Source: an optimization exercise on an open RTL-to-GDS flow (aim: small area). Production flows keep margins and buffers that such runs may drop.
RTL that was checked went through simulation tests only; none was proved equivalent to the original.
Some runs may be left out. An edit can pass the tests and still lose a function that they never use.
Function not checked in run 1: the RTL went through the layout flow alone.

File: flow/config.mk
export PLATFORM = sky130hd
export DESIGN_NAME = Motor_Controller
export DESIGN_NICKNAME = Motor_Controller
export VERILOG_FILES = /design/flow/design.v
export SDC_FILE = /design/flow/constraint.sdc
export NUM_CORES = 4
export LEC_CHECK = 0
export CAP_MARGIN = 20
export CORE_MARGIN = 2
export CORE_UTILIZATION = 40
export CTS_BUF_LIST = sky130_fd_sc_hd__clkbuf_4 sky130_fd_sc_hd__clkbuf_8
export GPL_TIMING_DRIVEN = 0
export SLEW_MARGIN = 20
File: flow/constraint.sdc
create_clock -name core_clock -period 10.0 [get_ports {in_clk}]
set_input_delay 2.0000 -clock core_clock [delete_from_list [all_inputs] [get_ports {in_clk}]]
set_output_delay 2.0000 -clock core_clock [all_outputs]
set_load 0.01 [all_outputs]
File: flow/design.v
`timescale 1ns / 1ps
module Motor_Controller
#(
parameter
      CLK_FREQUENCY     = 8'd4,       
      PWM_PERIOD        = 16'd2016,   
      SPEED_CTRL_PERIOD = 16'd2       
)
(
    input in_rst_n,
    input in_clk,
    input in_module_en,
    input in_fwd_dir,
    input in_PID_passby,
    input in_phA,
    input in_phB,
    input [15:0] in_speed_set,
    output reg [15:0] out_cur_speed,
    input [15:0] in_kp_param,
    input [15:0] in_ki_param,
    input [15:0] in_pid_out_max,
    input [15:0] in_pid_out_min,
    input [31:0] in_pid_ui_limit,
    output reg out_reg_PWMdir,
    output out_w_PWM
);
localparam CW = (PWM_PERIOD > 16'd8192) ? 15 : (PWM_PERIOD > 16'd4096) ? 13 :
                (PWM_PERIOD > 16'd2048) ? 12 : (PWM_PERIOD > 16'd1024) ? 11 :
                (PWM_PERIOD > 16'd512) ? 10 : (PWM_PERIOD > 16'd256) ? 9 :
                (PWM_PERIOD > 16'd128) ? 8 : (PWM_PERIOD > 16'd64) ? 7 :
                (PWM_PERIOD > 16'd32) ? 6 : 5;
localparam [CW-1:0] LAST = PWM_PERIOD - 1;
localparam [2:0] P0F = 3'b000, P1 = 3'b001, P2 = 3'b011, P3 = 3'b010,
                 P4 = 3'b110, P5 = 3'b111, P6 = 3'b101, P0 = 3'b100;
reg [2:0] st;
wire idle = (st == P0F) | (st == P0);
wire s_p1 = (st == P1);
wire s_p2 = (st == P2);
wire s_p4 = (st == P4);
wire s_p5 = (st == P5);
wire spe;
always @(posedge in_clk) begin
    if (!in_rst_n) st <= P0F;
    else case (st)
        P0F, P0: if (in_module_en) st <= P1;
        P1: st <= P2;
        P2: st <= P3;
        P3: st <= P4;
        P4: st <= P5;
        P5: st <= P6;
        P6: if (spe) st <= P0;
        default: st <= P0F;
    endcase
end
reg [1:0] ph;             
reg [CW-1:0] count;       
reg started;              
wire tick = (ph == 2'd1);
wire [CW:0] cc;           
wire [CW-1:0] cnext;
assign cc[0] = tick;
genvar i;
generate for (i = 0; i < CW; i = i + 1) begin : g_cnt
    assign cnext[i] = count[i] ^ cc[i];
    assign cc[i+1] = count[i] & cc[i];
end endgenerate
wire czero = ~in_rst_n | (tick & ((count & LAST) == LAST));
always @(posedge in_clk) begin
    if (!in_rst_n) begin
        ph <= 2'd0;
        started <= 1'b0;
    end else begin
        ph <= ph + 2'd1;
        if (tick) started <= 1'b1;
    end
    count <= czero ? {CW{1'b0}} : cnext;
end
assign spe = started & tick & (count == {CW{1'b0}});
reg [CW-1:0] pwm_thres;
reg thres_big;
wire [CW:0] pc;
assign pc[0] = 1'b0;
generate for (i = 0; i < CW; i = i + 1) begin : g_pwm
    assign pc[i+1] = (pwm_thres[i] & ~count[i]) | (pwm_thres[i] & pc[i]) | (~count[i] & pc[i]);
end endgenerate
assign out_w_PWM = pc[CW] | thres_big;
reg a0, a1, b0, b1;
always @(posedge in_clk) begin
    a0 <= in_phA; a1 <= a0;
    b0 <= in_phB; b1 <= b0;
end
wire cnt_en = a0 ^ a1 ^ b0 ^ b1;
reg sA, sB, dir;
always @(posedge in_clk or negedge in_rst_n) begin
    if (!in_rst_n) begin
        sA <= 1'b0; sB <= 1'b0; dir <= 1'b0;
    end else if ((in_phA ^ sA) ^ (in_phB ^ sB)) begin
        sA <= in_phA; sB <= in_phB;
        dir <= sB ^ in_phA;
    end
end
reg [15:0] cnter;
wire enc_clr = (st == P0F) | s_p2;
wire [15:0] cbase = enc_clr ? 16'd0 : cnter;
wire [16:0] ec;
wire [15:0] enext;
assign ec[0] = 1'b0;
generate for (i = 0; i < 16; i = i + 1) begin : g_enc
    wire bi = (i == 0) ? cnt_en : (cnt_en & dir);
    assign enext[i] = cbase[i] ^ bi ^ ec[i];
    assign ec[i+1] = (cbase[i] & bi) | (cbase[i] & ec[i]) | (bi & ec[i]);
end endgenerate
wire csat = enext[15] & ~(|enext[14:0]);
wire csat_up = csat & ~dir;
always @(posedge in_clk) begin
    cnter <= {enext[15] & ~csat_up, enext[14:1] | {14{csat_up}}, enext[0] | csat};
end
reg [31:0] ui;           
reg [31:0] x;            
reg [15:0] t16;          
reg tovh, tovl;          
wire [15:0] err = t16;
wire [15:0] o5 = t16;
wire sel7 = tovh;
wire [16:0] rc;
wire [15:0] err_d;
assign rc[0] = 1'b1;
generate for (i = 0; i < 16; i = i + 1) begin : g_err
    wire bi = ~cnter[i] | in_PID_passby;
    assign err_d[i] = in_speed_set[i] ^ bi ^ rc[i];
    assign rc[i+1] = (in_speed_set[i] & bi) | (in_speed_set[i] & rc[i]) | (bi & rc[i]);
end endgenerate
wire [15:0] ki_e = in_PID_passby ? 16'd0 : in_ki_param;
wire [15:0] kp_e = in_PID_passby ? 16'd256 : in_kp_param;
wire [15:0] max_e = in_PID_passby ? PWM_PERIOD : in_pid_out_max;
wire [15:0] min_e = in_PID_passby ? (16'd0 - PWM_PERIOD) : in_pid_out_min;
wire [15:0] m_a = st[0] ? ki_e : kp_e;
wire [31:0] m_c = st[0] ? ui : 32'd0;
wire [31:0] prod;
mac16 u_mac (.a(m_a), .b(err), .c(m_c), .s(prod));
wire [31:0] lim = in_pid_ui_limit;
wire [31:0] nlim;
inc32 u_neg (.a(~lim), .y(nlim));
wire gt, lt;
slt #(32) u_gt (.a(lim), .b(ui), .y(gt));
wire [31:0] clamp = gt ? lim : (lt ? nlim : ui);
slt #(32) u_lt (.a(ui), .b(nlim), .y(lt));
wire [16:0] oc;
wire [15:0] o3;
assign oc[0] = 1'b0;
generate for (i = 0; i < 16; i = i + 1) begin : g_o3
    assign o3[i] = x[i+8] ^ t16[i] ^ oc[i];
    assign oc[i+1] = (x[i+8] & t16[i]) | (x[i+8] & oc[i]) | (t16[i] & oc[i]);
end endgenerate
wire c9, c3, t12, t13;
slt #(16) u_c9 (.a(max_e), .b(t16), .y(c9));
slt #(16) u_c3 (.a(t16), .b(min_e), .y(c3));
slt #(16) u_12 (.a(max_e), .b(o3), .y(t12));
slt #(16) u_13 (.a(o3), .b(min_e), .y(t13));
wire t9 = tovh | (~tovl & c9);
wire t3 = tovl | (~tovh & c3);
wire cl = t9 | t3;
wire [15:0] o6 = sel7 ? max_e : o5;
wire [16:0] mc;
wire [15:0] mag;
assign mc[0] = o6[15];
generate for (i = 0; i < 16; i = i + 1) begin : g_mag
    wire v = o6[i] ^ o6[15];
    assign mag[i] = v ^ mc[i];
    assign mc[i+1] = v & mc[i];
end endgenerate
wire [15:0] thr16 = in_PID_passby ? mag : {mag[10:0], 5'd0};
always @(posedge in_clk) begin
    x <= in_PID_passby ? 32'd0 : clamp;
    if (~st[1]) t16 <= err_d;
    else if (~st[0]) t16 <= st[2] ? (t9 ? max_e : ((t3 | t13) ? min_e : o3)) : prod[23:8];
    tovh <= st[2] ? (t12 & ~cl) : (~prod[31] & (prod[30:23] != 8'h00));
    tovl <= prod[31] & (prod[30:23] != 8'hff);
end
always @(posedge in_clk) begin
    if (!in_rst_n) ui <= 32'd0;
    else if (s_p2) ui <= prod;
    else if (s_p4 & ~cl) ui <= x;
end
always @(posedge in_clk) begin
    if (!in_rst_n) begin
        out_cur_speed <= 16'd0;
        out_reg_PWMdir <= 1'b0;
        pwm_thres <= {CW{1'b0}};
        thres_big <= 1'b0;
    end else begin
        if (s_p1) out_cur_speed <= cnter;
        if (s_p5) begin
            out_reg_PWMdir <= o6[15] ^ ~in_fwd_dir;
            pwm_thres <= thr16[CW-1:0];
            thres_big <= |thr16[15:CW];
        end else if (idle & ~in_module_en) begin
            pwm_thres <= {CW{1'b0}};
            thres_big <= 1'b0;
        end
    end
end
endmodule
module slt #(parameter N = 16) (input [N-1:0] a, input [N-1:0] b, output y);
wire [N:0] c;
assign c[0] = 1'b0;
genvar i;
generate for (i = 0; i < N; i = i + 1) begin : g
    wire ai = (i == N-1) ? ~a[i] : a[i];
    wire bi = (i == N-1) ? ~b[i] : b[i];
    assign c[i+1] = (bi & ~ai) | (bi & c[i]) | (~ai & c[i]);
end endgenerate
assign y = c[N];
endmodule
module inc32 (input [31:0] a, output [31:0] y);
wire [32:0] c;
assign c[0] = 1'b1;
genvar i;
generate for (i = 0; i < 32; i = i + 1) begin : g
    assign y[i] = a[i] ^ c[i];
    assign c[i+1] = a[i] & c[i];
end endgenerate
endmodule
module mac16(input [15:0] a, input [15:0] b, input [31:0] c, output [31:0] s);
wire pp1, pp2, pp3, pp4, pp5, pp6, pp7, pp8, pp9, pp10, pp11, pp12, pp13, pp14, pp15, pp16;
wire pp17, pp18, pp19, pp20, pp21, pp22, pp23, pp24, pp25, pp26, pp27, pp28, pp29, pp30, pp31, pp32;
wire pp33, pp34, pp35, pp36, pp37, pp38, pp39, pp40, pp41, pp42, pp43, pp44, pp45, pp46, pp47, pp48;
wire pp49, pp50, pp51, pp52, pp53, pp54, pp55, pp56, pp57, pp58, pp59, pp60, pp61, pp62, pp63, pp64;
wire pp65, pp66, pp67, pp68, pp69, pp70, pp71, pp72, pp73, pp74, pp75, pp76, pp77, pp78, pp79, pp80;
wire pp81, pp82, pp83, pp84, pp85, pp86, pp87, pp88, pp89, pp90, pp91, pp92, pp93, pp94, pp95, pp96;
wire pp97, pp98, pp99, pp100, pp101, pp102, pp103, pp104, pp105, pp106, pp107, pp108, pp109, pp110, pp111, pp112;
wire pp113, pp114, pp115, pp116, pp117, pp118, pp119, pp120, pp121, pp122, pp123, pp124, pp125, pp126, pp127, pp128;
wire pp129, pp130, pp131, pp132, pp133, pp134, pp135, pp136, pp137, pp138, pp139, pp140, pp141, pp142, pp143, pp144;
wire pp145, pp146, pp147, pp148, pp149, pp150, pp151, pp152, pp153, pp154, pp155, pp156, pp157, pp158, pp159, pp160;
wire pp161, pp162, pp163, pp164, pp165, pp166, pp167, pp168, pp169, pp170, pp171, pp172, pp173, pp174, pp175, pp176;
wire pp177, pp178, pp179, pp180, pp181, pp182, pp183, pp184, pp185, pp186, pp187, pp188, pp189, pp190, pp191, pp192;
wire pp193, pp194, pp195, pp196, pp197, pp198, pp199, pp200, pp201, pp202, pp203, pp204, pp205, pp206, pp207, pp208;
wire pp209, pp210, pp211, pp212, pp213, pp214, pp215, pp216, pp217, pp218, pp219, pp220, pp221, pp222, pp223, pp224;
wire pp225, pp226, pp227, pp228, pp229, pp230, pp231, pp232, pp233, pp234, pp235, pp236, pp237, pp238, pp239, pp240;
wire pp241, pp242, pp243, pp244, pp245, pp246, pp247, pp248, pp249, pp250, pp251, pp252, pp253, pp254, pp255, pp256;
wire s257, c258, s259, c260, s261, c262, s263, c264, s265, c266, s267, c268, s269, c270, s271, c272;
wire s273, c274, s275, c276, s277, c278, s279, c280, s281, c282, s283, c284, s285, c286, s287, c288;
wire s289, c290, s291, c292, s293, c294, s295, c296, s297, c298, s299, c300, s301, c302, s303, c304;
wire s305, c306, s307, c308, s309, c310, s311, c312, s313, c314, s315, c316, s317, c318, s319, c320;
wire s321, c322, s323, c324, s325, c326, s327, c328, s329, c330, s331, c332, s333, c334, s335, c336;
wire s337, c338, s339, c340, s341, c342, s343, c344, s345, c346, s347, c348, s349, c350, s351, c352;
wire s353, c354, s355, c356, s357, c358, s359, c360, s361, c362, s363, c364, s365, c366, s367, c368;
wire s369, c370, s371, c372, s373, c374, s375, c376, s377, c378, s379, c380, s381, c382, s383, c384;
wire s385, c386, s387, c388, s389, c390, s391, c392, s393, c394, s395, c396, s397, c398, s399, c400;
wire s401, c402, s403, c404, s405, c406, s407, c408, s409, c410, s411, c412, s413, c414, s415, c416;
wire s417, c418, s419, c420, s421, c422, s423, c424, s425, c426, s427, c428, s429, c430, s431, c432;
wire s433, c434, s435, c436, s437, c438, s439, c440, s441, c442, s443, c444, s445, c446, s447, c448;
wire s449, c450, s451, c452, s453, c454, s455, c456, s457, c458, s459, c460, s461, c462, s463, c464;
wire s465, c466, s467, c468, s469, c470, s471, c472, s473, c474, s475, c476, s477, c478, s479, c480;
wire s481, c482, s483, c484, s485, c486, s487, c488, s489, c490, s491, c492, s493, c494, s495, c496;
wire s497, c498, s499, c500, s501, c502, s503, c504, s505, c506, s507, c508, s509, c510, s511, c512;
wire s513, c514, s515, c516, s517, c518, s519, c520, s521, c522, s523, c524, s525, c526, s527, c528;
wire s529, c530, s531, c532, s533, c534, s535, c536, s537, c538, s539, c540, s541, c542, s543, c544;
wire s545, c546, s547, c548, s549, c550, s551, c552, s553, c554, s555, c556, s557, c558, s559, c560;
wire s561, c562, s563, c564, s565, c566, s567, c568, s569, c570, s571, c572, s573, c574, s575, c576;
wire s577, c578, s579, c580, s581, c582, s583, c584, s585, c586, s587, c588, s589, c590, s591, c592;
wire s593, c594, s595, c596, s597, c598, s599, c600, s601, c602, s603, c604, s605, c606, s607, c608;
wire s609, c610, s611, c612, s613, c614, s615, c616, s617, c618, s619, c620, s621, c622, s623, c624;
wire s625, c626, s627, c628, s629, c630, s631, c632, s633, c634, s635, c636, s637, c638, s639, c640;
wire s641, c642, s643, c644, s645, c646, s647, c648, s649, c650, s651, c652, s653, c654, s655, c656;
wire s657, c658, s659, c660, s661, c662, s663, c664, s665, c666, s667, c668, s669, c670, s671, c672;
wire s673, c674, s675, c676, s677, c678, s679, c680, s681, c682, s683, c684, s685, c686, s687, c688;
wire s689, c690, s691, c692, s693, c694, s695, c696, s697, c698, s699, c700, s701, c702, s703, c704;
wire s705, c706, s707, c708, s709, c710, s711, c712, s713, c714, s715, c716, s717, c718, s719, c720;
wire s721, c722, s723, c724, s725, c726, s727, c728, s729, c730, s731, c732, s733, c734, s735, c736;
wire s737, c738, s739, c740, s741, c742, s743, c744, s745, c746, s747, c748, s749, c750, s751, c752;
wire s753, c754, s755, c756, s757, c758, s759, c760, s761, c762, s763, c764, s765, c766, s767, h768;
wire s769, h770, s771, h772, s773, p774, c775, s776, c777, s778, c779, s780, c781, s782, c783, s784;
wire h785, s786, h787, s788, h789, s790, p791, c792, s793, c794, s795, c796, s797, c798, s799, c800;
wire s801, h802, s803, h804, s805, h806, s807, p808, c809, s810, c811, s812, c813, s814, c815, s816;
wire c817, s818, h819, s820, h821, s822, h823, s824, p825, c826, s827, c828, s829, c830, s831, c832;
wire s833, c834, s835, h836, s837, h838, s839, h840, s841, p842, c843, s844, c845, s846, c847, s848;
wire c849, s850, c851, s852, h853, s854, h855, s856, h857, s858;
assign pp1 = a[0] & b[0];
assign pp2 = a[0] & b[1];
assign pp3 = a[0] & b[2];
assign pp4 = a[0] & b[3];
assign pp5 = a[0] & b[4];
assign pp6 = a[0] & b[5];
assign pp7 = a[0] & b[6];
assign pp8 = a[0] & b[7];
assign pp9 = a[0] & b[8];
assign pp10 = a[0] & b[9];
assign pp11 = a[0] & b[10];
assign pp12 = a[0] & b[11];
assign pp13 = a[0] & b[12];
assign pp14 = a[0] & b[13];
assign pp15 = a[0] & b[14];
assign pp16 = a[1] & b[0];
assign pp17 = a[1] & b[1];
assign pp18 = a[1] & b[2];
assign pp19 = a[1] & b[3];
assign pp20 = a[1] & b[4];
assign pp21 = a[1] & b[5];
assign pp22 = a[1] & b[6];
assign pp23 = a[1] & b[7];
assign pp24 = a[1] & b[8];
assign pp25 = a[1] & b[9];
assign pp26 = a[1] & b[10];
assign pp27 = a[1] & b[11];
assign pp28 = a[1] & b[12];
assign pp29 = a[1] & b[13];
assign pp30 = a[1] & b[14];
assign pp31 = a[2] & b[0];
assign pp32 = a[2] & b[1];
assign pp33 = a[2] & b[2];
assign pp34 = a[2] & b[3];
assign pp35 = a[2] & b[4];
assign pp36 = a[2] & b[5];
assign pp37 = a[2] & b[6];
assign pp38 = a[2] & b[7];
assign pp39 = a[2] & b[8];
assign pp40 = a[2] & b[9];
assign pp41 = a[2] & b[10];
assign pp42 = a[2] & b[11];
assign pp43 = a[2] & b[12];
assign pp44 = a[2] & b[13];
assign pp45 = a[2] & b[14];
assign pp46 = a[3] & b[0];
assign pp47 = a[3] & b[1];
assign pp48 = a[3] & b[2];
assign pp49 = a[3] & b[3];
assign pp50 = a[3] & b[4];
assign pp51 = a[3] & b[5];
assign pp52 = a[3] & b[6];
assign pp53 = a[3] & b[7];
assign pp54 = a[3] & b[8];
assign pp55 = a[3] & b[9];
assign pp56 = a[3] & b[10];
assign pp57 = a[3] & b[11];
assign pp58 = a[3] & b[12];
assign pp59 = a[3] & b[13];
assign pp60 = a[3] & b[14];
assign pp61 = a[4] & b[0];
assign pp62 = a[4] & b[1];
assign pp63 = a[4] & b[2];
assign pp64 = a[4] & b[3];
assign pp65 = a[4] & b[4];
assign pp66 = a[4] & b[5];
assign pp67 = a[4] & b[6];
assign pp68 = a[4] & b[7];
assign pp69 = a[4] & b[8];
assign pp70 = a[4] & b[9];
assign pp71 = a[4] & b[10];
assign pp72 = a[4] & b[11];
assign pp73 = a[4] & b[12];
assign pp74 = a[4] & b[13];
assign pp75 = a[4] & b[14];
assign pp76 = a[5] & b[0];
assign pp77 = a[5] & b[1];
assign pp78 = a[5] & b[2];
assign pp79 = a[5] & b[3];
assign pp80 = a[5] & b[4];
assign pp81 = a[5] & b[5];
assign pp82 = a[5] & b[6];
assign pp83 = a[5] & b[7];
assign pp84 = a[5] & b[8];
assign pp85 = a[5] & b[9];
assign pp86 = a[5] & b[10];
assign pp87 = a[5] & b[11];
assign pp88 = a[5] & b[12];
assign pp89 = a[5] & b[13];
assign pp90 = a[5] & b[14];
assign pp91 = a[6] & b[0];
assign pp92 = a[6] & b[1];
assign pp93 = a[6] & b[2];
assign pp94 = a[6] & b[3];
assign pp95 = a[6] & b[4];
assign pp96 = a[6] & b[5];
assign pp97 = a[6] & b[6];
assign pp98 = a[6] & b[7];
assign pp99 = a[6] & b[8];
assign pp100 = a[6] & b[9];
assign pp101 = a[6] & b[10];
assign pp102 = a[6] & b[11];
assign pp103 = a[6] & b[12];
assign pp104 = a[6] & b[13];
assign pp105 = a[6] & b[14];
assign pp106 = a[7] & b[0];
assign pp107 = a[7] & b[1];
assign pp108 = a[7] & b[2];
assign pp109 = a[7] & b[3];
assign pp110 = a[7] & b[4];
assign pp111 = a[7] & b[5];
assign pp112 = a[7] & b[6];
assign pp113 = a[7] & b[7];
assign pp114 = a[7] & b[8];
assign pp115 = a[7] & b[9];
assign pp116 = a[7] & b[10];
assign pp117 = a[7] & b[11];
assign pp118 = a[7] & b[12];
assign pp119 = a[7] & b[13];
assign pp120 = a[7] & b[14];
assign pp121 = a[8] & b[0];
assign pp122 = a[8] & b[1];
assign pp123 = a[8] & b[2];
assign pp124 = a[8] & b[3];
assign pp125 = a[8] & b[4];
assign pp126 = a[8] & b[5];
assign pp127 = a[8] & b[6];
assign pp128 = a[8] & b[7];
assign pp129 = a[8] & b[8];
assign pp130 = a[8] & b[9];
assign pp131 = a[8] & b[10];
assign pp132 = a[8] & b[11];
assign pp133 = a[8] & b[12];
assign pp134 = a[8] & b[13];
assign pp135 = a[8] & b[14];
assign pp136 = a[9] & b[0];
assign pp137 = a[9] & b[1];
assign pp138 = a[9] & b[2];
assign pp139 = a[9] & b[3];
assign pp140 = a[9] & b[4];
assign pp141 = a[9] & b[5];
assign pp142 = a[9] & b[6];
assign pp143 = a[9] & b[7];
assign pp144 = a[9] & b[8];
assign pp145 = a[9] & b[9];
assign pp146 = a[9] & b[10];
assign pp147 = a[9] & b[11];
assign pp148 = a[9] & b[12];
assign pp149 = a[9] & b[13];
assign pp150 = a[9] & b[14];
assign pp151 = a[10] & b[0];
assign pp152 = a[10] & b[1];
assign pp153 = a[10] & b[2];
assign pp154 = a[10] & b[3];
assign pp155 = a[10] & b[4];
assign pp156 = a[10] & b[5];
assign pp157 = a[10] & b[6];
assign pp158 = a[10] & b[7];
assign pp159 = a[10] & b[8];
assign pp160 = a[10] & b[9];
assign pp161 = a[10] & b[10];
assign pp162 = a[10] & b[11];
assign pp163 = a[10] & b[12];
assign pp164 = a[10] & b[13];
assign pp165 = a[10] & b[14];
assign pp166 = a[11] & b[0];
assign pp167 = a[11] & b[1];
assign pp168 = a[11] & b[2];
assign pp169 = a[11] & b[3];
assign pp170 = a[11] & b[4];
assign pp171 = a[11] & b[5];
assign pp172 = a[11] & b[6];
assign pp173 = a[11] & b[7];
assign pp174 = a[11] & b[8];
assign pp175 = a[11] & b[9];
assign pp176 = a[11] & b[10];
assign pp177 = a[11] & b[11];
assign pp178 = a[11] & b[12];
assign pp179 = a[11] & b[13];
assign pp180 = a[11] & b[14];
assign pp181 = a[12] & b[0];
assign pp182 = a[12] & b[1];
assign pp183 = a[12] & b[2];
assign pp184 = a[12] & b[3];
assign pp185 = a[12] & b[4];
assign pp186 = a[12] & b[5];
assign pp187 = a[12] & b[6];
assign pp188 = a[12] & b[7];
assign pp189 = a[12] & b[8];
assign pp190 = a[12] & b[9];
assign pp191 = a[12] & b[10];
assign pp192 = a[12] & b[11];
assign pp193 = a[12] & b[12];
assign pp194 = a[12] & b[13];
assign pp195 = a[12] & b[14];
assign pp196 = a[13] & b[0];
assign pp197 = a[13] & b[1];
assign pp198 = a[13] & b[2];
assign pp199 = a[13] & b[3];
assign pp200 = a[13] & b[4];
assign pp201 = a[13] & b[5];
assign pp202 = a[13] & b[6];
assign pp203 = a[13] & b[7];
assign pp204 = a[13] & b[8];
assign pp205 = a[13] & b[9];
assign pp206 = a[13] & b[10];
assign pp207 = a[13] & b[11];
assign pp208 = a[13] & b[12];
assign pp209 = a[13] & b[13];
assign pp210 = a[13] & b[14];
assign pp211 = a[14] & b[0];
assign pp212 = a[14] & b[1];
assign pp213 = a[14] & b[2];
assign pp214 = a[14] & b[3];
assign pp215 = a[14] & b[4];
assign pp216 = a[14] & b[5];
assign pp217 = a[14] & b[6];
assign pp218 = a[14] & b[7];
assign pp219 = a[14] & b[8];
assign pp220 = a[14] & b[9];
assign pp221 = a[14] & b[10];
assign pp222 = a[14] & b[11];
assign pp223 = a[14] & b[12];
assign pp224 = a[14] & b[13];
assign pp225 = a[14] & b[14];
assign pp226 = a[15] & ~b[0];
assign pp227 = b[15] & ~a[0];
assign pp228 = a[15] & ~b[1];
assign pp229 = b[15] & ~a[1];
assign pp230 = a[15] & ~b[2];
assign pp231 = b[15] & ~a[2];
assign pp232 = a[15] & ~b[3];
assign pp233 = b[15] & ~a[3];
assign pp234 = a[15] & ~b[4];
assign pp235 = b[15] & ~a[4];
assign pp236 = a[15] & ~b[5];
assign pp237 = b[15] & ~a[5];
assign pp238 = a[15] & ~b[6];
assign pp239 = b[15] & ~a[6];
assign pp240 = a[15] & ~b[7];
assign pp241 = b[15] & ~a[7];
assign pp242 = a[15] & ~b[8];
assign pp243 = b[15] & ~a[8];
assign pp244 = a[15] & ~b[9];
assign pp245 = b[15] & ~a[9];
assign pp246 = a[15] & ~b[10];
assign pp247 = b[15] & ~a[10];
assign pp248 = a[15] & ~b[11];
assign pp249 = b[15] & ~a[11];
assign pp250 = a[15] & ~b[12];
assign pp251 = b[15] & ~a[12];
assign pp252 = a[15] & ~b[13];
assign pp253 = b[15] & ~a[13];
assign pp254 = a[15] & ~b[14];
assign pp255 = b[15] & ~a[14];
assign pp256 = ~(a[15] | b[15]);
assign s257 = c[12] ^ pp13;
assign c258 = c[12] & pp13;
assign s259 = c[13] ^ pp14 ^ pp28;
assign c260 = (c[13] & pp14) | (pp28 & (c[13] ^ pp14));
assign s261 = pp42 ^ pp56;
assign c262 = pp42 & pp56;
assign s263 = c[14] ^ pp15 ^ pp29;
assign c264 = (c[14] & pp15) | (pp29 & (c[14] ^ pp15));
assign s265 = pp43 ^ pp57 ^ pp71;
assign c266 = (pp43 & pp57) | (pp71 & (pp43 ^ pp57));
assign s267 = pp85 ^ pp99;
assign c268 = pp85 & pp99;
assign s269 = b[15] ^ c[15] ^ a[15];
assign c270 = (b[15] & c[15]) | (a[15] & (b[15] ^ c[15]));
assign s271 = pp30 ^ pp44 ^ pp58;
assign c272 = (pp30 & pp44) | (pp58 & (pp30 ^ pp44));
assign s273 = pp72 ^ pp86 ^ pp100;
assign c274 = (pp72 & pp86) | (pp100 & (pp72 ^ pp86));
assign s275 = pp114 ^ pp128 ^ pp142;
assign c276 = (pp114 & pp128) | (pp142 & (pp114 ^ pp128));
assign s277 = pp156 ^ pp170;
assign c278 = pp156 & pp170;
assign s279 = c[16] ^ pp45 ^ pp59;
assign c280 = (c[16] & pp45) | (pp59 & (c[16] ^ pp45));
assign s281 = pp73 ^ pp87 ^ pp101;
assign c282 = (pp73 & pp87) | (pp101 & (pp73 ^ pp87));
assign s283 = pp115 ^ pp129 ^ pp143;
assign c284 = (pp115 & pp129) | (pp143 & (pp115 ^ pp129));
assign s285 = pp157 ^ pp171 ^ pp185;
assign c286 = (pp157 & pp171) | (pp185 & (pp157 ^ pp171));
assign s287 = c[17] ^ pp60 ^ pp74;
assign c288 = (c[17] & pp60) | (pp74 & (c[17] ^ pp60));
assign s289 = pp88 ^ pp102 ^ pp116;
assign c290 = (pp88 & pp102) | (pp116 & (pp88 ^ pp102));
assign s291 = pp130 ^ pp144 ^ pp158;
assign c292 = (pp130 & pp144) | (pp158 & (pp130 ^ pp144));
assign s293 = c[18] ^ pp75 ^ pp89;
assign c294 = (c[18] & pp75) | (pp89 & (c[18] ^ pp75));
assign s295 = pp103 ^ pp117 ^ pp131;
assign c296 = (pp103 & pp117) | (pp131 & (pp103 ^ pp117));
assign s297 = c[19] ^ pp90 ^ pp104;
assign c298 = (c[19] & pp90) | (pp104 & (c[19] ^ pp90));
assign s299 = c[8] ^ pp9;
assign c300 = c[8] & pp9;
assign s301 = c[9] ^ pp10 ^ pp24;
assign c302 = (c[9] & pp10) | (pp24 & (c[9] ^ pp10));
assign s303 = pp38 ^ pp52;
assign c304 = pp38 & pp52;
assign s305 = c[10] ^ pp11 ^ pp25;
assign c306 = (c[10] & pp11) | (pp25 & (c[10] ^ pp11));
assign s307 = pp39 ^ pp53 ^ pp67;
assign c308 = (pp39 & pp53) | (pp67 & (pp39 ^ pp53));
assign s309 = pp81 ^ pp95;
assign c310 = pp81 & pp95;
assign s311 = c[11] ^ pp12 ^ pp26;
assign c312 = (c[11] & pp12) | (pp26 & (c[11] ^ pp12));
assign s313 = pp40 ^ pp54 ^ pp68;
assign c314 = (pp40 & pp54) | (pp68 & (pp40 ^ pp54));
assign s315 = pp82 ^ pp96 ^ pp110;
assign c316 = (pp82 & pp96) | (pp110 & (pp82 ^ pp96));
assign s317 = pp124 ^ pp138;
assign c318 = pp124 & pp138;
assign s319 = pp27 ^ pp41 ^ pp55;
assign c320 = (pp27 & pp41) | (pp55 & (pp27 ^ pp41));
assign s321 = pp69 ^ pp83 ^ pp97;
assign c322 = (pp69 & pp83) | (pp97 & (pp69 ^ pp83));
assign s323 = pp111 ^ pp125 ^ pp139;
assign c324 = (pp111 & pp125) | (pp139 & (pp111 ^ pp125));
assign s325 = pp153 ^ pp167 ^ pp181;
assign c326 = (pp153 & pp167) | (pp181 & (pp153 ^ pp167));
assign s327 = pp70 ^ pp84 ^ pp98;
assign c328 = (pp70 & pp84) | (pp98 & (pp70 ^ pp84));
assign s329 = pp112 ^ pp126 ^ pp140;
assign c330 = (pp112 & pp126) | (pp140 & (pp112 ^ pp126));
assign s331 = pp154 ^ pp168 ^ pp182;
assign c332 = (pp154 & pp168) | (pp182 & (pp154 ^ pp168));
assign s333 = pp196 ^ c258 ^ s261;
assign c334 = (pp196 & c258) | (s261 & (pp196 ^ c258));
assign s335 = pp113 ^ pp127 ^ pp141;
assign c336 = (pp113 & pp127) | (pp141 & (pp113 ^ pp127));
assign s337 = pp155 ^ pp169 ^ pp183;
assign c338 = (pp155 & pp169) | (pp183 & (pp155 ^ pp169));
assign s339 = pp197 ^ pp211 ^ c262;
assign c340 = (pp197 & pp211) | (c262 & (pp197 ^ pp211));
assign s341 = s267 ^ c260 ^ s263;
assign c342 = (s267 & c260) | (s263 & (s267 ^ c260));
assign s343 = pp184 ^ pp198 ^ pp212;
assign c344 = (pp184 & pp198) | (pp212 & (pp184 ^ pp198));
assign s345 = pp226 ^ pp227 ^ c268;
assign c346 = (pp226 & pp227) | (c268 & (pp226 ^ pp227));
assign s347 = s277 ^ s269 ^ c264;
assign c348 = (s277 & s269) | (c264 & (s277 ^ s269));
assign s349 = c266 ^ s271 ^ s273;
assign c350 = (c266 & s271) | (s273 & (c266 ^ s271));
assign s351 = pp199 ^ pp213 ^ pp228;
assign c352 = (pp199 & pp213) | (pp228 & (pp199 ^ pp213));
assign s353 = pp229 ^ c278 ^ c270;
assign c354 = (pp229 & c278) | (c270 & (pp229 ^ c278));
assign s355 = c272 ^ c274 ^ c276;
assign c356 = (c272 & c274) | (c276 & (c272 ^ c274));
assign s357 = s279 ^ s281 ^ s283;
assign c358 = (s279 & s281) | (s283 & (s279 ^ s281));
assign s359 = pp172 ^ pp186 ^ pp200;
assign c360 = (pp172 & pp186) | (pp200 & (pp172 ^ pp186));
assign s361 = pp214 ^ pp230 ^ pp231;
assign c362 = (pp214 & pp230) | (pp231 & (pp214 ^ pp230));
assign s363 = c280 ^ c282 ^ c284;
assign c364 = (c280 & c282) | (c284 & (c280 ^ c282));
assign s365 = c286 ^ s287 ^ s289;
assign c366 = (c286 & s287) | (s289 & (c286 ^ s287));
assign s367 = pp145 ^ pp159 ^ pp173;
assign c368 = (pp145 & pp159) | (pp173 & (pp145 ^ pp159));
assign s369 = pp187 ^ pp201 ^ pp215;
assign c370 = (pp187 & pp201) | (pp215 & (pp187 ^ pp201));
assign s371 = pp232 ^ pp233 ^ c288;
assign c372 = (pp232 & pp233) | (c288 & (pp232 ^ pp233));
assign s373 = c290 ^ c292 ^ s293;
assign c374 = (c290 & c292) | (s293 & (c290 ^ c292));
assign s375 = pp118 ^ pp132 ^ pp146;
assign c376 = (pp118 & pp132) | (pp146 & (pp118 ^ pp132));
assign s377 = pp160 ^ pp174 ^ pp188;
assign c378 = (pp160 & pp174) | (pp188 & (pp160 ^ pp174));
assign s379 = pp202 ^ pp216 ^ pp234;
assign c380 = (pp202 & pp216) | (pp234 & (pp202 ^ pp216));
assign s381 = pp235 ^ c294 ^ c296;
assign c382 = (pp235 & c294) | (c296 & (pp235 ^ c294));
assign s383 = c[20] ^ pp105 ^ pp119;
assign c384 = (c[20] & pp105) | (pp119 & (c[20] ^ pp105));
assign s385 = pp133 ^ pp147 ^ pp161;
assign c386 = (pp133 & pp147) | (pp161 & (pp133 ^ pp147));
assign s387 = pp175 ^ pp189 ^ pp203;
assign c388 = (pp175 & pp189) | (pp203 & (pp175 ^ pp189));
assign s389 = pp217 ^ pp236 ^ pp237;
assign c390 = (pp217 & pp236) | (pp237 & (pp217 ^ pp236));
assign s391 = c[21] ^ pp120 ^ pp134;
assign c392 = (c[21] & pp120) | (pp134 & (c[21] ^ pp120));
assign s393 = pp148 ^ pp162 ^ pp176;
assign c394 = (pp148 & pp162) | (pp176 & (pp148 ^ pp162));
assign s395 = pp190 ^ pp204 ^ pp218;
assign c396 = (pp190 & pp204) | (pp218 & (pp190 ^ pp204));
assign s397 = c[22] ^ pp135 ^ pp149;
assign c398 = (c[22] & pp135) | (pp149 & (c[22] ^ pp135));
assign s399 = pp163 ^ pp177 ^ pp191;
assign c400 = (pp163 & pp177) | (pp191 & (pp163 ^ pp177));
assign s401 = c[23] ^ pp150 ^ pp164;
assign c402 = (c[23] & pp150) | (pp164 & (c[23] ^ pp150));
assign s403 = c[5] ^ pp6;
assign c404 = c[5] & pp6;
assign s405 = c[6] ^ pp7 ^ pp21;
assign c406 = (c[6] & pp7) | (pp21 & (c[6] ^ pp7));
assign s407 = pp35 ^ pp49;
assign c408 = pp35 & pp49;
assign s409 = c[7] ^ pp8 ^ pp22;
assign c410 = (c[7] & pp8) | (pp22 & (c[7] ^ pp8));
assign s411 = pp36 ^ pp50 ^ pp64;
assign c412 = (pp36 & pp50) | (pp64 & (pp36 ^ pp50));
assign s413 = pp78 ^ pp92;
assign c414 = pp78 & pp92;
assign s415 = pp23 ^ pp37 ^ pp51;
assign c416 = (pp23 & pp37) | (pp51 & (pp23 ^ pp37));
assign s417 = pp65 ^ pp79 ^ pp93;
assign c418 = (pp65 & pp79) | (pp93 & (pp65 ^ pp79));
assign s419 = pp107 ^ pp121 ^ s299;
assign c420 = (pp107 & pp121) | (s299 & (pp107 ^ pp121));
assign s421 = pp66 ^ pp80 ^ pp94;
assign c422 = (pp66 & pp80) | (pp94 & (pp66 ^ pp80));
assign s423 = pp108 ^ pp122 ^ pp136;
assign c424 = (pp108 & pp122) | (pp136 & (pp108 ^ pp122));
assign s425 = c300 ^ s303 ^ s301;
assign c426 = (c300 & s303) | (s301 & (c300 ^ s303));
assign s427 = pp109 ^ pp123 ^ pp137;
assign c428 = (pp109 & pp123) | (pp137 & (pp109 ^ pp123));
assign s429 = pp151 ^ c304 ^ s309;
assign c430 = (pp151 & c304) | (s309 & (pp151 ^ c304));
assign s431 = c302 ^ s305 ^ s307;
assign c432 = (c302 & s305) | (s307 & (c302 ^ s305));
assign s433 = pp152 ^ pp166 ^ c310;
assign c434 = (pp152 & pp166) | (c310 & (pp152 ^ pp166));
assign s435 = s317 ^ c306 ^ c308;
assign c436 = (s317 & c306) | (c308 & (s317 ^ c306));
assign s437 = s311 ^ s313 ^ s315;
assign c438 = (s311 & s313) | (s315 & (s311 ^ s313));
assign s439 = c318 ^ s257 ^ c312;
assign c440 = (c318 & s257) | (c312 & (c318 ^ s257));
assign s441 = c314 ^ c316 ^ s319;
assign c442 = (c314 & c316) | (s319 & (c314 ^ c316));
assign s443 = s321 ^ s323 ^ s325;
assign c444 = (s321 & s323) | (s325 & (s321 ^ s323));
assign s445 = c320 ^ c322 ^ c324;
assign c446 = (c320 & c322) | (c324 & (c320 ^ c322));
assign s447 = c326 ^ s327 ^ s329;
assign c448 = (c326 & s327) | (s329 & (c326 ^ s327));
assign s449 = s331 ^ s259 ^ s333;
assign c450 = (s331 & s259) | (s333 & (s331 ^ s259));
assign s451 = c328 ^ c330 ^ c332;
assign c452 = (c328 & c330) | (c332 & (c328 ^ c330));
assign s453 = s335 ^ s337 ^ s265;
assign c454 = (s335 & s337) | (s265 & (s335 ^ s337));
assign s455 = c334 ^ s339 ^ s341;
assign c456 = (c334 & s339) | (s341 & (c334 ^ s339));
assign s457 = c336 ^ c338 ^ s343;
assign c458 = (c336 & c338) | (s343 & (c336 ^ c338));
assign s459 = s275 ^ c340 ^ s345;
assign c460 = (s275 & c340) | (s345 & (s275 ^ c340));
assign s461 = c342 ^ s347 ^ s349;
assign c462 = (c342 & s347) | (s349 & (c342 ^ s347));
assign s463 = c344 ^ s351 ^ s285;
assign c464 = (c344 & s351) | (s285 & (c344 ^ s351));
assign s465 = c346 ^ s353 ^ c348;
assign c466 = (c346 & s353) | (c348 & (c346 ^ s353));
assign s467 = c350 ^ s355 ^ s357;
assign c468 = (c350 & s355) | (s357 & (c350 ^ s355));
assign s469 = c352 ^ s359 ^ s361;
assign c470 = (c352 & s359) | (s361 & (c352 ^ s359));
assign s471 = s291 ^ c354 ^ c356;
assign c472 = (s291 & c354) | (c356 & (s291 ^ c354));
assign s473 = c358 ^ s363 ^ s365;
assign c474 = (c358 & s363) | (s365 & (c358 ^ s363));
assign s475 = c360 ^ c362 ^ s367;
assign c476 = (c360 & c362) | (s367 & (c360 ^ c362));
assign s477 = s369 ^ s295 ^ c364;
assign c478 = (s369 & s295) | (c364 & (s369 ^ s295));
assign s479 = c366 ^ s371 ^ s373;
assign c480 = (c366 & s371) | (s373 & (c366 ^ s371));
assign s481 = c368 ^ c370 ^ s375;
assign c482 = (c368 & c370) | (s375 & (c368 ^ c370));
assign s483 = s377 ^ s379 ^ s297;
assign c484 = (s377 & s379) | (s297 & (s377 ^ s379));
assign s485 = c372 ^ c374 ^ s381;
assign c486 = (c372 & c374) | (s381 & (c372 ^ c374));
assign s487 = c376 ^ c378 ^ c380;
assign c488 = (c376 & c378) | (c380 & (c376 ^ c378));
assign s489 = c298 ^ s383 ^ s385;
assign c490 = (c298 & s383) | (s385 & (c298 ^ s383));
assign s491 = s387 ^ s389 ^ c382;
assign c492 = (s387 & s389) | (c382 & (s387 ^ s389));
assign s493 = pp238 ^ pp239 ^ c384;
assign c494 = (pp238 & pp239) | (c384 & (pp238 ^ pp239));
assign s495 = c386 ^ c388 ^ c390;
assign c496 = (c386 & c388) | (c390 & (c386 ^ c388));
assign s497 = s391 ^ s393 ^ s395;
assign c498 = (s391 & s393) | (s395 & (s391 ^ s393));
assign s499 = pp205 ^ pp219 ^ pp240;
assign c500 = (pp205 & pp219) | (pp240 & (pp205 ^ pp219));
assign s501 = pp241 ^ c392 ^ c394;
assign c502 = (pp241 & c392) | (c394 & (pp241 ^ c392));
assign s503 = c396 ^ s397 ^ s399;
assign c504 = (c396 & s397) | (s399 & (c396 ^ s397));
assign s505 = pp178 ^ pp192 ^ pp206;
assign c506 = (pp178 & pp192) | (pp206 & (pp178 ^ pp192));
assign s507 = pp220 ^ pp242 ^ pp243;
assign c508 = (pp220 & pp242) | (pp243 & (pp220 ^ pp242));
assign s509 = c398 ^ c400 ^ s401;
assign c510 = (c398 & c400) | (s401 & (c398 ^ c400));
assign s511 = c[24] ^ pp165 ^ pp179;
assign c512 = (c[24] & pp165) | (pp179 & (c[24] ^ pp165));
assign s513 = pp193 ^ pp207 ^ pp221;
assign c514 = (pp193 & pp207) | (pp221 & (pp193 ^ pp207));
assign s515 = pp244 ^ pp245 ^ c402;
assign c516 = (pp244 & pp245) | (c402 & (pp244 ^ pp245));
assign s517 = c[25] ^ pp180 ^ pp194;
assign c518 = (c[25] & pp180) | (pp194 & (c[25] ^ pp180));
assign s519 = pp208 ^ pp222 ^ pp246;
assign c520 = (pp208 & pp222) | (pp246 & (pp208 ^ pp222));
assign s521 = c[26] ^ pp195 ^ pp209;
assign c522 = (c[26] & pp195) | (pp209 & (c[26] ^ pp195));
assign s523 = c[3] ^ pp4;
assign c524 = c[3] & pp4;
assign s525 = c[4] ^ pp5 ^ pp19;
assign c526 = (c[4] & pp5) | (pp19 & (c[4] ^ pp5));
assign s527 = pp33 ^ pp47;
assign c528 = pp33 & pp47;
assign s529 = pp20 ^ pp34 ^ pp48;
assign c530 = (pp20 & pp34) | (pp48 & (pp20 ^ pp34));
assign s531 = pp62 ^ pp76 ^ s403;
assign c532 = (pp62 & pp76) | (s403 & (pp62 ^ pp76));
assign s533 = pp63 ^ pp77 ^ pp91;
assign c534 = (pp63 & pp77) | (pp91 & (pp63 ^ pp77));
assign s535 = c404 ^ s407 ^ s405;
assign c536 = (c404 & s407) | (s405 & (c404 ^ s407));
assign s537 = pp106 ^ c408 ^ s413;
assign c538 = (pp106 & c408) | (s413 & (pp106 ^ c408));
assign s539 = c406 ^ s409 ^ s411;
assign c540 = (c406 & s409) | (s411 & (c406 ^ s409));
assign s541 = c414 ^ c410 ^ c412;
assign c542 = (c414 & c410) | (c412 & (c414 ^ c410));
assign s543 = s415 ^ s417 ^ s419;
assign c544 = (s415 & s417) | (s419 & (s415 ^ s417));
assign s545 = c416 ^ c418 ^ s421;
assign c546 = (c416 & c418) | (s421 & (c416 ^ c418));
assign s547 = s423 ^ c420 ^ s425;
assign c548 = (s423 & c420) | (s425 & (s423 ^ c420));
assign s549 = c422 ^ c424 ^ s427;
assign c550 = (c422 & c424) | (s427 & (c422 ^ c424));
assign s551 = s429 ^ c426 ^ s431;
assign c552 = (s429 & c426) | (s431 & (s429 ^ c426));
assign s553 = c428 ^ c430 ^ s433;
assign c554 = (c428 & c430) | (s433 & (c428 ^ c430));
assign s555 = c432 ^ s435 ^ s437;
assign c556 = (c432 & s435) | (s437 & (c432 ^ s435));
assign s557 = c434 ^ c436 ^ c438;
assign c558 = (c434 & c436) | (c438 & (c434 ^ c436));
assign s559 = s439 ^ s441 ^ s443;
assign c560 = (s439 & s441) | (s443 & (s439 ^ s441));
assign s561 = c440 ^ c442 ^ c444;
assign c562 = (c440 & c442) | (c444 & (c440 ^ c442));
assign s563 = s445 ^ s447 ^ s449;
assign c564 = (s445 & s447) | (s449 & (s445 ^ s447));
assign s565 = c446 ^ c448 ^ s451;
assign c566 = (c446 & c448) | (s451 & (c446 ^ c448));
assign s567 = s453 ^ c450 ^ s455;
assign c568 = (s453 & c450) | (s455 & (s453 ^ c450));
assign s569 = c452 ^ c454 ^ s457;
assign c570 = (c452 & c454) | (s457 & (c452 ^ c454));
assign s571 = s459 ^ c456 ^ s461;
assign c572 = (s459 & c456) | (s461 & (s459 ^ c456));
assign s573 = c458 ^ s463 ^ c460;
assign c574 = (c458 & s463) | (c460 & (c458 ^ s463));
assign s575 = s465 ^ c462 ^ s467;
assign c576 = (s465 & c462) | (s467 & (s465 ^ c462));
assign s577 = c464 ^ s469 ^ c466;
assign c578 = (c464 & s469) | (c466 & (c464 ^ s469));
assign s579 = s471 ^ c468 ^ s473;
assign c580 = (s471 & c468) | (s473 & (s471 ^ c468));
assign s581 = c470 ^ s475 ^ c472;
assign c582 = (c470 & s475) | (c472 & (c470 ^ s475));
assign s583 = s477 ^ c474 ^ s479;
assign c584 = (s477 & c474) | (s479 & (s477 ^ c474));
assign s585 = c476 ^ s481 ^ s483;
assign c586 = (c476 & s481) | (s483 & (c476 ^ s481));
assign s587 = c478 ^ c480 ^ s485;
assign c588 = (c478 & c480) | (s485 & (c478 ^ c480));
assign s589 = c482 ^ c484 ^ s487;
assign c590 = (c482 & c484) | (s487 & (c482 ^ c484));
assign s591 = s489 ^ c486 ^ s491;
assign c592 = (s489 & c486) | (s491 & (s489 ^ c486));
assign s593 = c488 ^ c490 ^ s493;
assign c594 = (c488 & c490) | (s493 & (c488 ^ c490));
assign s595 = s495 ^ s497 ^ c492;
assign c596 = (s495 & s497) | (c492 & (s495 ^ s497));
assign s597 = s499 ^ c494 ^ c496;
assign c598 = (s499 & c494) | (c496 & (s499 ^ c494));
assign s599 = c498 ^ s501 ^ s503;
assign c600 = (c498 & s501) | (s503 & (c498 ^ s501));
assign s601 = c500 ^ s505 ^ s507;
assign c602 = (c500 & s505) | (s507 & (c500 ^ s505));
assign s603 = c502 ^ c504 ^ s509;
assign c604 = (c502 & c504) | (s509 & (c502 ^ c504));
assign s605 = c506 ^ c508 ^ s511;
assign c606 = (c506 & c508) | (s511 & (c506 ^ c508));
assign s607 = s513 ^ c510 ^ s515;
assign c608 = (s513 & c510) | (s515 & (s513 ^ c510));
assign s609 = pp247 ^ c512 ^ c514;
assign c610 = (pp247 & c512) | (c514 & (pp247 ^ c512));
assign s611 = s517 ^ s519 ^ c516;
assign c612 = (s517 & s519) | (c516 & (s517 ^ s519));
assign s613 = pp223 ^ pp248 ^ pp249;
assign c614 = (pp223 & pp248) | (pp249 & (pp223 ^ pp248));
assign s615 = c518 ^ c520 ^ s521;
assign c616 = (c518 & c520) | (s521 & (c518 ^ c520));
assign s617 = c[27] ^ pp210 ^ pp224;
assign c618 = (c[27] & pp210) | (pp224 & (c[27] ^ pp210));
assign s619 = pp250 ^ pp251 ^ c522;
assign c620 = (pp250 & pp251) | (c522 & (pp250 ^ pp251));
assign s621 = c[28] ^ pp225 ^ pp252;
assign c622 = (c[28] & pp225) | (pp252 & (c[28] ^ pp225));
assign s623 = c[2] ^ pp3;
assign c624 = c[2] & pp3;
assign s625 = pp18 ^ pp32 ^ pp46;
assign c626 = (pp18 & pp32) | (pp46 & (pp18 ^ pp32));
assign s627 = pp61 ^ c524 ^ s527;
assign c628 = (pp61 & c524) | (s527 & (pp61 ^ c524));
assign s629 = c528 ^ c526 ^ s529;
assign c630 = (c528 & c526) | (s529 & (c528 ^ c526));
assign s631 = c530 ^ s533 ^ c532;
assign c632 = (c530 & s533) | (c532 & (c530 ^ s533));
assign s633 = c534 ^ s537 ^ c536;
assign c634 = (c534 & s537) | (c536 & (c534 ^ s537));
assign s635 = c538 ^ c540 ^ s541;
assign c636 = (c538 & c540) | (s541 & (c538 ^ c540));
assign s637 = c542 ^ s545 ^ c544;
assign c638 = (c542 & s545) | (c544 & (c542 ^ s545));
assign s639 = c546 ^ s549 ^ c548;
assign c640 = (c546 & s549) | (c548 & (c546 ^ s549));
assign s641 = c550 ^ s553 ^ c552;
assign c642 = (c550 & s553) | (c552 & (c550 ^ s553));
assign s643 = c554 ^ c556 ^ s557;
assign c644 = (c554 & c556) | (s557 & (c554 ^ c556));
assign s645 = c558 ^ c560 ^ s561;
assign c646 = (c558 & c560) | (s561 & (c558 ^ c560));
assign s647 = c562 ^ s565 ^ c564;
assign c648 = (c562 & s565) | (c564 & (c562 ^ s565));
assign s649 = c566 ^ s569 ^ c568;
assign c650 = (c566 & s569) | (c568 & (c566 ^ s569));
assign s651 = c570 ^ s573 ^ c572;
assign c652 = (c570 & s573) | (c572 & (c570 ^ s573));
assign s653 = c574 ^ s577 ^ c576;
assign c654 = (c574 & s577) | (c576 & (c574 ^ s577));
assign s655 = c578 ^ s581 ^ c580;
assign c656 = (c578 & s581) | (c580 & (c578 ^ s581));
assign s657 = s585 ^ c582 ^ c584;
assign c658 = (s585 & c582) | (c584 & (s585 ^ c582));
assign s659 = c586 ^ s589 ^ s591;
assign c660 = (c586 & s589) | (s591 & (c586 ^ s589));
assign s661 = c590 ^ s593 ^ c592;
assign c662 = (c590 & s593) | (c592 & (c590 ^ s593));
assign s663 = c594 ^ s597 ^ s599;
assign c664 = (c594 & s597) | (s599 & (c594 ^ s597));
assign s665 = s601 ^ c598 ^ c600;
assign c666 = (s601 & c598) | (c600 & (s601 ^ c598));
assign s667 = c602 ^ s605 ^ c604;
assign c668 = (c602 & s605) | (c604 & (c602 ^ s605));
assign s669 = c606 ^ s609 ^ c608;
assign c670 = (c606 & s609) | (c608 & (c606 ^ s609));
assign s671 = s613 ^ c610 ^ s615;
assign c672 = (s613 & c610) | (s615 & (s613 ^ c610));
assign s673 = c614 ^ s617 ^ c616;
assign c674 = (c614 & s617) | (c616 & (c614 ^ s617));
assign s675 = pp253 ^ c618 ^ s621;
assign c676 = (pp253 & c618) | (s621 & (pp253 ^ c618));
assign s677 = c[29] ^ pp254 ^ pp255;
assign c678 = (c[29] & pp254) | (pp255 & (c[29] ^ pp254));
assign s679 = 1'b1 ^ c[30];
assign c680 = 1'b1 & c[30];
assign s681 = c[1] ^ pp2;
assign c682 = c[1] & pp2;
assign s683 = pp17 ^ pp31 ^ s623;
assign c684 = (pp17 & pp31) | (s623 & (pp17 ^ pp31));
assign s685 = c624 ^ s523 ^ s625;
assign c686 = (c624 & s523) | (s625 & (c624 ^ s523));
assign s687 = c626 ^ s525 ^ s627;
assign c688 = (c626 & s525) | (s627 & (c626 ^ s525));
assign s689 = c628 ^ s531 ^ s629;
assign c690 = (c628 & s531) | (s629 & (c628 ^ s531));
assign s691 = c630 ^ s535 ^ s631;
assign c692 = (c630 & s535) | (s631 & (c630 ^ s535));
assign s693 = s539 ^ c632 ^ s633;
assign c694 = (s539 & c632) | (s633 & (s539 ^ c632));
assign s695 = s543 ^ c634 ^ s635;
assign c696 = (s543 & c634) | (s635 & (s543 ^ c634));
assign s697 = c636 ^ s547 ^ s637;
assign c698 = (c636 & s547) | (s637 & (c636 ^ s547));
assign s699 = s551 ^ c638 ^ s639;
assign c700 = (s551 & c638) | (s639 & (s551 ^ c638));
assign s701 = s555 ^ c640 ^ s641;
assign c702 = (s555 & c640) | (s641 & (s555 ^ c640));
assign s703 = s559 ^ c642 ^ s643;
assign c704 = (s559 & c642) | (s643 & (s559 ^ c642));
assign s705 = s563 ^ c644 ^ s645;
assign c706 = (s563 & c644) | (s645 & (s563 ^ c644));
assign s707 = c646 ^ s567 ^ s647;
assign c708 = (c646 & s567) | (s647 & (c646 ^ s567));
assign s709 = s571 ^ c648 ^ s649;
assign c710 = (s571 & c648) | (s649 & (s571 ^ c648));
assign s711 = s575 ^ c650 ^ s651;
assign c712 = (s575 & c650) | (s651 & (s575 ^ c650));
assign s713 = s579 ^ c652 ^ s653;
assign c714 = (s579 & c652) | (s653 & (s579 ^ c652));
assign s715 = s583 ^ c654 ^ s655;
assign c716 = (s583 & c654) | (s655 & (s583 ^ c654));
assign s717 = s587 ^ c656 ^ s657;
assign c718 = (s587 & c656) | (s657 & (s587 ^ c656));
assign s719 = c588 ^ s659 ^ c658;
assign c720 = (c588 & s659) | (c658 & (c588 ^ s659));
assign s721 = s595 ^ c660 ^ s661;
assign c722 = (s595 & c660) | (s661 & (s595 ^ c660));
assign s723 = c596 ^ s663 ^ c662;
assign c724 = (c596 & s663) | (c662 & (c596 ^ s663));
assign s725 = s603 ^ c664 ^ s665;
assign c726 = (s603 & c664) | (s665 & (s603 ^ c664));
assign s727 = s607 ^ c666 ^ s667;
assign c728 = (s607 & c666) | (s667 & (s607 ^ c666));
assign s729 = s611 ^ s669 ^ c668;
assign c730 = (s611 & s669) | (c668 & (s611 ^ s669));
assign s731 = c612 ^ s671 ^ c670;
assign c732 = (c612 & s671) | (c670 & (c612 ^ s671));
assign s733 = s619 ^ c672 ^ s673;
assign c734 = (s619 & c672) | (s673 & (s619 ^ c672));
assign s735 = c620 ^ s675 ^ c674;
assign c736 = (c620 & s675) | (c674 & (c620 ^ s675));
assign s737 = c622 ^ s677 ^ c676;
assign c738 = (c622 & s677) | (c676 & (c622 ^ s677));
assign s739 = s679 ^ pp256 ^ c678;
assign c740 = (s679 & pp256) | (c678 & (s679 ^ pp256));
assign s741 = 1'b1 ^ c[31] ^ c680;
assign c742 = (1'b1 & c[31]) | (c680 & (1'b1 ^ c[31]));
assign s743 = c[0] ^ pp1;
assign c744 = c[0] & pp1;
assign s745 = s681 ^ pp16 ^ c744;
assign c746 = (s681 & pp16) | (c744 & (s681 ^ pp16));
assign s747 = c682 ^ s683 ^ c746;
assign c748 = (c682 & s683) | (c746 & (c682 ^ s683));
assign s749 = c684 ^ s685 ^ c748;
assign c750 = (c684 & s685) | (c748 & (c684 ^ s685));
assign s751 = c686 ^ s687 ^ c750;
assign c752 = (c686 & s687) | (c750 & (c686 ^ s687));
assign s753 = c688 ^ s689 ^ c752;
assign c754 = (c688 & s689) | (c752 & (c688 ^ s689));
assign s755 = c690 ^ s691 ^ c754;
assign c756 = (c690 & s691) | (c754 & (c690 ^ s691));
assign s757 = c692 ^ s693 ^ c756;
assign c758 = (c692 & s693) | (c756 & (c692 ^ s693));
assign s759 = c694 ^ s695;
assign c760 = c694 & s695;
assign s761 = c696 ^ s697 ^ c760;
assign c762 = (c696 & s697) | (c760 & (c696 ^ s697));
assign s763 = c698 ^ s699 ^ c762;
assign c764 = (c698 & s699) | (c762 & (c698 ^ s699));
assign s765 = c700 ^ s701 ^ c764;
assign c766 = (c700 & s701) | (c764 & (c700 ^ s701));
assign s767 = s759 ^ c758;
assign h768 = s759 & c758;
assign s769 = s761 ^ h768;
assign h770 = s761 & h768;
assign s771 = s763 ^ h770;
assign h772 = s763 & h770;
assign s773 = s765 ^ h772;
assign p774 = s759 & s761 & s763 & s765;
assign c775 = c766 | (c758 & p774);
assign s776 = c702 ^ s703;
assign c777 = c702 & s703;
assign s778 = c704 ^ s705 ^ c777;
assign c779 = (c704 & s705) | (c777 & (c704 ^ s705));
assign s780 = c706 ^ s707 ^ c779;
assign c781 = (c706 & s707) | (c779 & (c706 ^ s707));
assign s782 = c708 ^ s709 ^ c781;
assign c783 = (c708 & s709) | (c781 & (c708 ^ s709));
assign s784 = s776 ^ c775;
assign h785 = s776 & c775;
assign s786 = s778 ^ h785;
assign h787 = s778 & h785;
assign s788 = s780 ^ h787;
assign h789 = s780 & h787;
assign s790 = s782 ^ h789;
assign p791 = s776 & s778 & s780 & s782;
assign c792 = c783 | (c775 & p791);
assign s793 = c710 ^ s711;
assign c794 = c710 & s711;
assign s795 = c712 ^ s713 ^ c794;
assign c796 = (c712 & s713) | (c794 & (c712 ^ s713));
assign s797 = c714 ^ s715 ^ c796;
assign c798 = (c714 & s715) | (c796 & (c714 ^ s715));
assign s799 = c716 ^ s717 ^ c798;
assign c800 = (c716 & s717) | (c798 & (c716 ^ s717));
assign s801 = s793 ^ c792;
assign h802 = s793 & c792;
assign s803 = s795 ^ h802;
assign h804 = s795 & h802;
assign s805 = s797 ^ h804;
assign h806 = s797 & h804;
assign s807 = s799 ^ h806;
assign p808 = s793 & s795 & s797 & s799;
assign c809 = c800 | (c792 & p808);
assign s810 = c718 ^ s719;
assign c811 = c718 & s719;
assign s812 = c720 ^ s721 ^ c811;
assign c813 = (c720 & s721) | (c811 & (c720 ^ s721));
assign s814 = c722 ^ s723 ^ c813;
assign c815 = (c722 & s723) | (c813 & (c722 ^ s723));
assign s816 = c724 ^ s725 ^ c815;
assign c817 = (c724 & s725) | (c815 & (c724 ^ s725));
assign s818 = s810 ^ c809;
assign h819 = s810 & c809;
assign s820 = s812 ^ h819;
assign h821 = s812 & h819;
assign s822 = s814 ^ h821;
assign h823 = s814 & h821;
assign s824 = s816 ^ h823;
assign p825 = s810 & s812 & s814 & s816;
assign c826 = c817 | (c809 & p825);
assign s827 = c726 ^ s727;
assign c828 = c726 & s727;
assign s829 = c728 ^ s729 ^ c828;
assign c830 = (c728 & s729) | (c828 & (c728 ^ s729));
assign s831 = c730 ^ s731 ^ c830;
assign c832 = (c730 & s731) | (c830 & (c730 ^ s731));
assign s833 = c732 ^ s733 ^ c832;
assign c834 = (c732 & s733) | (c832 & (c732 ^ s733));
assign s835 = s827 ^ c826;
assign h836 = s827 & c826;
assign s837 = s829 ^ h836;
assign h838 = s829 & h836;
assign s839 = s831 ^ h838;
assign h840 = s831 & h838;
assign s841 = s833 ^ h840;
assign p842 = s827 & s829 & s831 & s833;
assign c843 = c834 | (c826 & p842);
assign s844 = c734 ^ s735;
assign c845 = c734 & s735;
assign s846 = c736 ^ s737 ^ c845;
assign c847 = (c736 & s737) | (c845 & (c736 ^ s737));
assign s848 = c738 ^ s739 ^ c847;
assign c849 = (c738 & s739) | (c847 & (c738 ^ s739));
assign s850 = c740 ^ s741 ^ c849;
assign c851 = (c740 & s741) | (c849 & (c740 ^ s741));
assign s852 = s844 ^ c843;
assign h853 = s844 & c843;
assign s854 = s846 ^ h853;
assign h855 = s846 & h853;
assign s856 = s848 ^ h855;
assign h857 = s848 & h855;
assign s858 = s850 ^ h857;
assign s = {s858, s856, s854, s852, s841, s839, s837, s835, s824, s822, s820, s818, s807, s805, s803, s801, s790, s788, s786, s784, s773, s771, s769, s767, s757, s755, s753, s751, s749, s747, s745, s743};
endmodule
File: flow/flow/run.sh
#!/bin/bash
# Own layout flow: the standard synthesis, then a signal-polarity clean-up of
# the mapped netlist (flow/polopt.py: removes inverters around full adders and
# picks inverted/non-inverted gate twins), then the standard layout of that
# netlist, with the smallest buffer on the ports.
set -euo pipefail
W=$(pwd)
R=$W/orfs/results/$FLOW_PLATFORM/Motor_Controller/base
LIB=$FLOW_HOME/platforms/$FLOW_PLATFORM/lib/sky130_fd_sc_hd__tt_025C_1v80.lib
bash standard.sh synth > $W/synth.log 2>&1
cp $R/1_2_yosys.v $W/1_2_yosys.std.v
python3 $W/flow/polopt.py $W/1_2_yosys.std.v $R/1_2_yosys.v $LIB > $W/polopt.log 2>&1
rm -f $R/1_synth.odb
bash standard.sh 'BUFFER_PORTS_ARGS=-buffer_cell sky130_fd_sc_hd__buf_1' finish > $W/layout.log 2>&1
File: flow/flow/polopt.py
#!/usr/bin/env python3
"""Signal-polarity optimisation of a mapped sky130hd netlist (after synthesis).

Every internal inverter is dissolved; then each full adder may be used in
inverted polarity (a full adder is self-dual: FA(~a,~b,~c) = (~sum, ~cout)),
and each simple gate may be swapped for its output-inverted twin (and2 <->
nand2, a21o <-> a21oi, ...).  A local search picks the choice with the least
cell area (inverters added where a consumer needs the other polarity plus the
area change of swapped gates).  Flip-flops, ports and the logic function are
left unchanged.

usage: polopt.py in.v out.v liberty.lib"""
import re, sys, random, math

src, dst, lib = sys.argv[1], sys.argv[2], sys.argv[3]
text = open(src).read()
libtxt = open(lib).read()
AREA = {}
for m in re.finditer(r'cell \("(sky130_fd_sc_hd__\w+)"\)\s*\{(.*?)\n\s*area\s*:\s*([\d.]+)', libtxt, re.S):
    AREA[m.group(1)] = float(m.group(3))
INV_AREA = AREA['sky130_fd_sc_hd__inv_1']

PAIRS = [('and2', 'nand2'), ('and3', 'nand3'), ('and4', 'nand4'), ('or2', 'nor2'), ('or3', 'nor3'),
         ('or4', 'nor4'), ('xor2', 'xnor2'), ('xor3', 'xnor3'), ('a21o', 'a21oi'), ('o21a', 'o21ai'),
         ('a22o', 'a22oi'), ('o22a', 'o22ai'), ('a211o', 'a211oi'), ('o211a', 'o211ai'),
         ('a31o', 'a31oi'), ('o31a', 'o31ai'), ('a2bb2o', 'a2bb2oi'), ('o2bb2a', 'o2bb2ai'),
         ('a32o', 'a32oi'), ('o32a', 'o32ai'), ('a221o', 'a221oi'), ('o221a', 'o221ai'),
         ('a311o', 'a311oi'), ('o311a', 'o311ai'), ('a2111o', 'a2111oi'), ('o2111a', 'o2111ai'),
         ('and2b', 'nand2b'), ('or2b', 'nor2b'), ('and3b', 'nand3b'), ('or3b', 'nor3b'),
         ('and4b', 'nand4b'), ('or4b', 'nor4b'), ('a21bo', 'a21boi'), ('o21ba', 'o21bai'),
         ('mux2', 'mux2i'), ('and4bb', 'nand4bb'), ('or4bb', 'nor4bb'), ('a41o', 'a41oi'),
         ('o41a', 'o41ai'), ('buf', 'inv'), ('clkbuf', 'clkinv')]
TWIN = {}
for a, b in PAIRS:
    TWIN[a] = b
    TWIN[b] = a
def twin_type(typ):
    m = re.match(r'sky130_fd_sc_hd__(\w+?)_(\d+)$', typ)
    if not m or m.group(1) not in TWIN:
        return None
    t = TWIN[m.group(1)]
    for d in (m.group(2), '1', '2'):
        cand = 'sky130_fd_sc_hd__%s_%s' % (t, d)
        if cand in AREA:
            return cand
    return None

OUTPINS = {'X', 'Y', 'Q', 'Q_N', 'SUM', 'COUT', 'HI', 'LO'}
cell_re = re.compile(r'^(\s*)(sky130_fd_sc_hd__\w+)\s+(\\\S+\s|\S+)\s*\((.*?)\);\n', re.M | re.S)
pin_re = re.compile(r'\.(\w+)\(\s*(.*?)\s*\)\s*(?:,|$)', re.S)
cells = []
for m in cell_re.finditer(text):
    typ, name, body = m.group(2), m.group(3), m.group(4)
    pins = [(p, n.strip()) for p, n in pin_re.findall(body)]
    cells.append({'typ': typ, 'name': name, 'pins': pins, 'span': m.span()})

ports = set()
for m in re.finditer(r'^\s*(input|output|inout)\s+(\[[^\]]*\]\s*)?(\S+?)\s*;', text, re.M):
    ports.add(m.group(3))
fixed = set()
for m in re.finditer(r'^\s*assign\s+(.*?);', text, re.M | re.S):
    for tok in re.findall(r'\\\S+|[A-Za-z_][\w$]*(?:\[\d+\])?', m.group(1)):
        fixed.add(tok.strip())
def base(n):
    return n.lstrip('\\').strip().split('[')[0]
def is_fixed(n):
    return n in fixed or base(n) in ports or "'" in n
def is_inv(c):
    return re.match(r'sky130_fd_sc_hd__(clk)?inv_\d+$', c['typ']) is not None
def is_fa(c):
    return re.match(r'sky130_fd_sc_hd__fa_\d+$', c['typ']) is not None

drv = {}
for i, c in enumerate(cells):
    for p, n in c['pins']:
        if p in OUTPINS:
            drv[n] = (i, p)
coll = set()
for i, c in enumerate(cells):
    if is_inv(c):
        d = dict(c['pins'])
        if not is_fixed(d['A']) and not is_fixed(d['Y']):
            coll.add(i)
memo = {}
def root(n):
    if n in memo:
        return memo[n]
    if n in drv and drv[n][0] in coll:
        r, par = root(dict(cells[drv[n][0]]['pins'])['A'])
        res = (r, par ^ 1)
    else:
        res = (n, 0)
    memo[n] = res
    return res

cons = []
for i, c in enumerate(cells):
    if i in coll:
        continue
    for k, (p, n) in enumerate(c['pins']):
        if p in OUTPINS or p == 'CLK':
            continue
        r, par = root(n)
        cons.append((i, k, r, par))

# flippable cells: kind 'fa' (inputs and outputs flip) or 'gate' (output flips, type swaps)
flip = {}
kind = {}
delta = {}
for i, c in enumerate(cells):
    if i in coll:
        continue
    outs_fixed = any(is_fixed(n) for p, n in c['pins'] if p in OUTPINS)
    if outs_fixed:
        continue
    if is_fa(c):
        flip[i] = 0; kind[i] = 'fa'; delta[i] = 0.0
    else:
        t = twin_type(c['typ'])
        if t and sum(1 for p, n in c['pins'] if p in OUTPINS) == 1:
            flip[i] = 0; kind[i] = 'gate'; delta[i] = AREA[t] - AREA[c['typ']]

def q(r):
    if r in drv and drv[r][0] in flip:
        return flip[drv[r][0]]
    return 0
cnt = {}
by_cell = {}
for (i, k, r, par) in cons:
    need = par ^ (flip[i] if kind.get(i) == 'fa' else 0)
    cnt.setdefault(r, [0, 0])[need] += 1
    if kind.get(i) == 'fa':
        by_cell.setdefault(i, []).append((r, par))
outs = {i: [n for p, n in cells[i]['pins'] if p in OUTPINS] for i in flip}
def rcost(r):
    c = cnt.get(r)
    if c is None:
        return 0.0
    return INV_AREA if c[1 - q(r)] > 0 else 0.0
def ccost(i):
    return delta[i] if flip[i] else 0.0
def toggle(i):
    for (r, par) in by_cell.get(i, []):
        need = par ^ flip[i]
        cnt[r][need] -= 1
        cnt[r][need ^ 1] += 1
    flip[i] ^= 1
def total():
    return sum(rcost(r) for r in cnt) + sum(ccost(i) for i in flip)
start = total()
keys = list(flip)
aff_of = {i: set(r for r, _ in by_cell.get(i, [])) | set(outs[i]) for i in keys}
best = start
best_flip = dict(flip)
for seed in range(8):
    random.seed(seed)
    # restart from the all-zero assignment
    for i in keys:
        if flip[i]:
            toggle(i)
    cur = start
    T0 = 4.0
    steps = 300 * len(keys)
    for s_ in range(steps):
        T = max(0.02, T0 * (1 - s_ / steps))
        i = random.choice(keys)
        aff = aff_of[i]
        before = sum(rcost(r) for r in aff) + ccost(i)
        toggle(i)
        after = sum(rcost(r) for r in aff) + ccost(i)
        d = after - before
        if d <= 0 or random.random() < math.exp(-d / T):
            cur += d
            if cur < best - 1e-9:
                best = cur
                best_flip = dict(flip)
        else:
            toggle(i)
# restore best
for i in keys:
    if flip[i] != best_flip[i]:
        toggle(i)
final = total()

newinv = {}
extra_wires = []
extra_cells = []
def esc(n):
    return n + ' ' if n.startswith('\\') else n
def net_for(r, need):
    if need == q(r):
        return r
    if r not in newinv:
        k = len(newinv)
        w = 'pinv_%d_n' % k
        newinv[r] = w
        extra_wires.append('  wire %s;\n' % w)
        extra_cells.append('  sky130_fd_sc_hd__inv_1 pinv_%d (\n    .A(%s),\n    .Y(%s)\n  );\n' % (k, esc(r), w))
    return newinv[r]
newpins = {}
for (i, k, r, par) in cons:
    need = par ^ (flip[i] if kind.get(i) == 'fa' else 0)
    newpins[(i, k)] = net_for(r, need)

out = []
pos = 0
nswap = 0
for i, c in enumerate(cells):
    s, e = c['span']
    out.append(text[pos:s])
    pos = e
    if i in coll:
        continue
    typ = c['typ']
    swap = kind.get(i) == 'gate' and flip[i]
    if swap:
        typ = twin_type(typ)
        nswap += 1
    pins = []
    for k, (p, n) in enumerate(c['pins']):
        if swap and p in ('X', 'Y'):
            p = 'Y' if p == 'X' else 'X'
        pins.append('    .%s(%s)' % (p, esc(newpins.get((i, k), n))))
    name = c['name'] if c['name'].endswith(' ') or not c['name'].startswith('\\') else c['name'] + ' '
    out.append('  %s %s(\n%s\n  );\n' % (typ, name if name.endswith(' ') else name + ' ', ',\n'.join(pins)))
tail = text[pos:]
body = ''.join(out)
idx = body.find('  sky130_fd_sc_hd__')
body = body[:idx] + ''.join(extra_wires) + body[idx:]
tail = tail.replace('endmodule', ''.join(extra_cells) + 'endmodule', 1)
open(dst, 'w').write(body + tail)
print('polopt: %d cells, %d inverters dissolved, %d added, %d FAs inverted, %d gates swapped; '
      'polarity cost %.1f -> %.1f um2' % (len(cells), len(coll), len(newinv),
      sum(1 for i in flip if kind[i] == 'fa' and flip[i]), nswap, start, final))
if len(sys.argv) > 4:
    from collections import Counter
    dk = Counter(); ck = Counter()
    for r in cnt:
        if rcost(r):
            d = cells[drv[r][0]]['typ'].replace('sky130_fd_sc_hd__', '') + '.' + drv[r][1] if r in drv else 'port'
            dk[d] += 1
    for (i, k, r, par) in cons:
        need = par ^ (flip[i] if kind.get(i) == 'fa' else 0)
        if need != q(r):
            ck[cells[i]['typ'].replace('sky130_fd_sc_hd__', '') + '.' + cells[i]['pins'][k][0]] += 1
    print('drivers', dk.most_common(12))
    print('consumers', ck.most_common(16))
File: flow/standard.sh
#!/bin/bash
# synth_recipe.tcl (not shown) runs the flow's synth.tcl, then flattens the netlist and writes it again
# the make line also repeats each setting of config.mk as NAME=value (left out here)
make -C /OpenROAD-flow-scripts/flow DESIGN_CONFIG=/design/flow/config.mk WORK_HOME=/design/flow/orfs CLKGATE_MAP_FILE= SYNTH_SCRIPT=/design/flow/synth_recipe.tcl "${@:-finish}"
==> key figures, run 1 <==
Status
  – Status: complete, no violations

Worst setup path
  – Slowest cell delay on critical path: 600 ps
  – FF-to-FF setup slack: 380 ps
  – Worst Setup EP: tovh
  – CP endpoint kind: flop
  – Slowest CP cell: fa_2
  – Critical path startpoint: in_PID_passby
  – CP max FO: 19
  – Worst R2R Path Depth: 24
  – CP dominant cell by count: fa_1
  – Worst setup SP type: input pin
  – CP required: 10380 ps
  – Kind of critical path: in2reg
  – Arr. time, crit path: 10160 ps
  – Worst r2r dst: cnter[10]

Drt
  – DR iter-0 viols: 1972
  – Post-DRT Antenna Nets: 0
  – Remaining DRCs: 0
  – DRT Pass-1 Iters: 6
  – Final WL: 73.65 mm
  – Via Count: 17510
  – Vias per cell: 6.056
  – Wirelength per Cell: 25.47 um

Hold path
  – Hold Crit Depth: 0
  – Hold Path End: b1
  – Min-delay src: b0
  – Hold crit path type: reg2reg

Global route
  – GRT Total Usage: 0.2999
  – Initial antenna violation count: 4
  – Vias in the first global route: 18260
  – First-pass GRT wire length: 111.4 mm
  – Largest net degree at the start of global routing: 20
  – Total grt overflow: 0

CTS
  – Root Buffer: clkbuf_8
  – Reg clk slew, reported paths: 100 ps
  – Worst-skew pair later-pin latency: 490 ps
  – CTS buffer count: 17
  – CTS tree: built
  – Max clock buf depth: 2
  – Clk sinks: 151
  – CTS HTree Levels: 4
  – Cts-stage hold buffer count: 0

Placement
  – PortBufs: 131
  – Area after DPL: 20400 um^2
  – RD Place Congestion: 0.9932
  – DP Wirelength: 59.88 mm

Timing
  – Fmax: 0.1023 GHz
  – Worst slew pin tran: 1211 ps
  – Rel. slew slack: 0.1695
  – Final Skew: 23.32 ps
  – Final hold vios: 0
  – Setup violators final: 0
  – Max Slew Vio Count: 0
  – Tmin final: 9777 ps
  – Period utilization: 0.9777

Floorplanning
  – Die Ht: 222.7 um
  – Top Ports: 137
  – Die area: 49610 um^2
  – Die width: 222.7 um
  – Std-Cell Rows: 80
  – Core area: 47450 um^2
  – Initial Util: 0.4034

Layout
  – Most common cell after layout, fill and taps aside: fa_1
  – Layout Nets: 2772
  – Fillers: 4722
  – Area Overhead vs Synth: 11.26%
  – Highest-count cells in the layout ignoring fill and taps: fa_1 (285), nand2_1 (204), inv_1 (179)
  – Fin area: 21290 um^2
  – Share of layout cells above drive strength 1: 0.07209

Synth
  – Post-Synthesis Cells: 2101
  – Area of the mapped netlist: 19140 um^2
  – Yosys warns: 1
  – Synth Net Count: 2611
  – Syn Area/Cell: 9.109 um^2

Run
  – # Max-Cap Violations: 0
-- run 1: metal layers --
| layer | vias to the layer above | track usage | share of wire |
|---|---|---|---|
| met5 | - | 0 | 0 |
| met4 | 0 | 0.1498 | 0.056 |
| met3 | 217 | 0.06599 | 0.099 |
| met2 | 1034 | 0.4705 | 0.45 |
| met1 | 8677 | 0.3911 | 0.40 |
| li1 | 7585 | - | - |
-- run 1: sequential cells by signal, summed over array words and instances, names as in the netlist, named ones only --
signal / cells
cnter: 16
dir: 1
out_cur_speed: 16
t16: 16
b1: 1
x: 32
started: 1
tovl: 1
st: 2
a1: 1
pwm_thres: 11
sA: 1
thres_big: 1
a0: 1
sB: 1
b0: 1
tovh: 1
out_reg_PWMdir: 1
ui: 32
count: 11
ph: 2
-- run 1: through the flow --
stage	instances	hold WS, ps	TNS [ps]	setup slack, ps
floorplan	2101	348.9	0	149.4
global placement	2847	353.6	-54780	-2380
detailed placement	2847	360.0	-58800	-2502
CTS	2885	370.4	0	0.9139
global route	2890	376.7	-8.130	-8.130
finish	2892	367.3	0	223.0
-- run 1: layout make-up --
type | instances | area (um^2) | share of cell area
multi-input cells | 1640 | 14980 | 0.7034
flip-flops and latches | 151 | 3198 | 0.1502
well taps | 615 | 769.5 | 0.03614
inverters | 185 | 703.2 | 0.03302
repair buffers | 145 | 596.8 | 0.02803
plain buffers | 122 | 595.6 | 0.02797
clock buffers | 18 | 241.5 | 0.01134
clock inverters | 14 | 206.4 | 0.009695
diodes | 2 | 5.005 | 0.0002350
-- run 1: critical path: cells and delay by family --
kind | cells | cell delay [ps]
AOI/OAI and AO/OA | 4 | 850
and+or+nand+nor | 4 | 960
buffers and inverters | 10 | 1410
adders and majority gates | 13 | 4920
-- run 1: repair_timing --
item,CTS,global route
buffers inserted,7,7
pin swaps,6,13
gates resized for setup,59,55
endpoints found under the setup margin,29,34
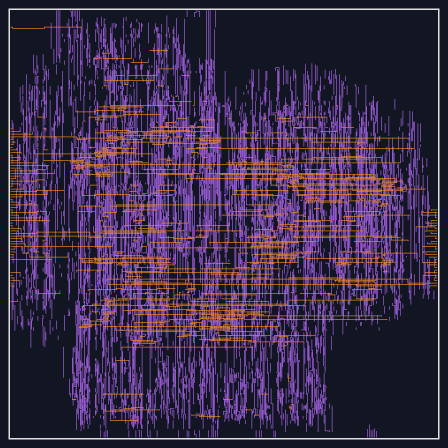
Fig. 1. Signal wires by layer (run 1).
Only two layers are drawn.
[purple] metal 2 | wire length: 32.9 mm
[orange] metal 3 | wire length: 7300 um

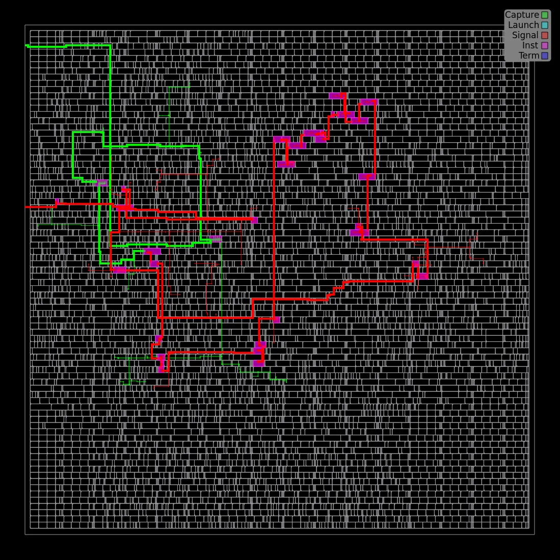
Fig. 2. Path with the least slack (run 1).
setup ws final: 223.0 ps
Finished Layout Cells: 2892
Setup TNS: 0 ps

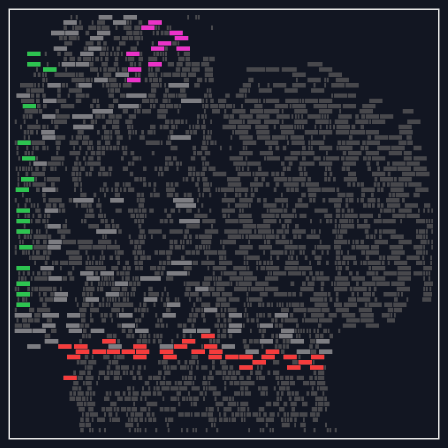
Fig. 3. Where the registers sit (run 1).
Other sequential cells in the stronger grey, the rest of the logic in the fainter grey.
[magenta] pwm_thres | flops: 11
[green] out_cur_speed | flops: 16
[red] x | flops: 32
not coloured: 92
fraction of area in registers: 0.1502
Util after Layout: 0.4488
register area: 3198 um^2

Fig. 4: run 1, cell classes on the final placement
The bar under the picture is 50 um long.
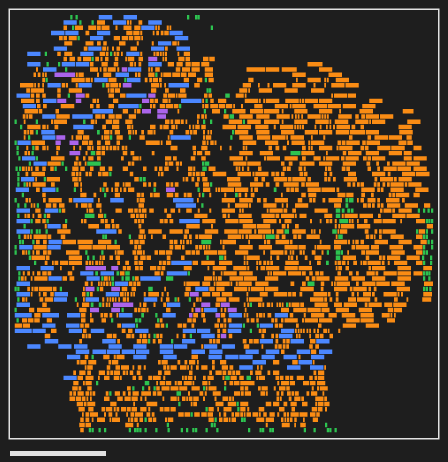

==> run 2: too many edits to list; what changed since run 1 <==
flow/design.v: 1138 -> 1148 lines; modules unchanged: 1
  Motor_Controller: edited, 202 -> 210 lines
  sneg: new, 9 lines
  mac16: edited, 915 -> 917 lines
  removed: inc32
==> module sneg as of run 2 <==
module sneg #(parameter N = 32) (input [N-1:0] a, input [N-1:0] b, output y);
wire [N:0] c;
assign c[0] = 1'b0;
genvar i;
generate for (i = 0; i < N; i = i + 1) begin : g
    assign c[i+1] = (a[i] & b[i]) | (a[i] & c[i]) | (b[i] & c[i]);
end endgenerate
assign y = a[N-1] ^ b[N-1] ^ c[N];
endmodule
==> module Motor_Controller as of run 2 <==
module Motor_Controller
#(
parameter
      CLK_FREQUENCY     = 8'd4,       
      PWM_PERIOD        = 16'd2016,   
      SPEED_CTRL_PERIOD = 16'd2       
)
(
    input in_rst_n,
    input in_clk,
    input in_module_en,
    input in_fwd_dir,
    input in_PID_passby,
    input in_phA,
    input in_phB,
    input [15:0] in_speed_set,
    output reg [15:0] out_cur_speed,
    input [15:0] in_kp_param,
    input [15:0] in_ki_param,
    input [15:0] in_pid_out_max,
    input [15:0] in_pid_out_min,
    input [31:0] in_pid_ui_limit,
    output reg out_reg_PWMdir,
    output out_w_PWM
);
localparam CW = (PWM_PERIOD > 16'd8192) ? 15 : (PWM_PERIOD > 16'd4096) ? 13 :
                (PWM_PERIOD > 16'd2048) ? 12 : (PWM_PERIOD > 16'd1024) ? 11 :
                (PWM_PERIOD > 16'd512) ? 10 : (PWM_PERIOD > 16'd256) ? 9 :
                (PWM_PERIOD > 16'd128) ? 8 : (PWM_PERIOD > 16'd64) ? 7 :
                (PWM_PERIOD > 16'd32) ? 6 : 5;
localparam [CW-1:0] LAST = PWM_PERIOD - 1;
localparam [2:0] P0F = 3'b000, P1 = 3'b001, P2 = 3'b011, P3 = 3'b010,
                 P4 = 3'b110, P5 = 3'b111, P6 = 3'b101, P0 = 3'b100;
reg [2:0] st;
wire idle = (st == P0F) | (st == P0);
wire s_p1 = (st == P1);
wire s_p2 = (st == P2);
wire s_p4 = (st == P4);
wire s_p5 = (st == P5);
wire spe;
always @(posedge in_clk) begin
    if (!in_rst_n) st <= P0F;
    else case (st)
        P0F, P0: if (in_module_en) st <= P1;
        P1: st <= P2;
        P2: st <= P3;
        P3: st <= P4;
        P4: st <= P5;
        P5: st <= P6;
        P6: if (spe) st <= P0;
        default: st <= P0F;
    endcase
end
reg [1:0] ph;             
reg [CW-1:0] count;       
reg started;              
wire tick = (ph == 2'd1);
wire [CW:0] cc;           
wire [CW-1:0] cnext;
assign cc[0] = tick;
genvar i;
generate for (i = 0; i < CW; i = i + 1) begin : g_cnt
    assign cnext[i] = count[i] ^ cc[i];
    assign cc[i+1] = count[i] & cc[i];
end endgenerate
wire czero = ~in_rst_n | (tick & ((count & LAST) == LAST));
always @(posedge in_clk) begin
    if (!in_rst_n) begin
        ph <= 2'd0;
        started <= 1'b0;
    end else begin
        ph <= ph + 2'd1;
        if (tick) started <= 1'b1;
    end
    count <= czero ? {CW{1'b0}} : cnext;
end
assign spe = started & tick & (count == {CW{1'b0}});
reg [CW-1:0] pwm_thres;
reg thres_big;
wire [CW:0] pc;
assign pc[0] = 1'b0;
generate for (i = 0; i < CW; i = i + 1) begin : g_pwm
    assign pc[i+1] = (pwm_thres[i] & ~count[i]) | (pwm_thres[i] & pc[i]) | (~count[i] & pc[i]);
end endgenerate
assign out_w_PWM = pc[CW] | thres_big;
reg a0, a1, b0, b1;
always @(posedge in_clk) begin
    a0 <= in_phA; a1 <= a0;
    b0 <= in_phB; b1 <= b0;
end
wire cnt_en = a0 ^ a1 ^ b0 ^ b1;
reg sA, sB, dir;
always @(posedge in_clk or negedge in_rst_n) begin
    if (!in_rst_n) begin
        sA <= 1'b0; sB <= 1'b0; dir <= 1'b0;
    end else if ((in_phA ^ sA) ^ (in_phB ^ sB)) begin
        sA <= in_phA; sB <= in_phB;
        dir <= sB ^ in_phA;
    end
end
reg [15:0] cnter;
wire enc_clr = (st == P0F) | s_p2;
wire [15:0] cbase = enc_clr ? 16'd0 : cnter;
wire [16:0] ec;
wire [15:0] enext;
assign ec[0] = 1'b0;
generate for (i = 0; i < 16; i = i + 1) begin : g_enc
    wire bi = (i == 0) ? cnt_en : (cnt_en & dir);
    assign enext[i] = cbase[i] ^ bi ^ ec[i];
    assign ec[i+1] = (cbase[i] & bi) | (cbase[i] & ec[i]) | (bi & ec[i]);
end endgenerate
wire csat = enext[15] & ~(|enext[14:0]);
wire csat_up = csat & ~dir;
always @(posedge in_clk) begin
    cnter <= {enext[15] & ~csat_up, enext[14:1] | {14{csat_up}}, enext[0] | csat};
end
reg [31:0] ui;           
reg incf;                
reg [31:0] x;            
reg lt3;                 
reg [15:0] t16;          
reg tovh, tovl;          
wire [15:0] err = t16;
wire [15:0] o5 = t16;
wire sel7 = tovh;
wire [16:0] rc;
wire [15:0] err_d;
assign rc[0] = 1'b1;
generate for (i = 0; i < 16; i = i + 1) begin : g_err
    wire bi = ~cnter[i] | in_PID_passby;
    assign err_d[i] = in_speed_set[i] ^ bi ^ rc[i];
    assign rc[i+1] = (in_speed_set[i] & bi) | (in_speed_set[i] & rc[i]) | (bi & rc[i]);
end endgenerate
wire [15:0] ki_e = in_PID_passby ? 16'd0 : in_ki_param;
wire [15:0] kp_e = in_PID_passby ? 16'd256 : in_kp_param;
wire [15:0] max_e = in_PID_passby ? PWM_PERIOD : in_pid_out_max;
wire [15:0] min_e = in_PID_passby ? (16'd0 - PWM_PERIOD) : in_pid_out_min;
wire [15:0] m_a = st[0] ? ki_e : kp_e;
wire [31:0] m_c = st[0] ? ui : 32'd0;
wire [31:0] prod;
mac16 u_mac (.a(m_a), .b(err), .c(m_c), .ci(st[0] & incf), .s(prod));
wire [31:0] lim = in_pid_ui_limit;
wire gt, lt;
slt #(32) u_gt (.a(lim), .b(ui), .y(gt));
sneg #(32) u_lt (.a(ui), .b(lim), .y(lt));
wire [31:0] clamp = gt ? lim : (lt ? ~lim : ui);
wire [16:0] oc;
wire [15:0] o3;
assign oc[0] = lt3 & (&x[7:0]);
generate for (i = 0; i < 16; i = i + 1) begin : g_o3
    assign o3[i] = x[i+8] ^ t16[i] ^ oc[i];
    assign oc[i+1] = (x[i+8] & t16[i]) | (x[i+8] & oc[i]) | (t16[i] & oc[i]);
end endgenerate
wire c9, c3, t12, t13;
slt #(16) u_c9 (.a(max_e), .b(t16), .y(c9));
slt #(16) u_c3 (.a(t16), .b(min_e), .y(c3));
slt #(16) u_12 (.a(max_e), .b(o3), .y(t12));
slt #(16) u_13 (.a(o3), .b(min_e), .y(t13));
wire t9 = tovh | (~tovl & c9);
wire t3 = tovl | (~tovh & c3);
wire cl = t9 | t3;
wire [15:0] o6 = sel7 ? max_e : o5;
wire [16:0] mc;
wire [15:0] mag;
assign mc[0] = o6[15];
generate for (i = 0; i < 16; i = i + 1) begin : g_mag
    wire v = o6[i] ^ o6[15];
    assign mag[i] = v ^ mc[i];
    assign mc[i+1] = v & mc[i];
end endgenerate
wire [15:0] thr16 = in_PID_passby ? mag : {mag[10:0], 5'd0};
always @(posedge in_clk) begin
    x <= in_PID_passby ? 32'd0 : clamp;
    lt3 <= ~in_PID_passby & ~gt & lt;
    if (~st[1]) t16 <= err_d;
    else if (~st[0]) t16 <= st[2] ? (t9 ? max_e : ((t3 | t13) ? min_e : o3)) : prod[23:8];
    tovh <= st[2] ? (t12 & ~cl) : (~prod[31] & (prod[30:23] != 8'h00));
    tovl <= prod[31] & (prod[30:23] != 8'hff);
end
always @(posedge in_clk) begin
    if (!in_rst_n) begin
        ui <= 32'd0;
        incf <= 1'b0;
    end else if (s_p2) begin
        ui <= prod;
        incf <= 1'b0;
    end else if (s_p4 & ~cl) begin
        ui <= x;
        incf <= lt3;
    end
end
always @(posedge in_clk) begin
    if (!in_rst_n) begin
        out_cur_speed <= 16'd0;
        out_reg_PWMdir <= 1'b0;
        pwm_thres <= {CW{1'b0}};
        thres_big <= 1'b0;
    end else begin
        if (s_p1) out_cur_speed <= cnter;
        if (s_p5) begin
            out_reg_PWMdir <= o6[15] ^ ~in_fwd_dir;
            pwm_thres <= thr16[CW-1:0];
            thres_big <= |thr16[15:CW];
        end else if (idle & ~in_module_en) begin
            pwm_thres <= {CW{1'b0}};
            thres_big <= 1'b0;
        end
    end
end
endmodule
--- a/flow/config.mk
+++ b/flow/config.mk
@@ -10,4 +10,4 @@
 export CORE_UTILIZATION = 40
 export CTS_BUF_LIST = sky130_fd_sc_hd__clkbuf_4 sky130_fd_sc_hd__clkbuf_8
-export GPL_TIMING_DRIVEN = 0
 export SLEW_MARGIN = 20
+export SYNTH_HIERARCHICAL = 1
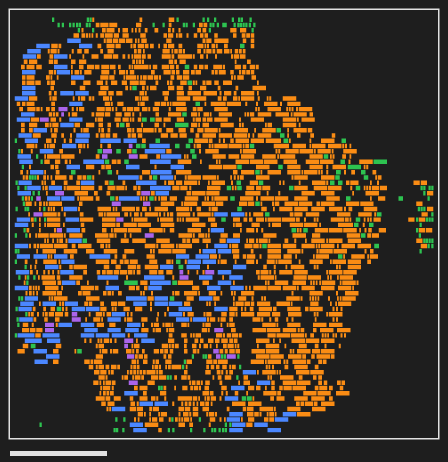
Fig. 5. Cell classes on the final placement (run 2).
The bar under the picture is 50 um long.
[orange] combinational and other logic | cells: 1753 | share of their area: 76%
[purple] clock drivers and dummy loads | cells: 31 | share of their area: 1.8%
[green] other buffers and delay cells | cells: 218 | share of their area: 5.9%
[blue] flops | cells: 153 | share of their area: 16%

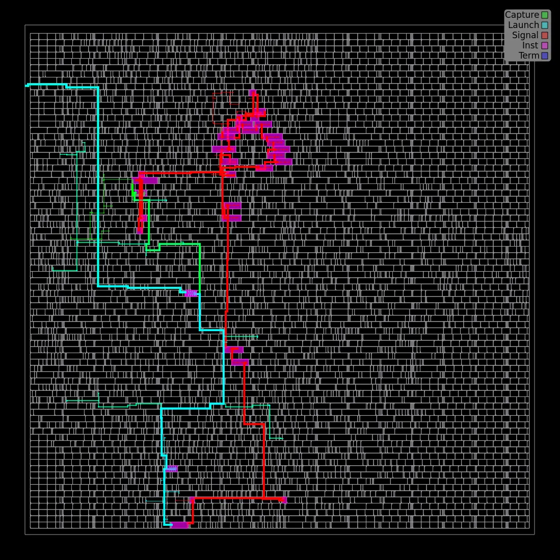
Fig. 6. Path with the least slack (run 2).
Finished Layout Cells: 2762
Tmin final: 9681 ps

==> run 2 against run 1 <==
Effect of this change: register-to-register slack worse by 60 ps; utilization down 0.52 points; routed wire length fell by 20%; count of clock-buffer cells in the layout stayed put; via count is 13% lower; final cell count is 4.5% lower; sequential share of layout area up 0.67 points; largest cell class unchanged.
==> key figures, run 2 <==
Worst setup path
  – Arr. time, crit path: 9880 ps
  – Worst R2R Path Depth: 29
  – Kind of critical path: reg2reg
  – Slowest CP cell: fa_1
  – Worst r2r dst: t16[4]
  – CP endpoint kind: flop
  – Slowest cell delay on critical path: 590 ps
  – CP max FO: 13
  – Worst setup SP type: flop

Timing
  – Max Slew Vio Count: 0
  – Final Skew: 20.75 ps
  – Worst hold slack: 369.0 ps
  – Worst slew pin tran: 1090 ps
  – Final hold vios: 0
  – Period utilization: 0.9681
  – Setup violators final: 0

Placement
  – PortBufs: 136
  – Inst Count DP: 2730
  – DP Wirelength: 47.21 mm
  – RD Place Congestion: 0.9605
  – Place WS: -145.0 ps

CTS
  – Worst-skew pair later-pin latency: 490 ps
  – Post-CTS resize count: 0
  – Clk sinks: 153
  – Reg clk slew, reported paths: 90 ps
  – CTS buffer count: 17
  – Root Buffer: clkbuf_8
  – Max clock buf depth: 2
  – CTS HTree Levels: 4
  – Post-CTS Setup Inserts: 0

Layout
  – Top flop regs: ui x32, x x32
  – Layout Nets: 2624
  – Fillers: 4487
  – Highest-count cells in the layout ignoring fill and taps: nand2_1 (316), fa_1 (286), inv_1 (166)
  – # diodes: 0
  – Share of layout cells above drive strength 1: 0.1077
  – Most common cell after layout, fill and taps aside: nand2_1
  – Multi-input combinational cell area: 14460 um^2
  – Register area: 3239 um^2
  – Area Overhead vs Synth: 9.399%

Floorplanning
  – Die width: 221.2 um
  – Core area: 46560 um^2
  – Std-Cell Rows: 79
  – Die area: 48940 um^2
  – Initial Util: 0.4055
  – Die Ht: 221.2 um
  – Top Ports: 137

Synth
  – Post-Synthesis Cells: 2036
  – Area of the mapped netlist: 18880 um^2
  – Yosys warns: 7
  – Syn Area/Cell: 9.272 um^2
  – Synth Net Count: 2517

Hold path
  – Hold Path End: b1
  – Hold Crit Depth: 0
  – Hold crit path type: reg2reg
  – Min-delay src: b0

Drt
  – Final WL: 59.10 mm
  – Remaining DRCs: 0
  – Post-DRT Antenna Nets: 0
  – Wirelength per Cell: 21.40 um
  – Vias per cell: 5.534
  – DRT Pass-1 Iters: 6
  – DR iter-0 viols: 1074

Status
  – Status: complete, no violations

Global route
  – Largest net degree at the start of global routing: 55
  – Initial antenna violation count: 0
  – First-pass GRT wire length: 93.97 mm
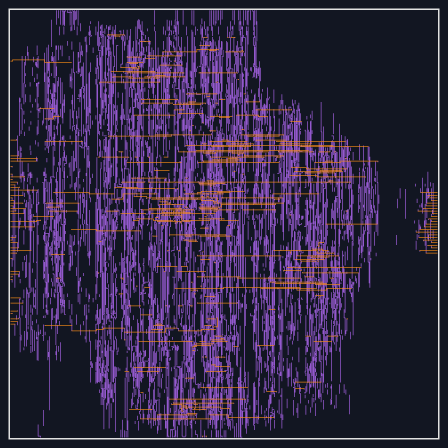
Fig. 7. Signal wires by layer (run 2).
Only two layers are drawn.
[purple] metal 2 | wire length: 28.4 mm
[orange] metal 3 | wire length: 3810 um
Via Count: 15290
GRT Total Usage: 0.2472

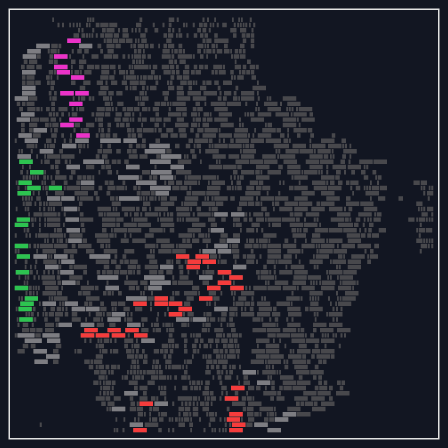
Fig. 8. Where the registers sit (run 2).
Other sequential cells in the stronger grey, the rest of the logic in the fainter grey.
[red] x | flops: 32
[green] out_cur_speed | flops: 16 | where: left middle
[magenta] pwm_thres | flops: 11 | where: top left

==> run 2: cell count changes in the layout (fill, tap and decap cells not counted), sizes merged, moves of 24 or more <==
cell,change
a221oi,+24
nor2,+69
clkbuf,-91
a31oi,-24
mux2,+31
or3,-31
a21oi,-42
ha,-31
buf,+42
nand2b,+24
o41ai,-31
nor3,-78
nand2,+112
nand3,-26
==> run 2: worst max-delay path: cells and delay by family, from the launching register on <==
family / cells / cell delay, ps
AOI/OAI and AO/OA: 5 / 660
adders and majority gates: 16 / 7100
DFF: 1 / 320
muxes: 1 / 360
buffers and inverters: 3 / 470
and+or+nand+nor: 4 / 490
==> run 2: worst max path at each step <==
stage | start | end | depth (start not counted)
2_1_floorplan | in_PID_passby | ui[31] | 32
3_3_place_gp | in_PID_passby | ui[31] | 29
3_5_place_dp | in_PID_passby | tovh | 26
4_1_cts | x[0] | t16[10] | 29
5_1_grt | in_PID_passby | ui[31] | 27
6_report | x[0] | t16[4] | 29
==> run 2: area by class of cell <==
class                      instances  share of cell area
multi-input combinational       1581              0.7003
sequential                       153              0.1569
timing repair buffer             218             0.05713
tap                              607             0.03678
inverter                         172             0.03175
clock buffer                      18             0.01200
clock inverter                    13            0.005211
==> run 2: per-stage QoR <==
step	instance area (um^2)
final	20650
after global routing	20650
after CTS	20600
after detailed placement	20240
after global placement	20230
after floorplan	19020
==> run 2: routing by layer <==
metal | GRT usage | vias to the layer above | share of wire
met4 | 0.1046 | 0 | 0.045
met5 | 0 | - | 0
met2 | 0.4119 | 598 | 0.48
met3 | 0.04023 | 148 | 0.064
li1 | - | 6926 | -
met1 | 0.3185 | 7614 | 0.41
Fig. 9: run 2, a small window of the routed layout
The bar under the picture is 10 um long. Region (40, 151) to (70, 181) um. Cells in grey, sequential cells in the stronger grey; small squares are vias.
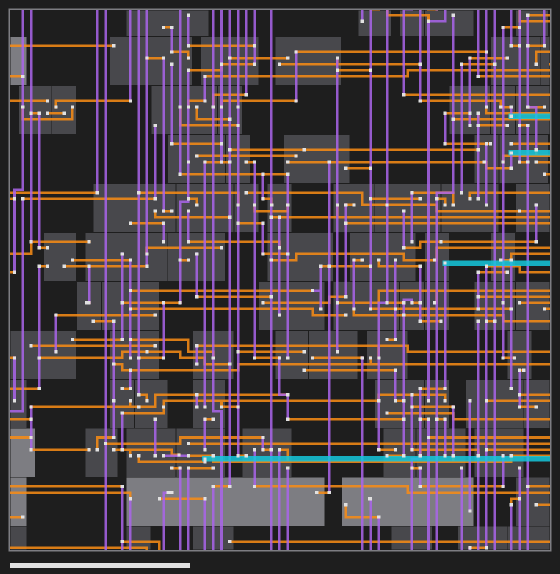

==> run 3, diff against run 2 <==
==> flow/flow/run.sh (replaced) <==
#!/bin/bash
# Own layout flow:
#  1. the standard synthesis (standard.sh synth);
#  2. flow/remap.py maps the combinational logic again with an area-oriented
#     ABC script (flip-flops, full/half adders and their names are kept);
#  3. flow/polopt.py removes inverters around full adders and picks gate
#     polarity twins;
#  4. the standard layout of that netlist, with the smallest port buffer.
set -euo pipefail
W=$(pwd)
R=$W/orfs/results/$FLOW_PLATFORM/Motor_Controller/base
LIB=$FLOW_HOME/platforms/$FLOW_PLATFORM/lib/sky130_fd_sc_hd__tt_025C_1v80.lib
YS=$(command -v yosys || echo $FLOW_HOME/../tools/install/yosys/bin/yosys)
bash standard.sh synth > $W/synth.log 2>&1
cp $R/1_2_yosys.v $W/1_2_yosys.std.v
python3 $W/flow/remap.py $YS $LIB $W/1_2_yosys.std.v $W/1_2_yosys.remap.v > $W/remap.log 2>&1
python3 $W/flow/polopt.py $W/1_2_yosys.remap.v $R/1_2_yosys.v $LIB > $W/polopt.log 2>&1
rm -f $R/1_synth.odb
bash standard.sh 'BUFFER_PORTS_ARGS=-buffer_cell sky130_fd_sc_hd__buf_1' finish > $W/layout.log 2>&1
==> flow/flow/remap.py (new file) <==
#!/usr/bin/env python3
"""Re-map the combinational logic of a mapped netlist with an area-oriented
ABC script. Flip-flops, full and half adders and tie cells stay as they are
(same instances and names); every other cell is read as its liberty function
and mapped again.

usage: remap.py yosys liberty in.v out.v"""
import sys, subprocess, os, re, tempfile
ys, lib, src, dst = sys.argv[1:5]
keep = set(re.findall(r'^\s*(sky130_fd_sc_hd__(?:fa|ha|df|edf|sdf|dl|conb)\w*)\s', open(src).read(), re.M))
d = tempfile.mkdtemp(prefix='remap')
abc = os.path.join(d, 'area.abc')
open(abc, 'w').write('strash\ndc2\ndch -f\nmap -a\nmfs2\nstrash\ndch -f\nmap -a\ntopo\ndnsize\n')
script = os.path.join(d, 'remap.ys')
open(script, 'w').write('''read_liberty -ignore_miss_func %s
read_verilog %s
hierarchy -top Motor_Controller
setattr -mod -set keep_hierarchy 1 %s
flatten
opt_clean
abc -liberty %s -script %s Motor_Controller
opt_clean -purge
select Motor_Controller
write_verilog -noattr -noexpr -nohex -nodec -selected %s
''' % (lib, src, ' '.join(sorted(keep)), lib, abc, dst))
r = subprocess.run([ys, '-q', '-l', dst + '.log', script], capture_output=True, text=True)
sys.exit(r.returncode)
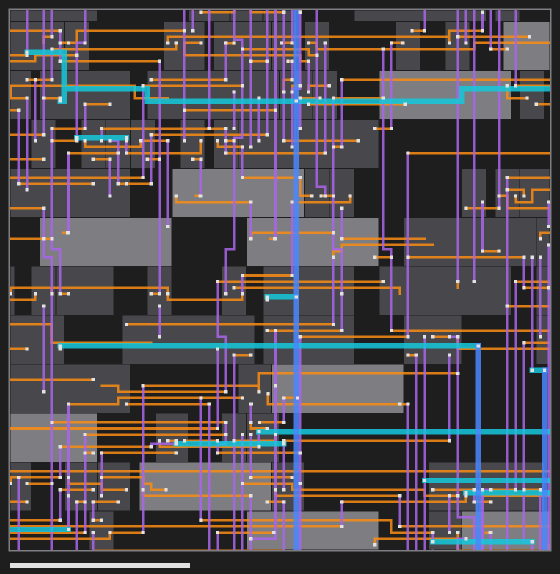
Fig. 10. A small window of the routed layout (run 3).
The bar under the picture is 10 um long. Region (37, 142) to (67, 172) um. Cells in grey, sequential cells in the stronger grey; small squares are vias.
[purple] metal 2
[cyan] metal 3
[orange] metal 1
[blue] metal 4
cells with their middle in the window: 59
sequential cells in the window: 9
most frequent: nand2_1 (10), dfxtp_1 (9)
netlist names of flops here include: cnter (4), ui (3), x (2)

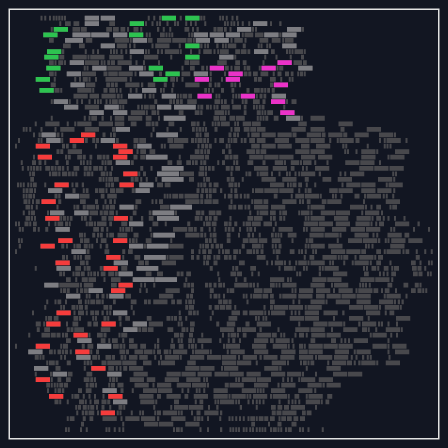
Fig. 11. Where the registers sit (run 3).
Other sequential cells in the stronger grey, the rest of the logic in the fainter grey.
[green] out_cur_speed | flops: 16
[red] x | flops: 32
[magenta] pwm_thres | flops: 11 | where: top middle
not coloured: 94

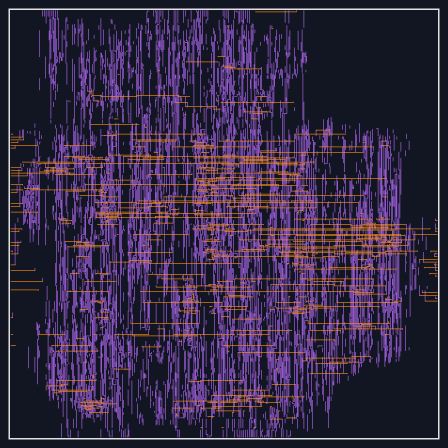
Fig. 12. Signal wires by layer (run 3).
Only two layers are drawn.
[purple] metal 2 | wire length: 27.9 mm
[orange] metal 3 | wire length: 5650 um
GRT Total Usage: 0.2857
Via Count: 15790

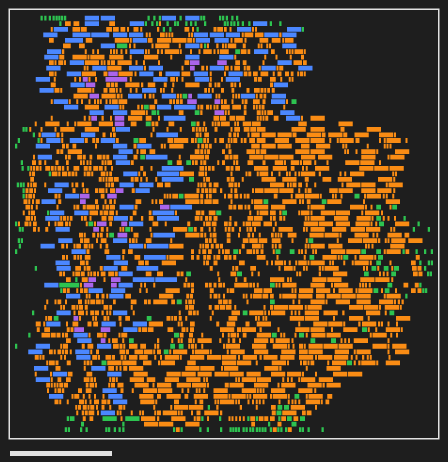
Fig. 13. Cell classes on the final placement (run 3).
The bar under the picture is 50 um long.
[blue] flops | cells: 153 | share of their area: 18%
[purple] clock drivers and dummy loads | cells: 32 | share of their area: 2.1%
[orange] combinational and other logic | cells: 1787 | share of their area: 74%
[green] other buffers and delay cells | cells: 215 | share of their area: 6.3%

==> run 3 against run 2 <==
Effect of this change: fmax increased by 1.3%; sequential share of layout area increased by 1.3 points; highest routed layer unchanged; final cell count decreased by 1.3%; count of clock-buffer cells in the layout increased by 1; synthesized cell count decreased by 4.7%; sequential cell count unchanged; global-route usage increased by 3.9 points; utilization increased by 1.4 points; critical endpoint is now ui[31]; first-iteration DRC count increased by 70%; via count increased by 3.3%; still clean; register-to-register slack improved by 300 ps; critical path type is now in2reg.
==> key figures, run 3 <==
Worst setup path
  – CP delay by family, top: adder cells
  – CP required: 10400 ps
  – CP max FO: 25
  – Reg-to-Reg Start: x[0]
  – CP endpoint kind: flop
  – Slowest CP cell: fa_1
  – Kind of critical path: in2reg
  – WP buf/inv: 8
  – Critical path startpoint: in_PID_passby
  – CP dominant cell by count: fa_1
  – Slowest cell delay on critical path: 530 ps
  – Arr. time, crit path: 9950 ps
  – Worst setup SP type: input pin

CTS
  – Post-CTS Setup Inserts: 0
  – Clk sinks: 153
  – CTS tree: built
  – Reg clk slew, reported paths: 100 ps
  – Cts-stage hold buffer count: 0
  – CTS HTree Levels: 4
  – Root Buffer: clkbuf_8
  – Post-CTS resize count: 0
  – Max clock buf depth: 2
  – Worst-skew pair later-pin latency: 470 ps
  – CTS buffer count: 17

Synth
  – Post-Synthesis Cells: 1940
  – Area of the mapped netlist: 16870 um^2
  – Yosys warns: 7
  – Synth Net Count: 2421
  – Syn Area/Cell: 8.695 um^2

Timing
  – Max Slew Vio Count: 0
  – Setup violators final: 0
  – Fmax: 0.1047 GHz
  – RSZ-0062 raised after global routing: no
  – Period utilization: 0.9553
  – Rel. slew slack: 0.3024
  – Setup ws final: 446.6 ps
  – Tmin final: 9553 ps
  – Final Skew: 15.41 ps
  – Worst hold slack: 377.9 ps
  – Final hold vios: 0
  – Worst slew pin tran: 1045 ps

Drt
  – Wirelength per Cell: 22.52 um
  – Final WL: 61.40 mm
  – DR iter-0 viols: 1828
  – Post-DRT Antenna Nets: 0
  – Remaining DRCs: 0
  – DRT Pass-1 Iters: 8
  – Vias per cell: 5.793

Placement
  – PortBufs: 136
  – Place WS: -23.17 ps
  – RD Place Congestion: 0.9784
  – Area after DPL: 18670 um^2
  – Inst Count DP: 2692
  – DP Wirelength: 49.93 mm

Layout
  – Most common cell after layout, fill and taps aside: nand2_1
  – Share of layout cells above drive strength 1: 0.06310
  – Fillers: 4127
  – # diodes: 0
  – Multi-input combinational cell area: 12630 um^2
  – Layout Nets: 2655
  – Area Overhead vs Synth: 13.28%
  – Register area: 3238 um^2
  – Finished Layout Cells: 2726
  – Top flop regs: ui x32, x x32
  – Highest-count cells in the layout ignoring fill and taps: nand2_1 (303), fa_1 (294), nor2_1 (253)
  – Fin area: 19110 um^2

Floorplanning
  – Initial Util: 0.4039
  – Die area: 43830 um^2
  – Die width: 209.4 um
  – Die Ht: 209.4 um
  – Top Ports: 137
  – Core area: 41760 um^2
  – Std-Cell Rows: 75

Global route
  – Initial antenna violation count: 0
  – Largest net degree at the start of global routing: 39
  – Total grt overflow: 0
  – Vias in the first global route: 15940
  – First-pass GRT wire length: 94.74 mm

Status
  – Status: complete, no violations

Run
  – # Max-Cap Violations: 0

Hold path
  – Min-delay src: b0
  – Hold crit path type: reg2reg
-- run 3: cell type report --
type / instances / area share
multi-input cells: 1516 / 0.6611
flip-flops and latches: 153 / 0.1695
repair buffers: 215 / 0.06057
inverters: 271 / 0.05324
well taps: 539 / 0.03530
clock buffers: 19 / 0.01336
clock inverters: 13 / 0.007007
-- run 3: per-layer routing --
layer  wire length (um)  track usage  part of all wire
met4               2496       0.1010             0.041
met2              27870       0.4522              0.45
met3               5647      0.06210             0.092
met1              25380       0.3882              0.41
met5                  0            0                 0
-- run 3: per-stage QoR --
step	utilization	setup TNS, ps
CTS	0.4564	0
floorplan	-	0
finish	0.4576	0
global route	0.4576	0
detailed placement	0.4471	-42.80
global placement	0.4471	0
-- run 3: path summary, 6_finish.rpt --
| check | to | slack [ps] | cells after the start |
|---|---|---|---|
| max in group asynchronous | sA | 8160 | 2 |
| min | b1 | 380 | 0 |
| min reg2reg | b1 | 380 | 0 |
| max reg2reg | t16[13] | 620 | 27 |
| min in group asynchronous | dir | 1550 | 2 |
| max | ui[31] | 450 | 36 |
-- run 3: worst reg2reg max path, cell delays in order (launching register included) --
cell and delay [ps]:
dfxtp_1 330, nand2_1 90, nor3_1 120, fa_1 460, fa_1 470, fa_1 470
fa_1 470, fa_1 460, fa_1 470, fa_1 460, fa_1 460, fa_1 460
fa_1 460, fa_1 470, fa_1 460, fa_1 460, fa_1 460, fa_1 440
xnor2_1 150, xnor2_1 280, inv_1 120, o22ai_1 180, nand3_1 120, buf_4 210
a21oi_1 150, o21ai_0 120, o21ai_0 150, o221ai_1 160
Fig. 14: run 3, path with the least slack
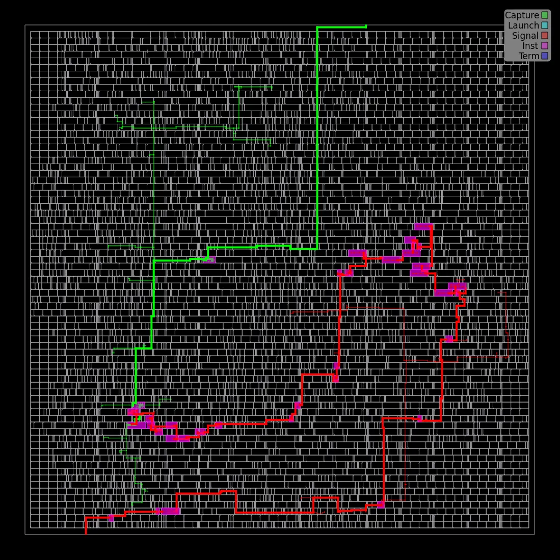

==> run 4, diff against run 3 <==
--- a/flow/flow/remap.py
+++ b/flow/flow/remap.py
@@ -9,4 +9,6 @@
 ys, lib, src, dst = sys.argv[1:5]
 keep = set(re.findall(r'^\s*(sky130_fd_sc_hd__(?:fa|ha|df|edf|sdf|dl|conb)\w*)\s', open(src).read(), re.M))
+libcells = re.findall(r'cell \("(sky130_fd_sc_hd__\w+)"\)', open(lib).read())
+dont = ' '.join('-dont_use ' + c for c in libcells if 'lpflow' in c or 'probe' in c)
 d = tempfile.mkdtemp(prefix='remap')
 abc = os.path.join(d, 'area.abc')
@@ -19,9 +21,9 @@
 flatten
 opt_clean
-abc -liberty %s -script %s Motor_Controller
+abc -liberty %s %s -script %s Motor_Controller
 opt_clean -purge
 select Motor_Controller
 write_verilog -noattr -noexpr -nohex -nodec -selected %s
-''' % (lib, src, ' '.join(sorted(keep)), lib, abc, dst))
+''' % (lib, src, ' '.join(sorted(keep)), lib, dont, abc, dst))
 r = subprocess.run([ys, '-q', '-l', dst + '.log', script], capture_output=True, text=True)
 sys.exit(r.returncode)
--- a/flow/config.mk
+++ b/flow/config.mk
@@ -10,4 +10,5 @@
 export CORE_UTILIZATION = 40
 export CTS_BUF_LIST = sky130_fd_sc_hd__clkbuf_4 sky130_fd_sc_hd__clkbuf_8
+export GPL_TIMING_DRIVEN = 0
 export SLEW_MARGIN = 20
 export SYNTH_HIERARCHICAL = 1
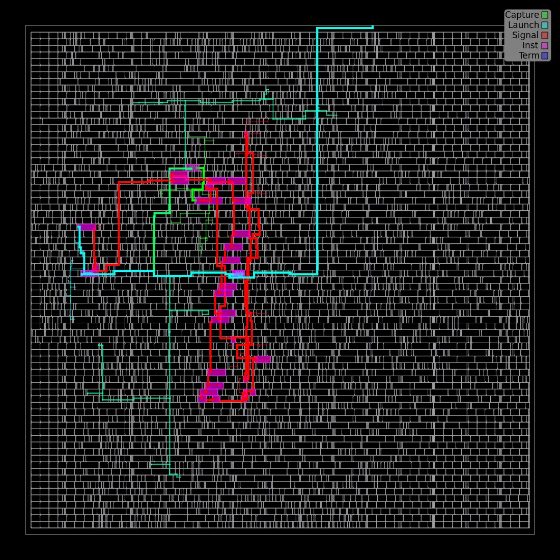
Fig. 15. Path with the least slack (run 4).
setup ws final: 371.2 ps
Util after Layout: 0.4646
Tmin final: 9629 ps
Finished Layout Cells: 2715

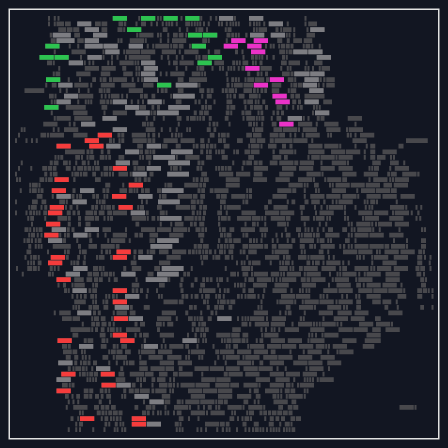
Fig. 16. Where the registers sit (run 4).
Other sequential cells in the stronger grey, the rest of the logic in the fainter grey.
[red] x | flops: 32
[green] out_cur_speed | flops: 16
[magenta] pwm_thres | flops: 11 | where: top middle
not coloured: 94

==> run 4 against run 3 <==
Effect of this change: global-route usage down 0.67 points; still clean; routed wire length down 0.36%; critical path depth fell by 9.
==> key figures, run 4 <==
Global route
  – Met1 usage: 0.3789
  – Vias in the first global route: 15810
  – Initial antenna violation count: 0
  – Largest net degree at the start of global routing: 44
  – GRT Total Usage: 0.2790
  – Grt met3 use: 0.05521
  – Met2 usage: 0.4477
  – Layer with the highest usage: met2
  – First-pass GRT wire length: 92.38 mm
  – Total grt overflow: 0

Timing
  – Rel. slew slack: 0.2795
  – Final Skew: 18.40 ps
  – Setup violators final: 0
  – Period utilization: 0.9629
  – Max Slew Vio Count: 0
  – Fmax: 0.1039 GHz
  – Worst slew pin tran: 1080 ps
  – Final hold vios: 0

Layout
  – # diodes: 0
  – Area Overhead vs Synth: 15.14%
  – Share of layout cells above drive strength 1: 0.07399
  – Fillers: 4176
  – Layout Nets: 2644
  – Most common cell after layout, fill and taps aside: nand2_1
  – Highest-count cells in the layout ignoring fill and taps: nand2_1 (299), fa_1 (292), nor2_1 (250)
  – Top flop regs: ui x32, x x32

Drt
  – Post-DRT Antenna Nets: 0
  – DRT Pass-1 Iters: 8
  – Remaining DRCs: 0
  – Final WL: 61.18 mm
  – Vias per cell: 5.800
  – DR iter-0 viols: 2072
  – Via Count: 15750
  – Wirelength per Cell: 22.53 um

Floorplanning
  – Die Ht: 209.5 um
  – Initial Util: 0.4035
  – Die area: 43880 um^2
  – Top Ports: 137
  – Core area: 41850 um^2
  – Die width: 209.5 um
  – Std-Cell Rows: 75

CTS
  – CTS buffer count: 17
  – CTS tree: built
  – Max clock buf depth: 2
  – Root Buffer: clkbuf_8
  – Cts-stage hold buffer count: 0
  – Clk sinks: 153
  – Worst-skew pair later-pin latency: 510 ps
  – CTS HTree Levels: 4
  – Reg clk slew, reported paths: 110 ps

Run
  – # Max-Cap Violations: 0

Hold path
  – Hold crit path type: reg2reg
  – Min-delay src: a0

Placement
  – DP Wirelength: 47.38 mm
  – Place WS: -2261 ps
  – RD Place Congestion: 0.9505
  – PortBufs: 136
  – Inst Count DP: 2628

Synth
  – Yosys warns: 7
  – Synth Net Count: 2415
  – Post-Synthesis Cells: 1934
  – Area of the mapped netlist: 16890 um^2
  – Syn Area/Cell: 8.733 um^2

Worst setup path
  – Critical path startpoint: x[7]
  – Slowest CP cell: fa_1
  – Kind of critical path: reg2reg
  – CP max FO: 20
  – CP dominant cell by count: fa_1
  – WP buf/inv: 2
  – Slowest cell delay on critical path: 480 ps
  – Worst setup SP type: flop
  – Arr. time, crit path: 9870 ps
  – CP delay by family, top: adder cells
  – CP required: 10240 ps
  – CP endpoint kind: flop
  – Reg-to-Reg Start: x[7]

Status
  – Status: complete, no violations
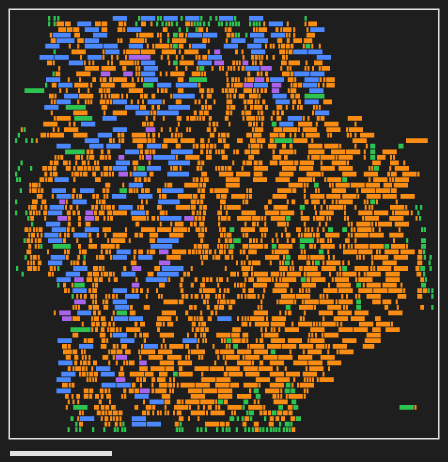
Fig. 17. Cell classes on the final placement (run 4).
The bar under the picture is 50 um long.
[purple] clock drivers and dummy loads | cells: 32 | share of their area: 2.3%
[blue] flops | cells: 153 | share of their area: 17%
[orange] combinational and other logic | cells: 1782 | share of their area: 73%
[green] other buffers and delay cells | cells: 209 | share of their area: 7.0%

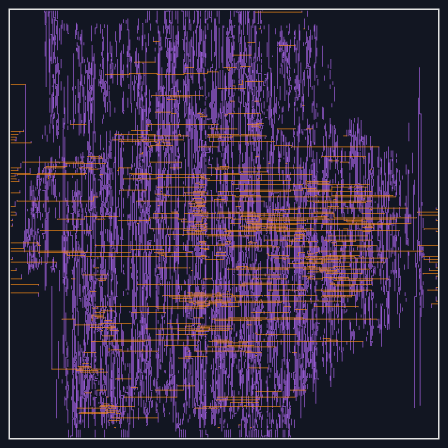
Fig. 18. Signal wires by layer (run 4).
Only two layers are drawn.
[orange] metal 3 | wire length: 5790 um
[purple] metal 2 | wire length: 28.2 mm

-- run 4: stage by stage --
stage | hold slack, ps | setup TNS [ps] | utilization | instance area (um^2)
6_report | 376.3 | 0 | 0.4646 | 19440
5_1_grt | 388.4 | -18.19 | 0.4646 | 19440
4_1_cts | 380.3 | 0 | 0.4535 | 18980
3_5_place_dp | 359.2 | -33100 | 0.4388 | 18370
3_3_place_gp | 354.7 | -251970 | 0.4318 | 18070
2_1_floorplan | 348.9 | 0 | - | 16890
-- run 4: path summary, 6_finish.rpt --
| kind | end | slack, ps | depth (start not counted) |
|---|---|---|---|
| max | t16[15] | 370 | 27 |
| min reg2reg | a1 | 380 | 0 |
| max in group asynchronous | dir | 8340 | 2 |
| min | a1 | 380 | 0 |
| max reg2reg | t16[15] | 370 | 27 |
| min in group asynchronous | sB | 1490 | 2 |
-- run 4: per-layer routing --
metal | wire [um] | part of all wire
met5 | 0 | 0
met4 | 2028 | 0.033
met1 | 25170 | 0.41
met3 | 5789 | 0.095
met2 | 28200 | 0.46
-- run 4: cell type report --
type,instances,area (um^2),area share
Multi-Input combinational cell,1518,12740,0.6554
Sequential cell,153,3239,0.1666
Timing Repair Buffer,209,1305,0.06711
Inverter,263,1037,0.05334
Tap cell,539,674.4,0.03468
Clock buffer,17,234.0,0.01203
Clock inverter,15,200.2,0.01030
Timing Repair inverter,1,11.26,0.0005791
-- run 4: timing repair --
item                       4_1_cts  5_1_grt
gates cloned                     0        4
setup buffers                   17       31
setup endpoints to repair       31        7
gates resized for setup         16       19
pin swaps                        9       15
Fig. 19: run 4, a small window of the routed layout
The bar under the picture is 10 um long. Region (37, 142) to (67, 172) um. Cells in grey, sequential cells in the stronger grey; small squares are vias.
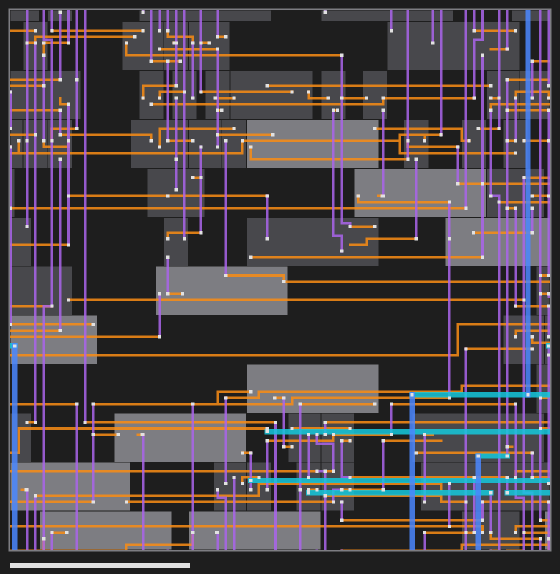

==> run 5, diff against run 4 <==
--- a/flow/config.mk
+++ b/flow/config.mk
@@ -10,5 +10,4 @@
 export CORE_UTILIZATION = 40
 export CTS_BUF_LIST = sky130_fd_sc_hd__clkbuf_4 sky130_fd_sc_hd__clkbuf_8
-export GPL_TIMING_DRIVEN = 0
 export SLEW_MARGIN = 20
 export SYNTH_HIERARCHICAL = 1
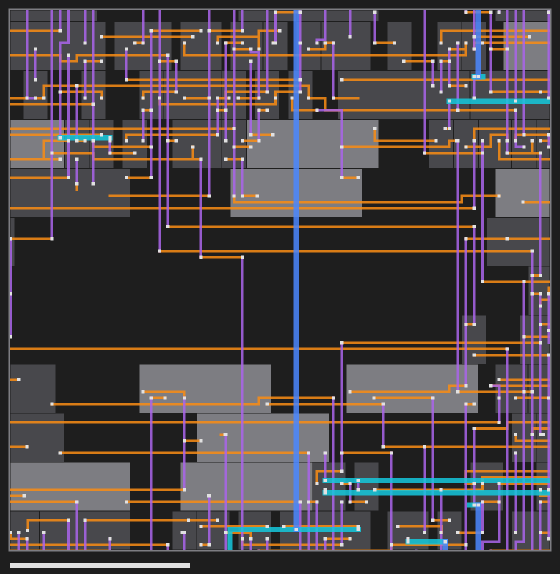
Fig. 20. A small window of the routed layout (run 5).
The bar under the picture is 10 um long. Region (37, 142) to (67, 172) um. Cells in grey, sequential cells in the stronger grey; small squares are vias.
[purple] metal 2
[cyan] metal 3
[orange] metal 1
[blue] metal 4
netlist names of flops here include: x (3), cnter (2), ui (2)
sequential cells in the window: 7
cells with their middle in the window: 55
most frequent: nand2_1 (12), dfxtp_1 (7)

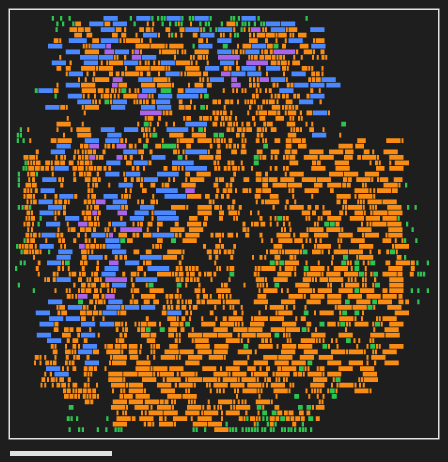
Fig. 21. Cell classes on the final placement (run 5).
The bar under the picture is 50 um long.
[blue] flops | cells: 153 | share of their area: 18%
[green] other buffers and delay cells | cells: 212 | share of their area: 6.0%
[orange] combinational and other logic | cells: 1781 | share of their area: 74%
[purple] clock drivers and dummy loads | cells: 32 | share of their area: 2.6%

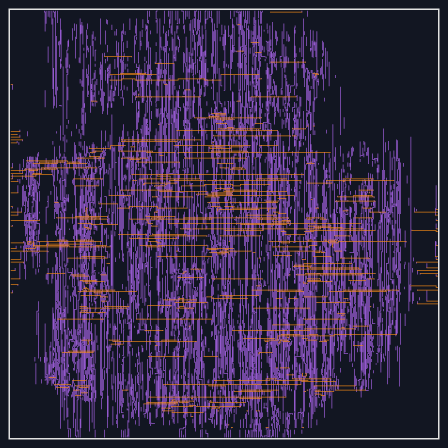
Fig. 22. Signal wires by layer (run 5).
Only two layers are drawn.
[purple] metal 2 | wire length: 28.7 mm
[orange] metal 3 | wire length: 4710 um

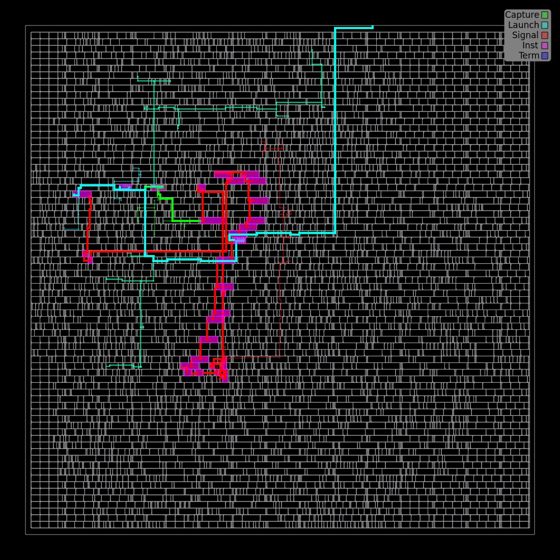
Fig. 23. Path with the least slack (run 5).
setup ws final: 415.3 ps
Util after Layout: 0.4578
Finished Layout Cells: 2717
Tmin final: 9585 ps

==> run 5 against run 4 <==
Effect of this change: via count increased by 0.22%; sequential cell count unchanged; still clean on timing, DRC and antenna; final cell count about the same; area after synthesis unchanged; hold slack got worse by 11 ps; critical endpoint unchanged.
==> key figures, run 5 <==
Timing
  – Setup TNS: 0 ps
  – Worst hold slack: 365.5 ps
  – Period utilization: 0.9585
  – Final Skew: 15.53 ps
  – Final hold vios: 0
  – Fmax: 0.1043 GHz
  – RSZ-0062 raised after global routing: no

Floorplanning
  – Std-Cell Rows: 75
  – Top Ports: 137
  – Initial Util: 0.4035
  – Die width: 209.5 um

Worst setup path
  – CP max FO: 12
  – WP buf/inv: 2
  – Kind of critical path: reg2reg
  – Slowest cell delay on critical path: 470 ps

CTS
  – CTS buffer count: 17
  – CTS tree: built
  – Max clock buf depth: 2
  – Worst-skew pair later-pin latency: 480 ps
  – Cts-stage hold buffer count: 0
  – Post-CTS resize count: 0

Drt
  – DR iter-0 viols: 1379
  – Via Count: 15780
  – Post-DRT Antenna Nets: 0

Status
  – Status: complete, no violations

Run
  – # Max-Cap Violations: 0

Layout
  – Area Overhead vs Synth: 13.46%
  – # diodes: 0
  – Layout Nets: 2646

Global route
  – Layer with the highest usage: met2
  – First-pass GRT wire length: 95.35 mm

Placement
  – Place WS: 144.3 ps
  – DP Wirelength: 50.82 mm

Synth
  – Area of the mapped netlist: 16890 um^2
  – Synth Net Count: 2415
run 5: cell types whose count changed in the layout (fill, tap and decap cells not counted), sizes merged:
| cell | previous run | this run |
|---|---|---|
| bufinv | 1 | 6 |
| clkbuf | 21 | 20 |
| buf | 205 | 210 |
| clkinv | 53 | 50 |
| inv | 220 | 219 |
| clkinvlp | 5 | 2 |
run 5: worst paths after layout:
path | from | to | cells past startpoint
max | x[7] | t16[15] | 27
min | b0 | b1 | 0
max reg2reg | x[7] | t16[15] | 27
min reg2reg | b0 | b1 | 0
max in group asynchronous | in_rst_n | dir | 2
min in group asynchronous | in_rst_n | sA | 2
run 5: metrics by stage:
step,util
final,0.4578
after global routing,0.4578
after CTS,0.4578
after detailed placement,0.4462
after global placement,0.4459
after floorplan,-
run 5: area by class of cell:
type                            instances  area (um^2)
Clock buffer                           18        241.5
Clock inverter                         14        245.2
Fill cell                            4154        22690
Inverter                              263        987.2
Multi-Input combinational cell       1518        12670
Sequential cell                       153         3238
Tap cell                              539        674.4
Timing Repair Buffer                  212         1104

==> static timing again, ports no longer ideal <==
In the flow no input, the clock included, has a driving cell. The finished layouts below were timed again as built, in two steps. Step 1: set_driving_cell puts a clkbuf_16 on in_clk and a buf_2 on each other input, an assumption about the parent block. Step 2 also shifts input and output timing later by t, the mid clock arrival at the registers, as if the neighbouring blocks saw the same clock. Slacks: ideal / step 1 / step 2; pairs: ideal / step 1.
run | t, ns | setup WS [ns] | worst setup path after step 2 | latest minus earliest clock arrival (ns) | slew at the worst register clock pin (ns)
run 1 | 0.526 | 0.223 / 0.244 / -0.282 | input to register | 0.023 / 0.023 | 0.11 / 0.11
run 2 | 0.531 | 0.319 / 0.319 / -0.107 | input to register | 0.021 / 0.020 | 0.10 / 0.10
run 3 | 0.508 | 0.447 / 0.471 / -0.038 | input to register | 0.019 / 0.019 | 0.10 / 0.10
run 4 | 0.550 | 0.371 / 0.310 / -0.240 | input to register | 0.024 / 0.024 | 0.11 / 0.11
run 5 | 0.514 | 0.415 / 0.415 / 0.047 | input to register | 0.016 / 0.017 | 0.10 / 0.10
Met with ideal ports but missed after step 2: setup timing in run 1, run 2, run 3 and run 4. For run 4, which loses most, drivers alone change the setup slack by -0.061 ns; drivers and shift together by -0.611 ns.
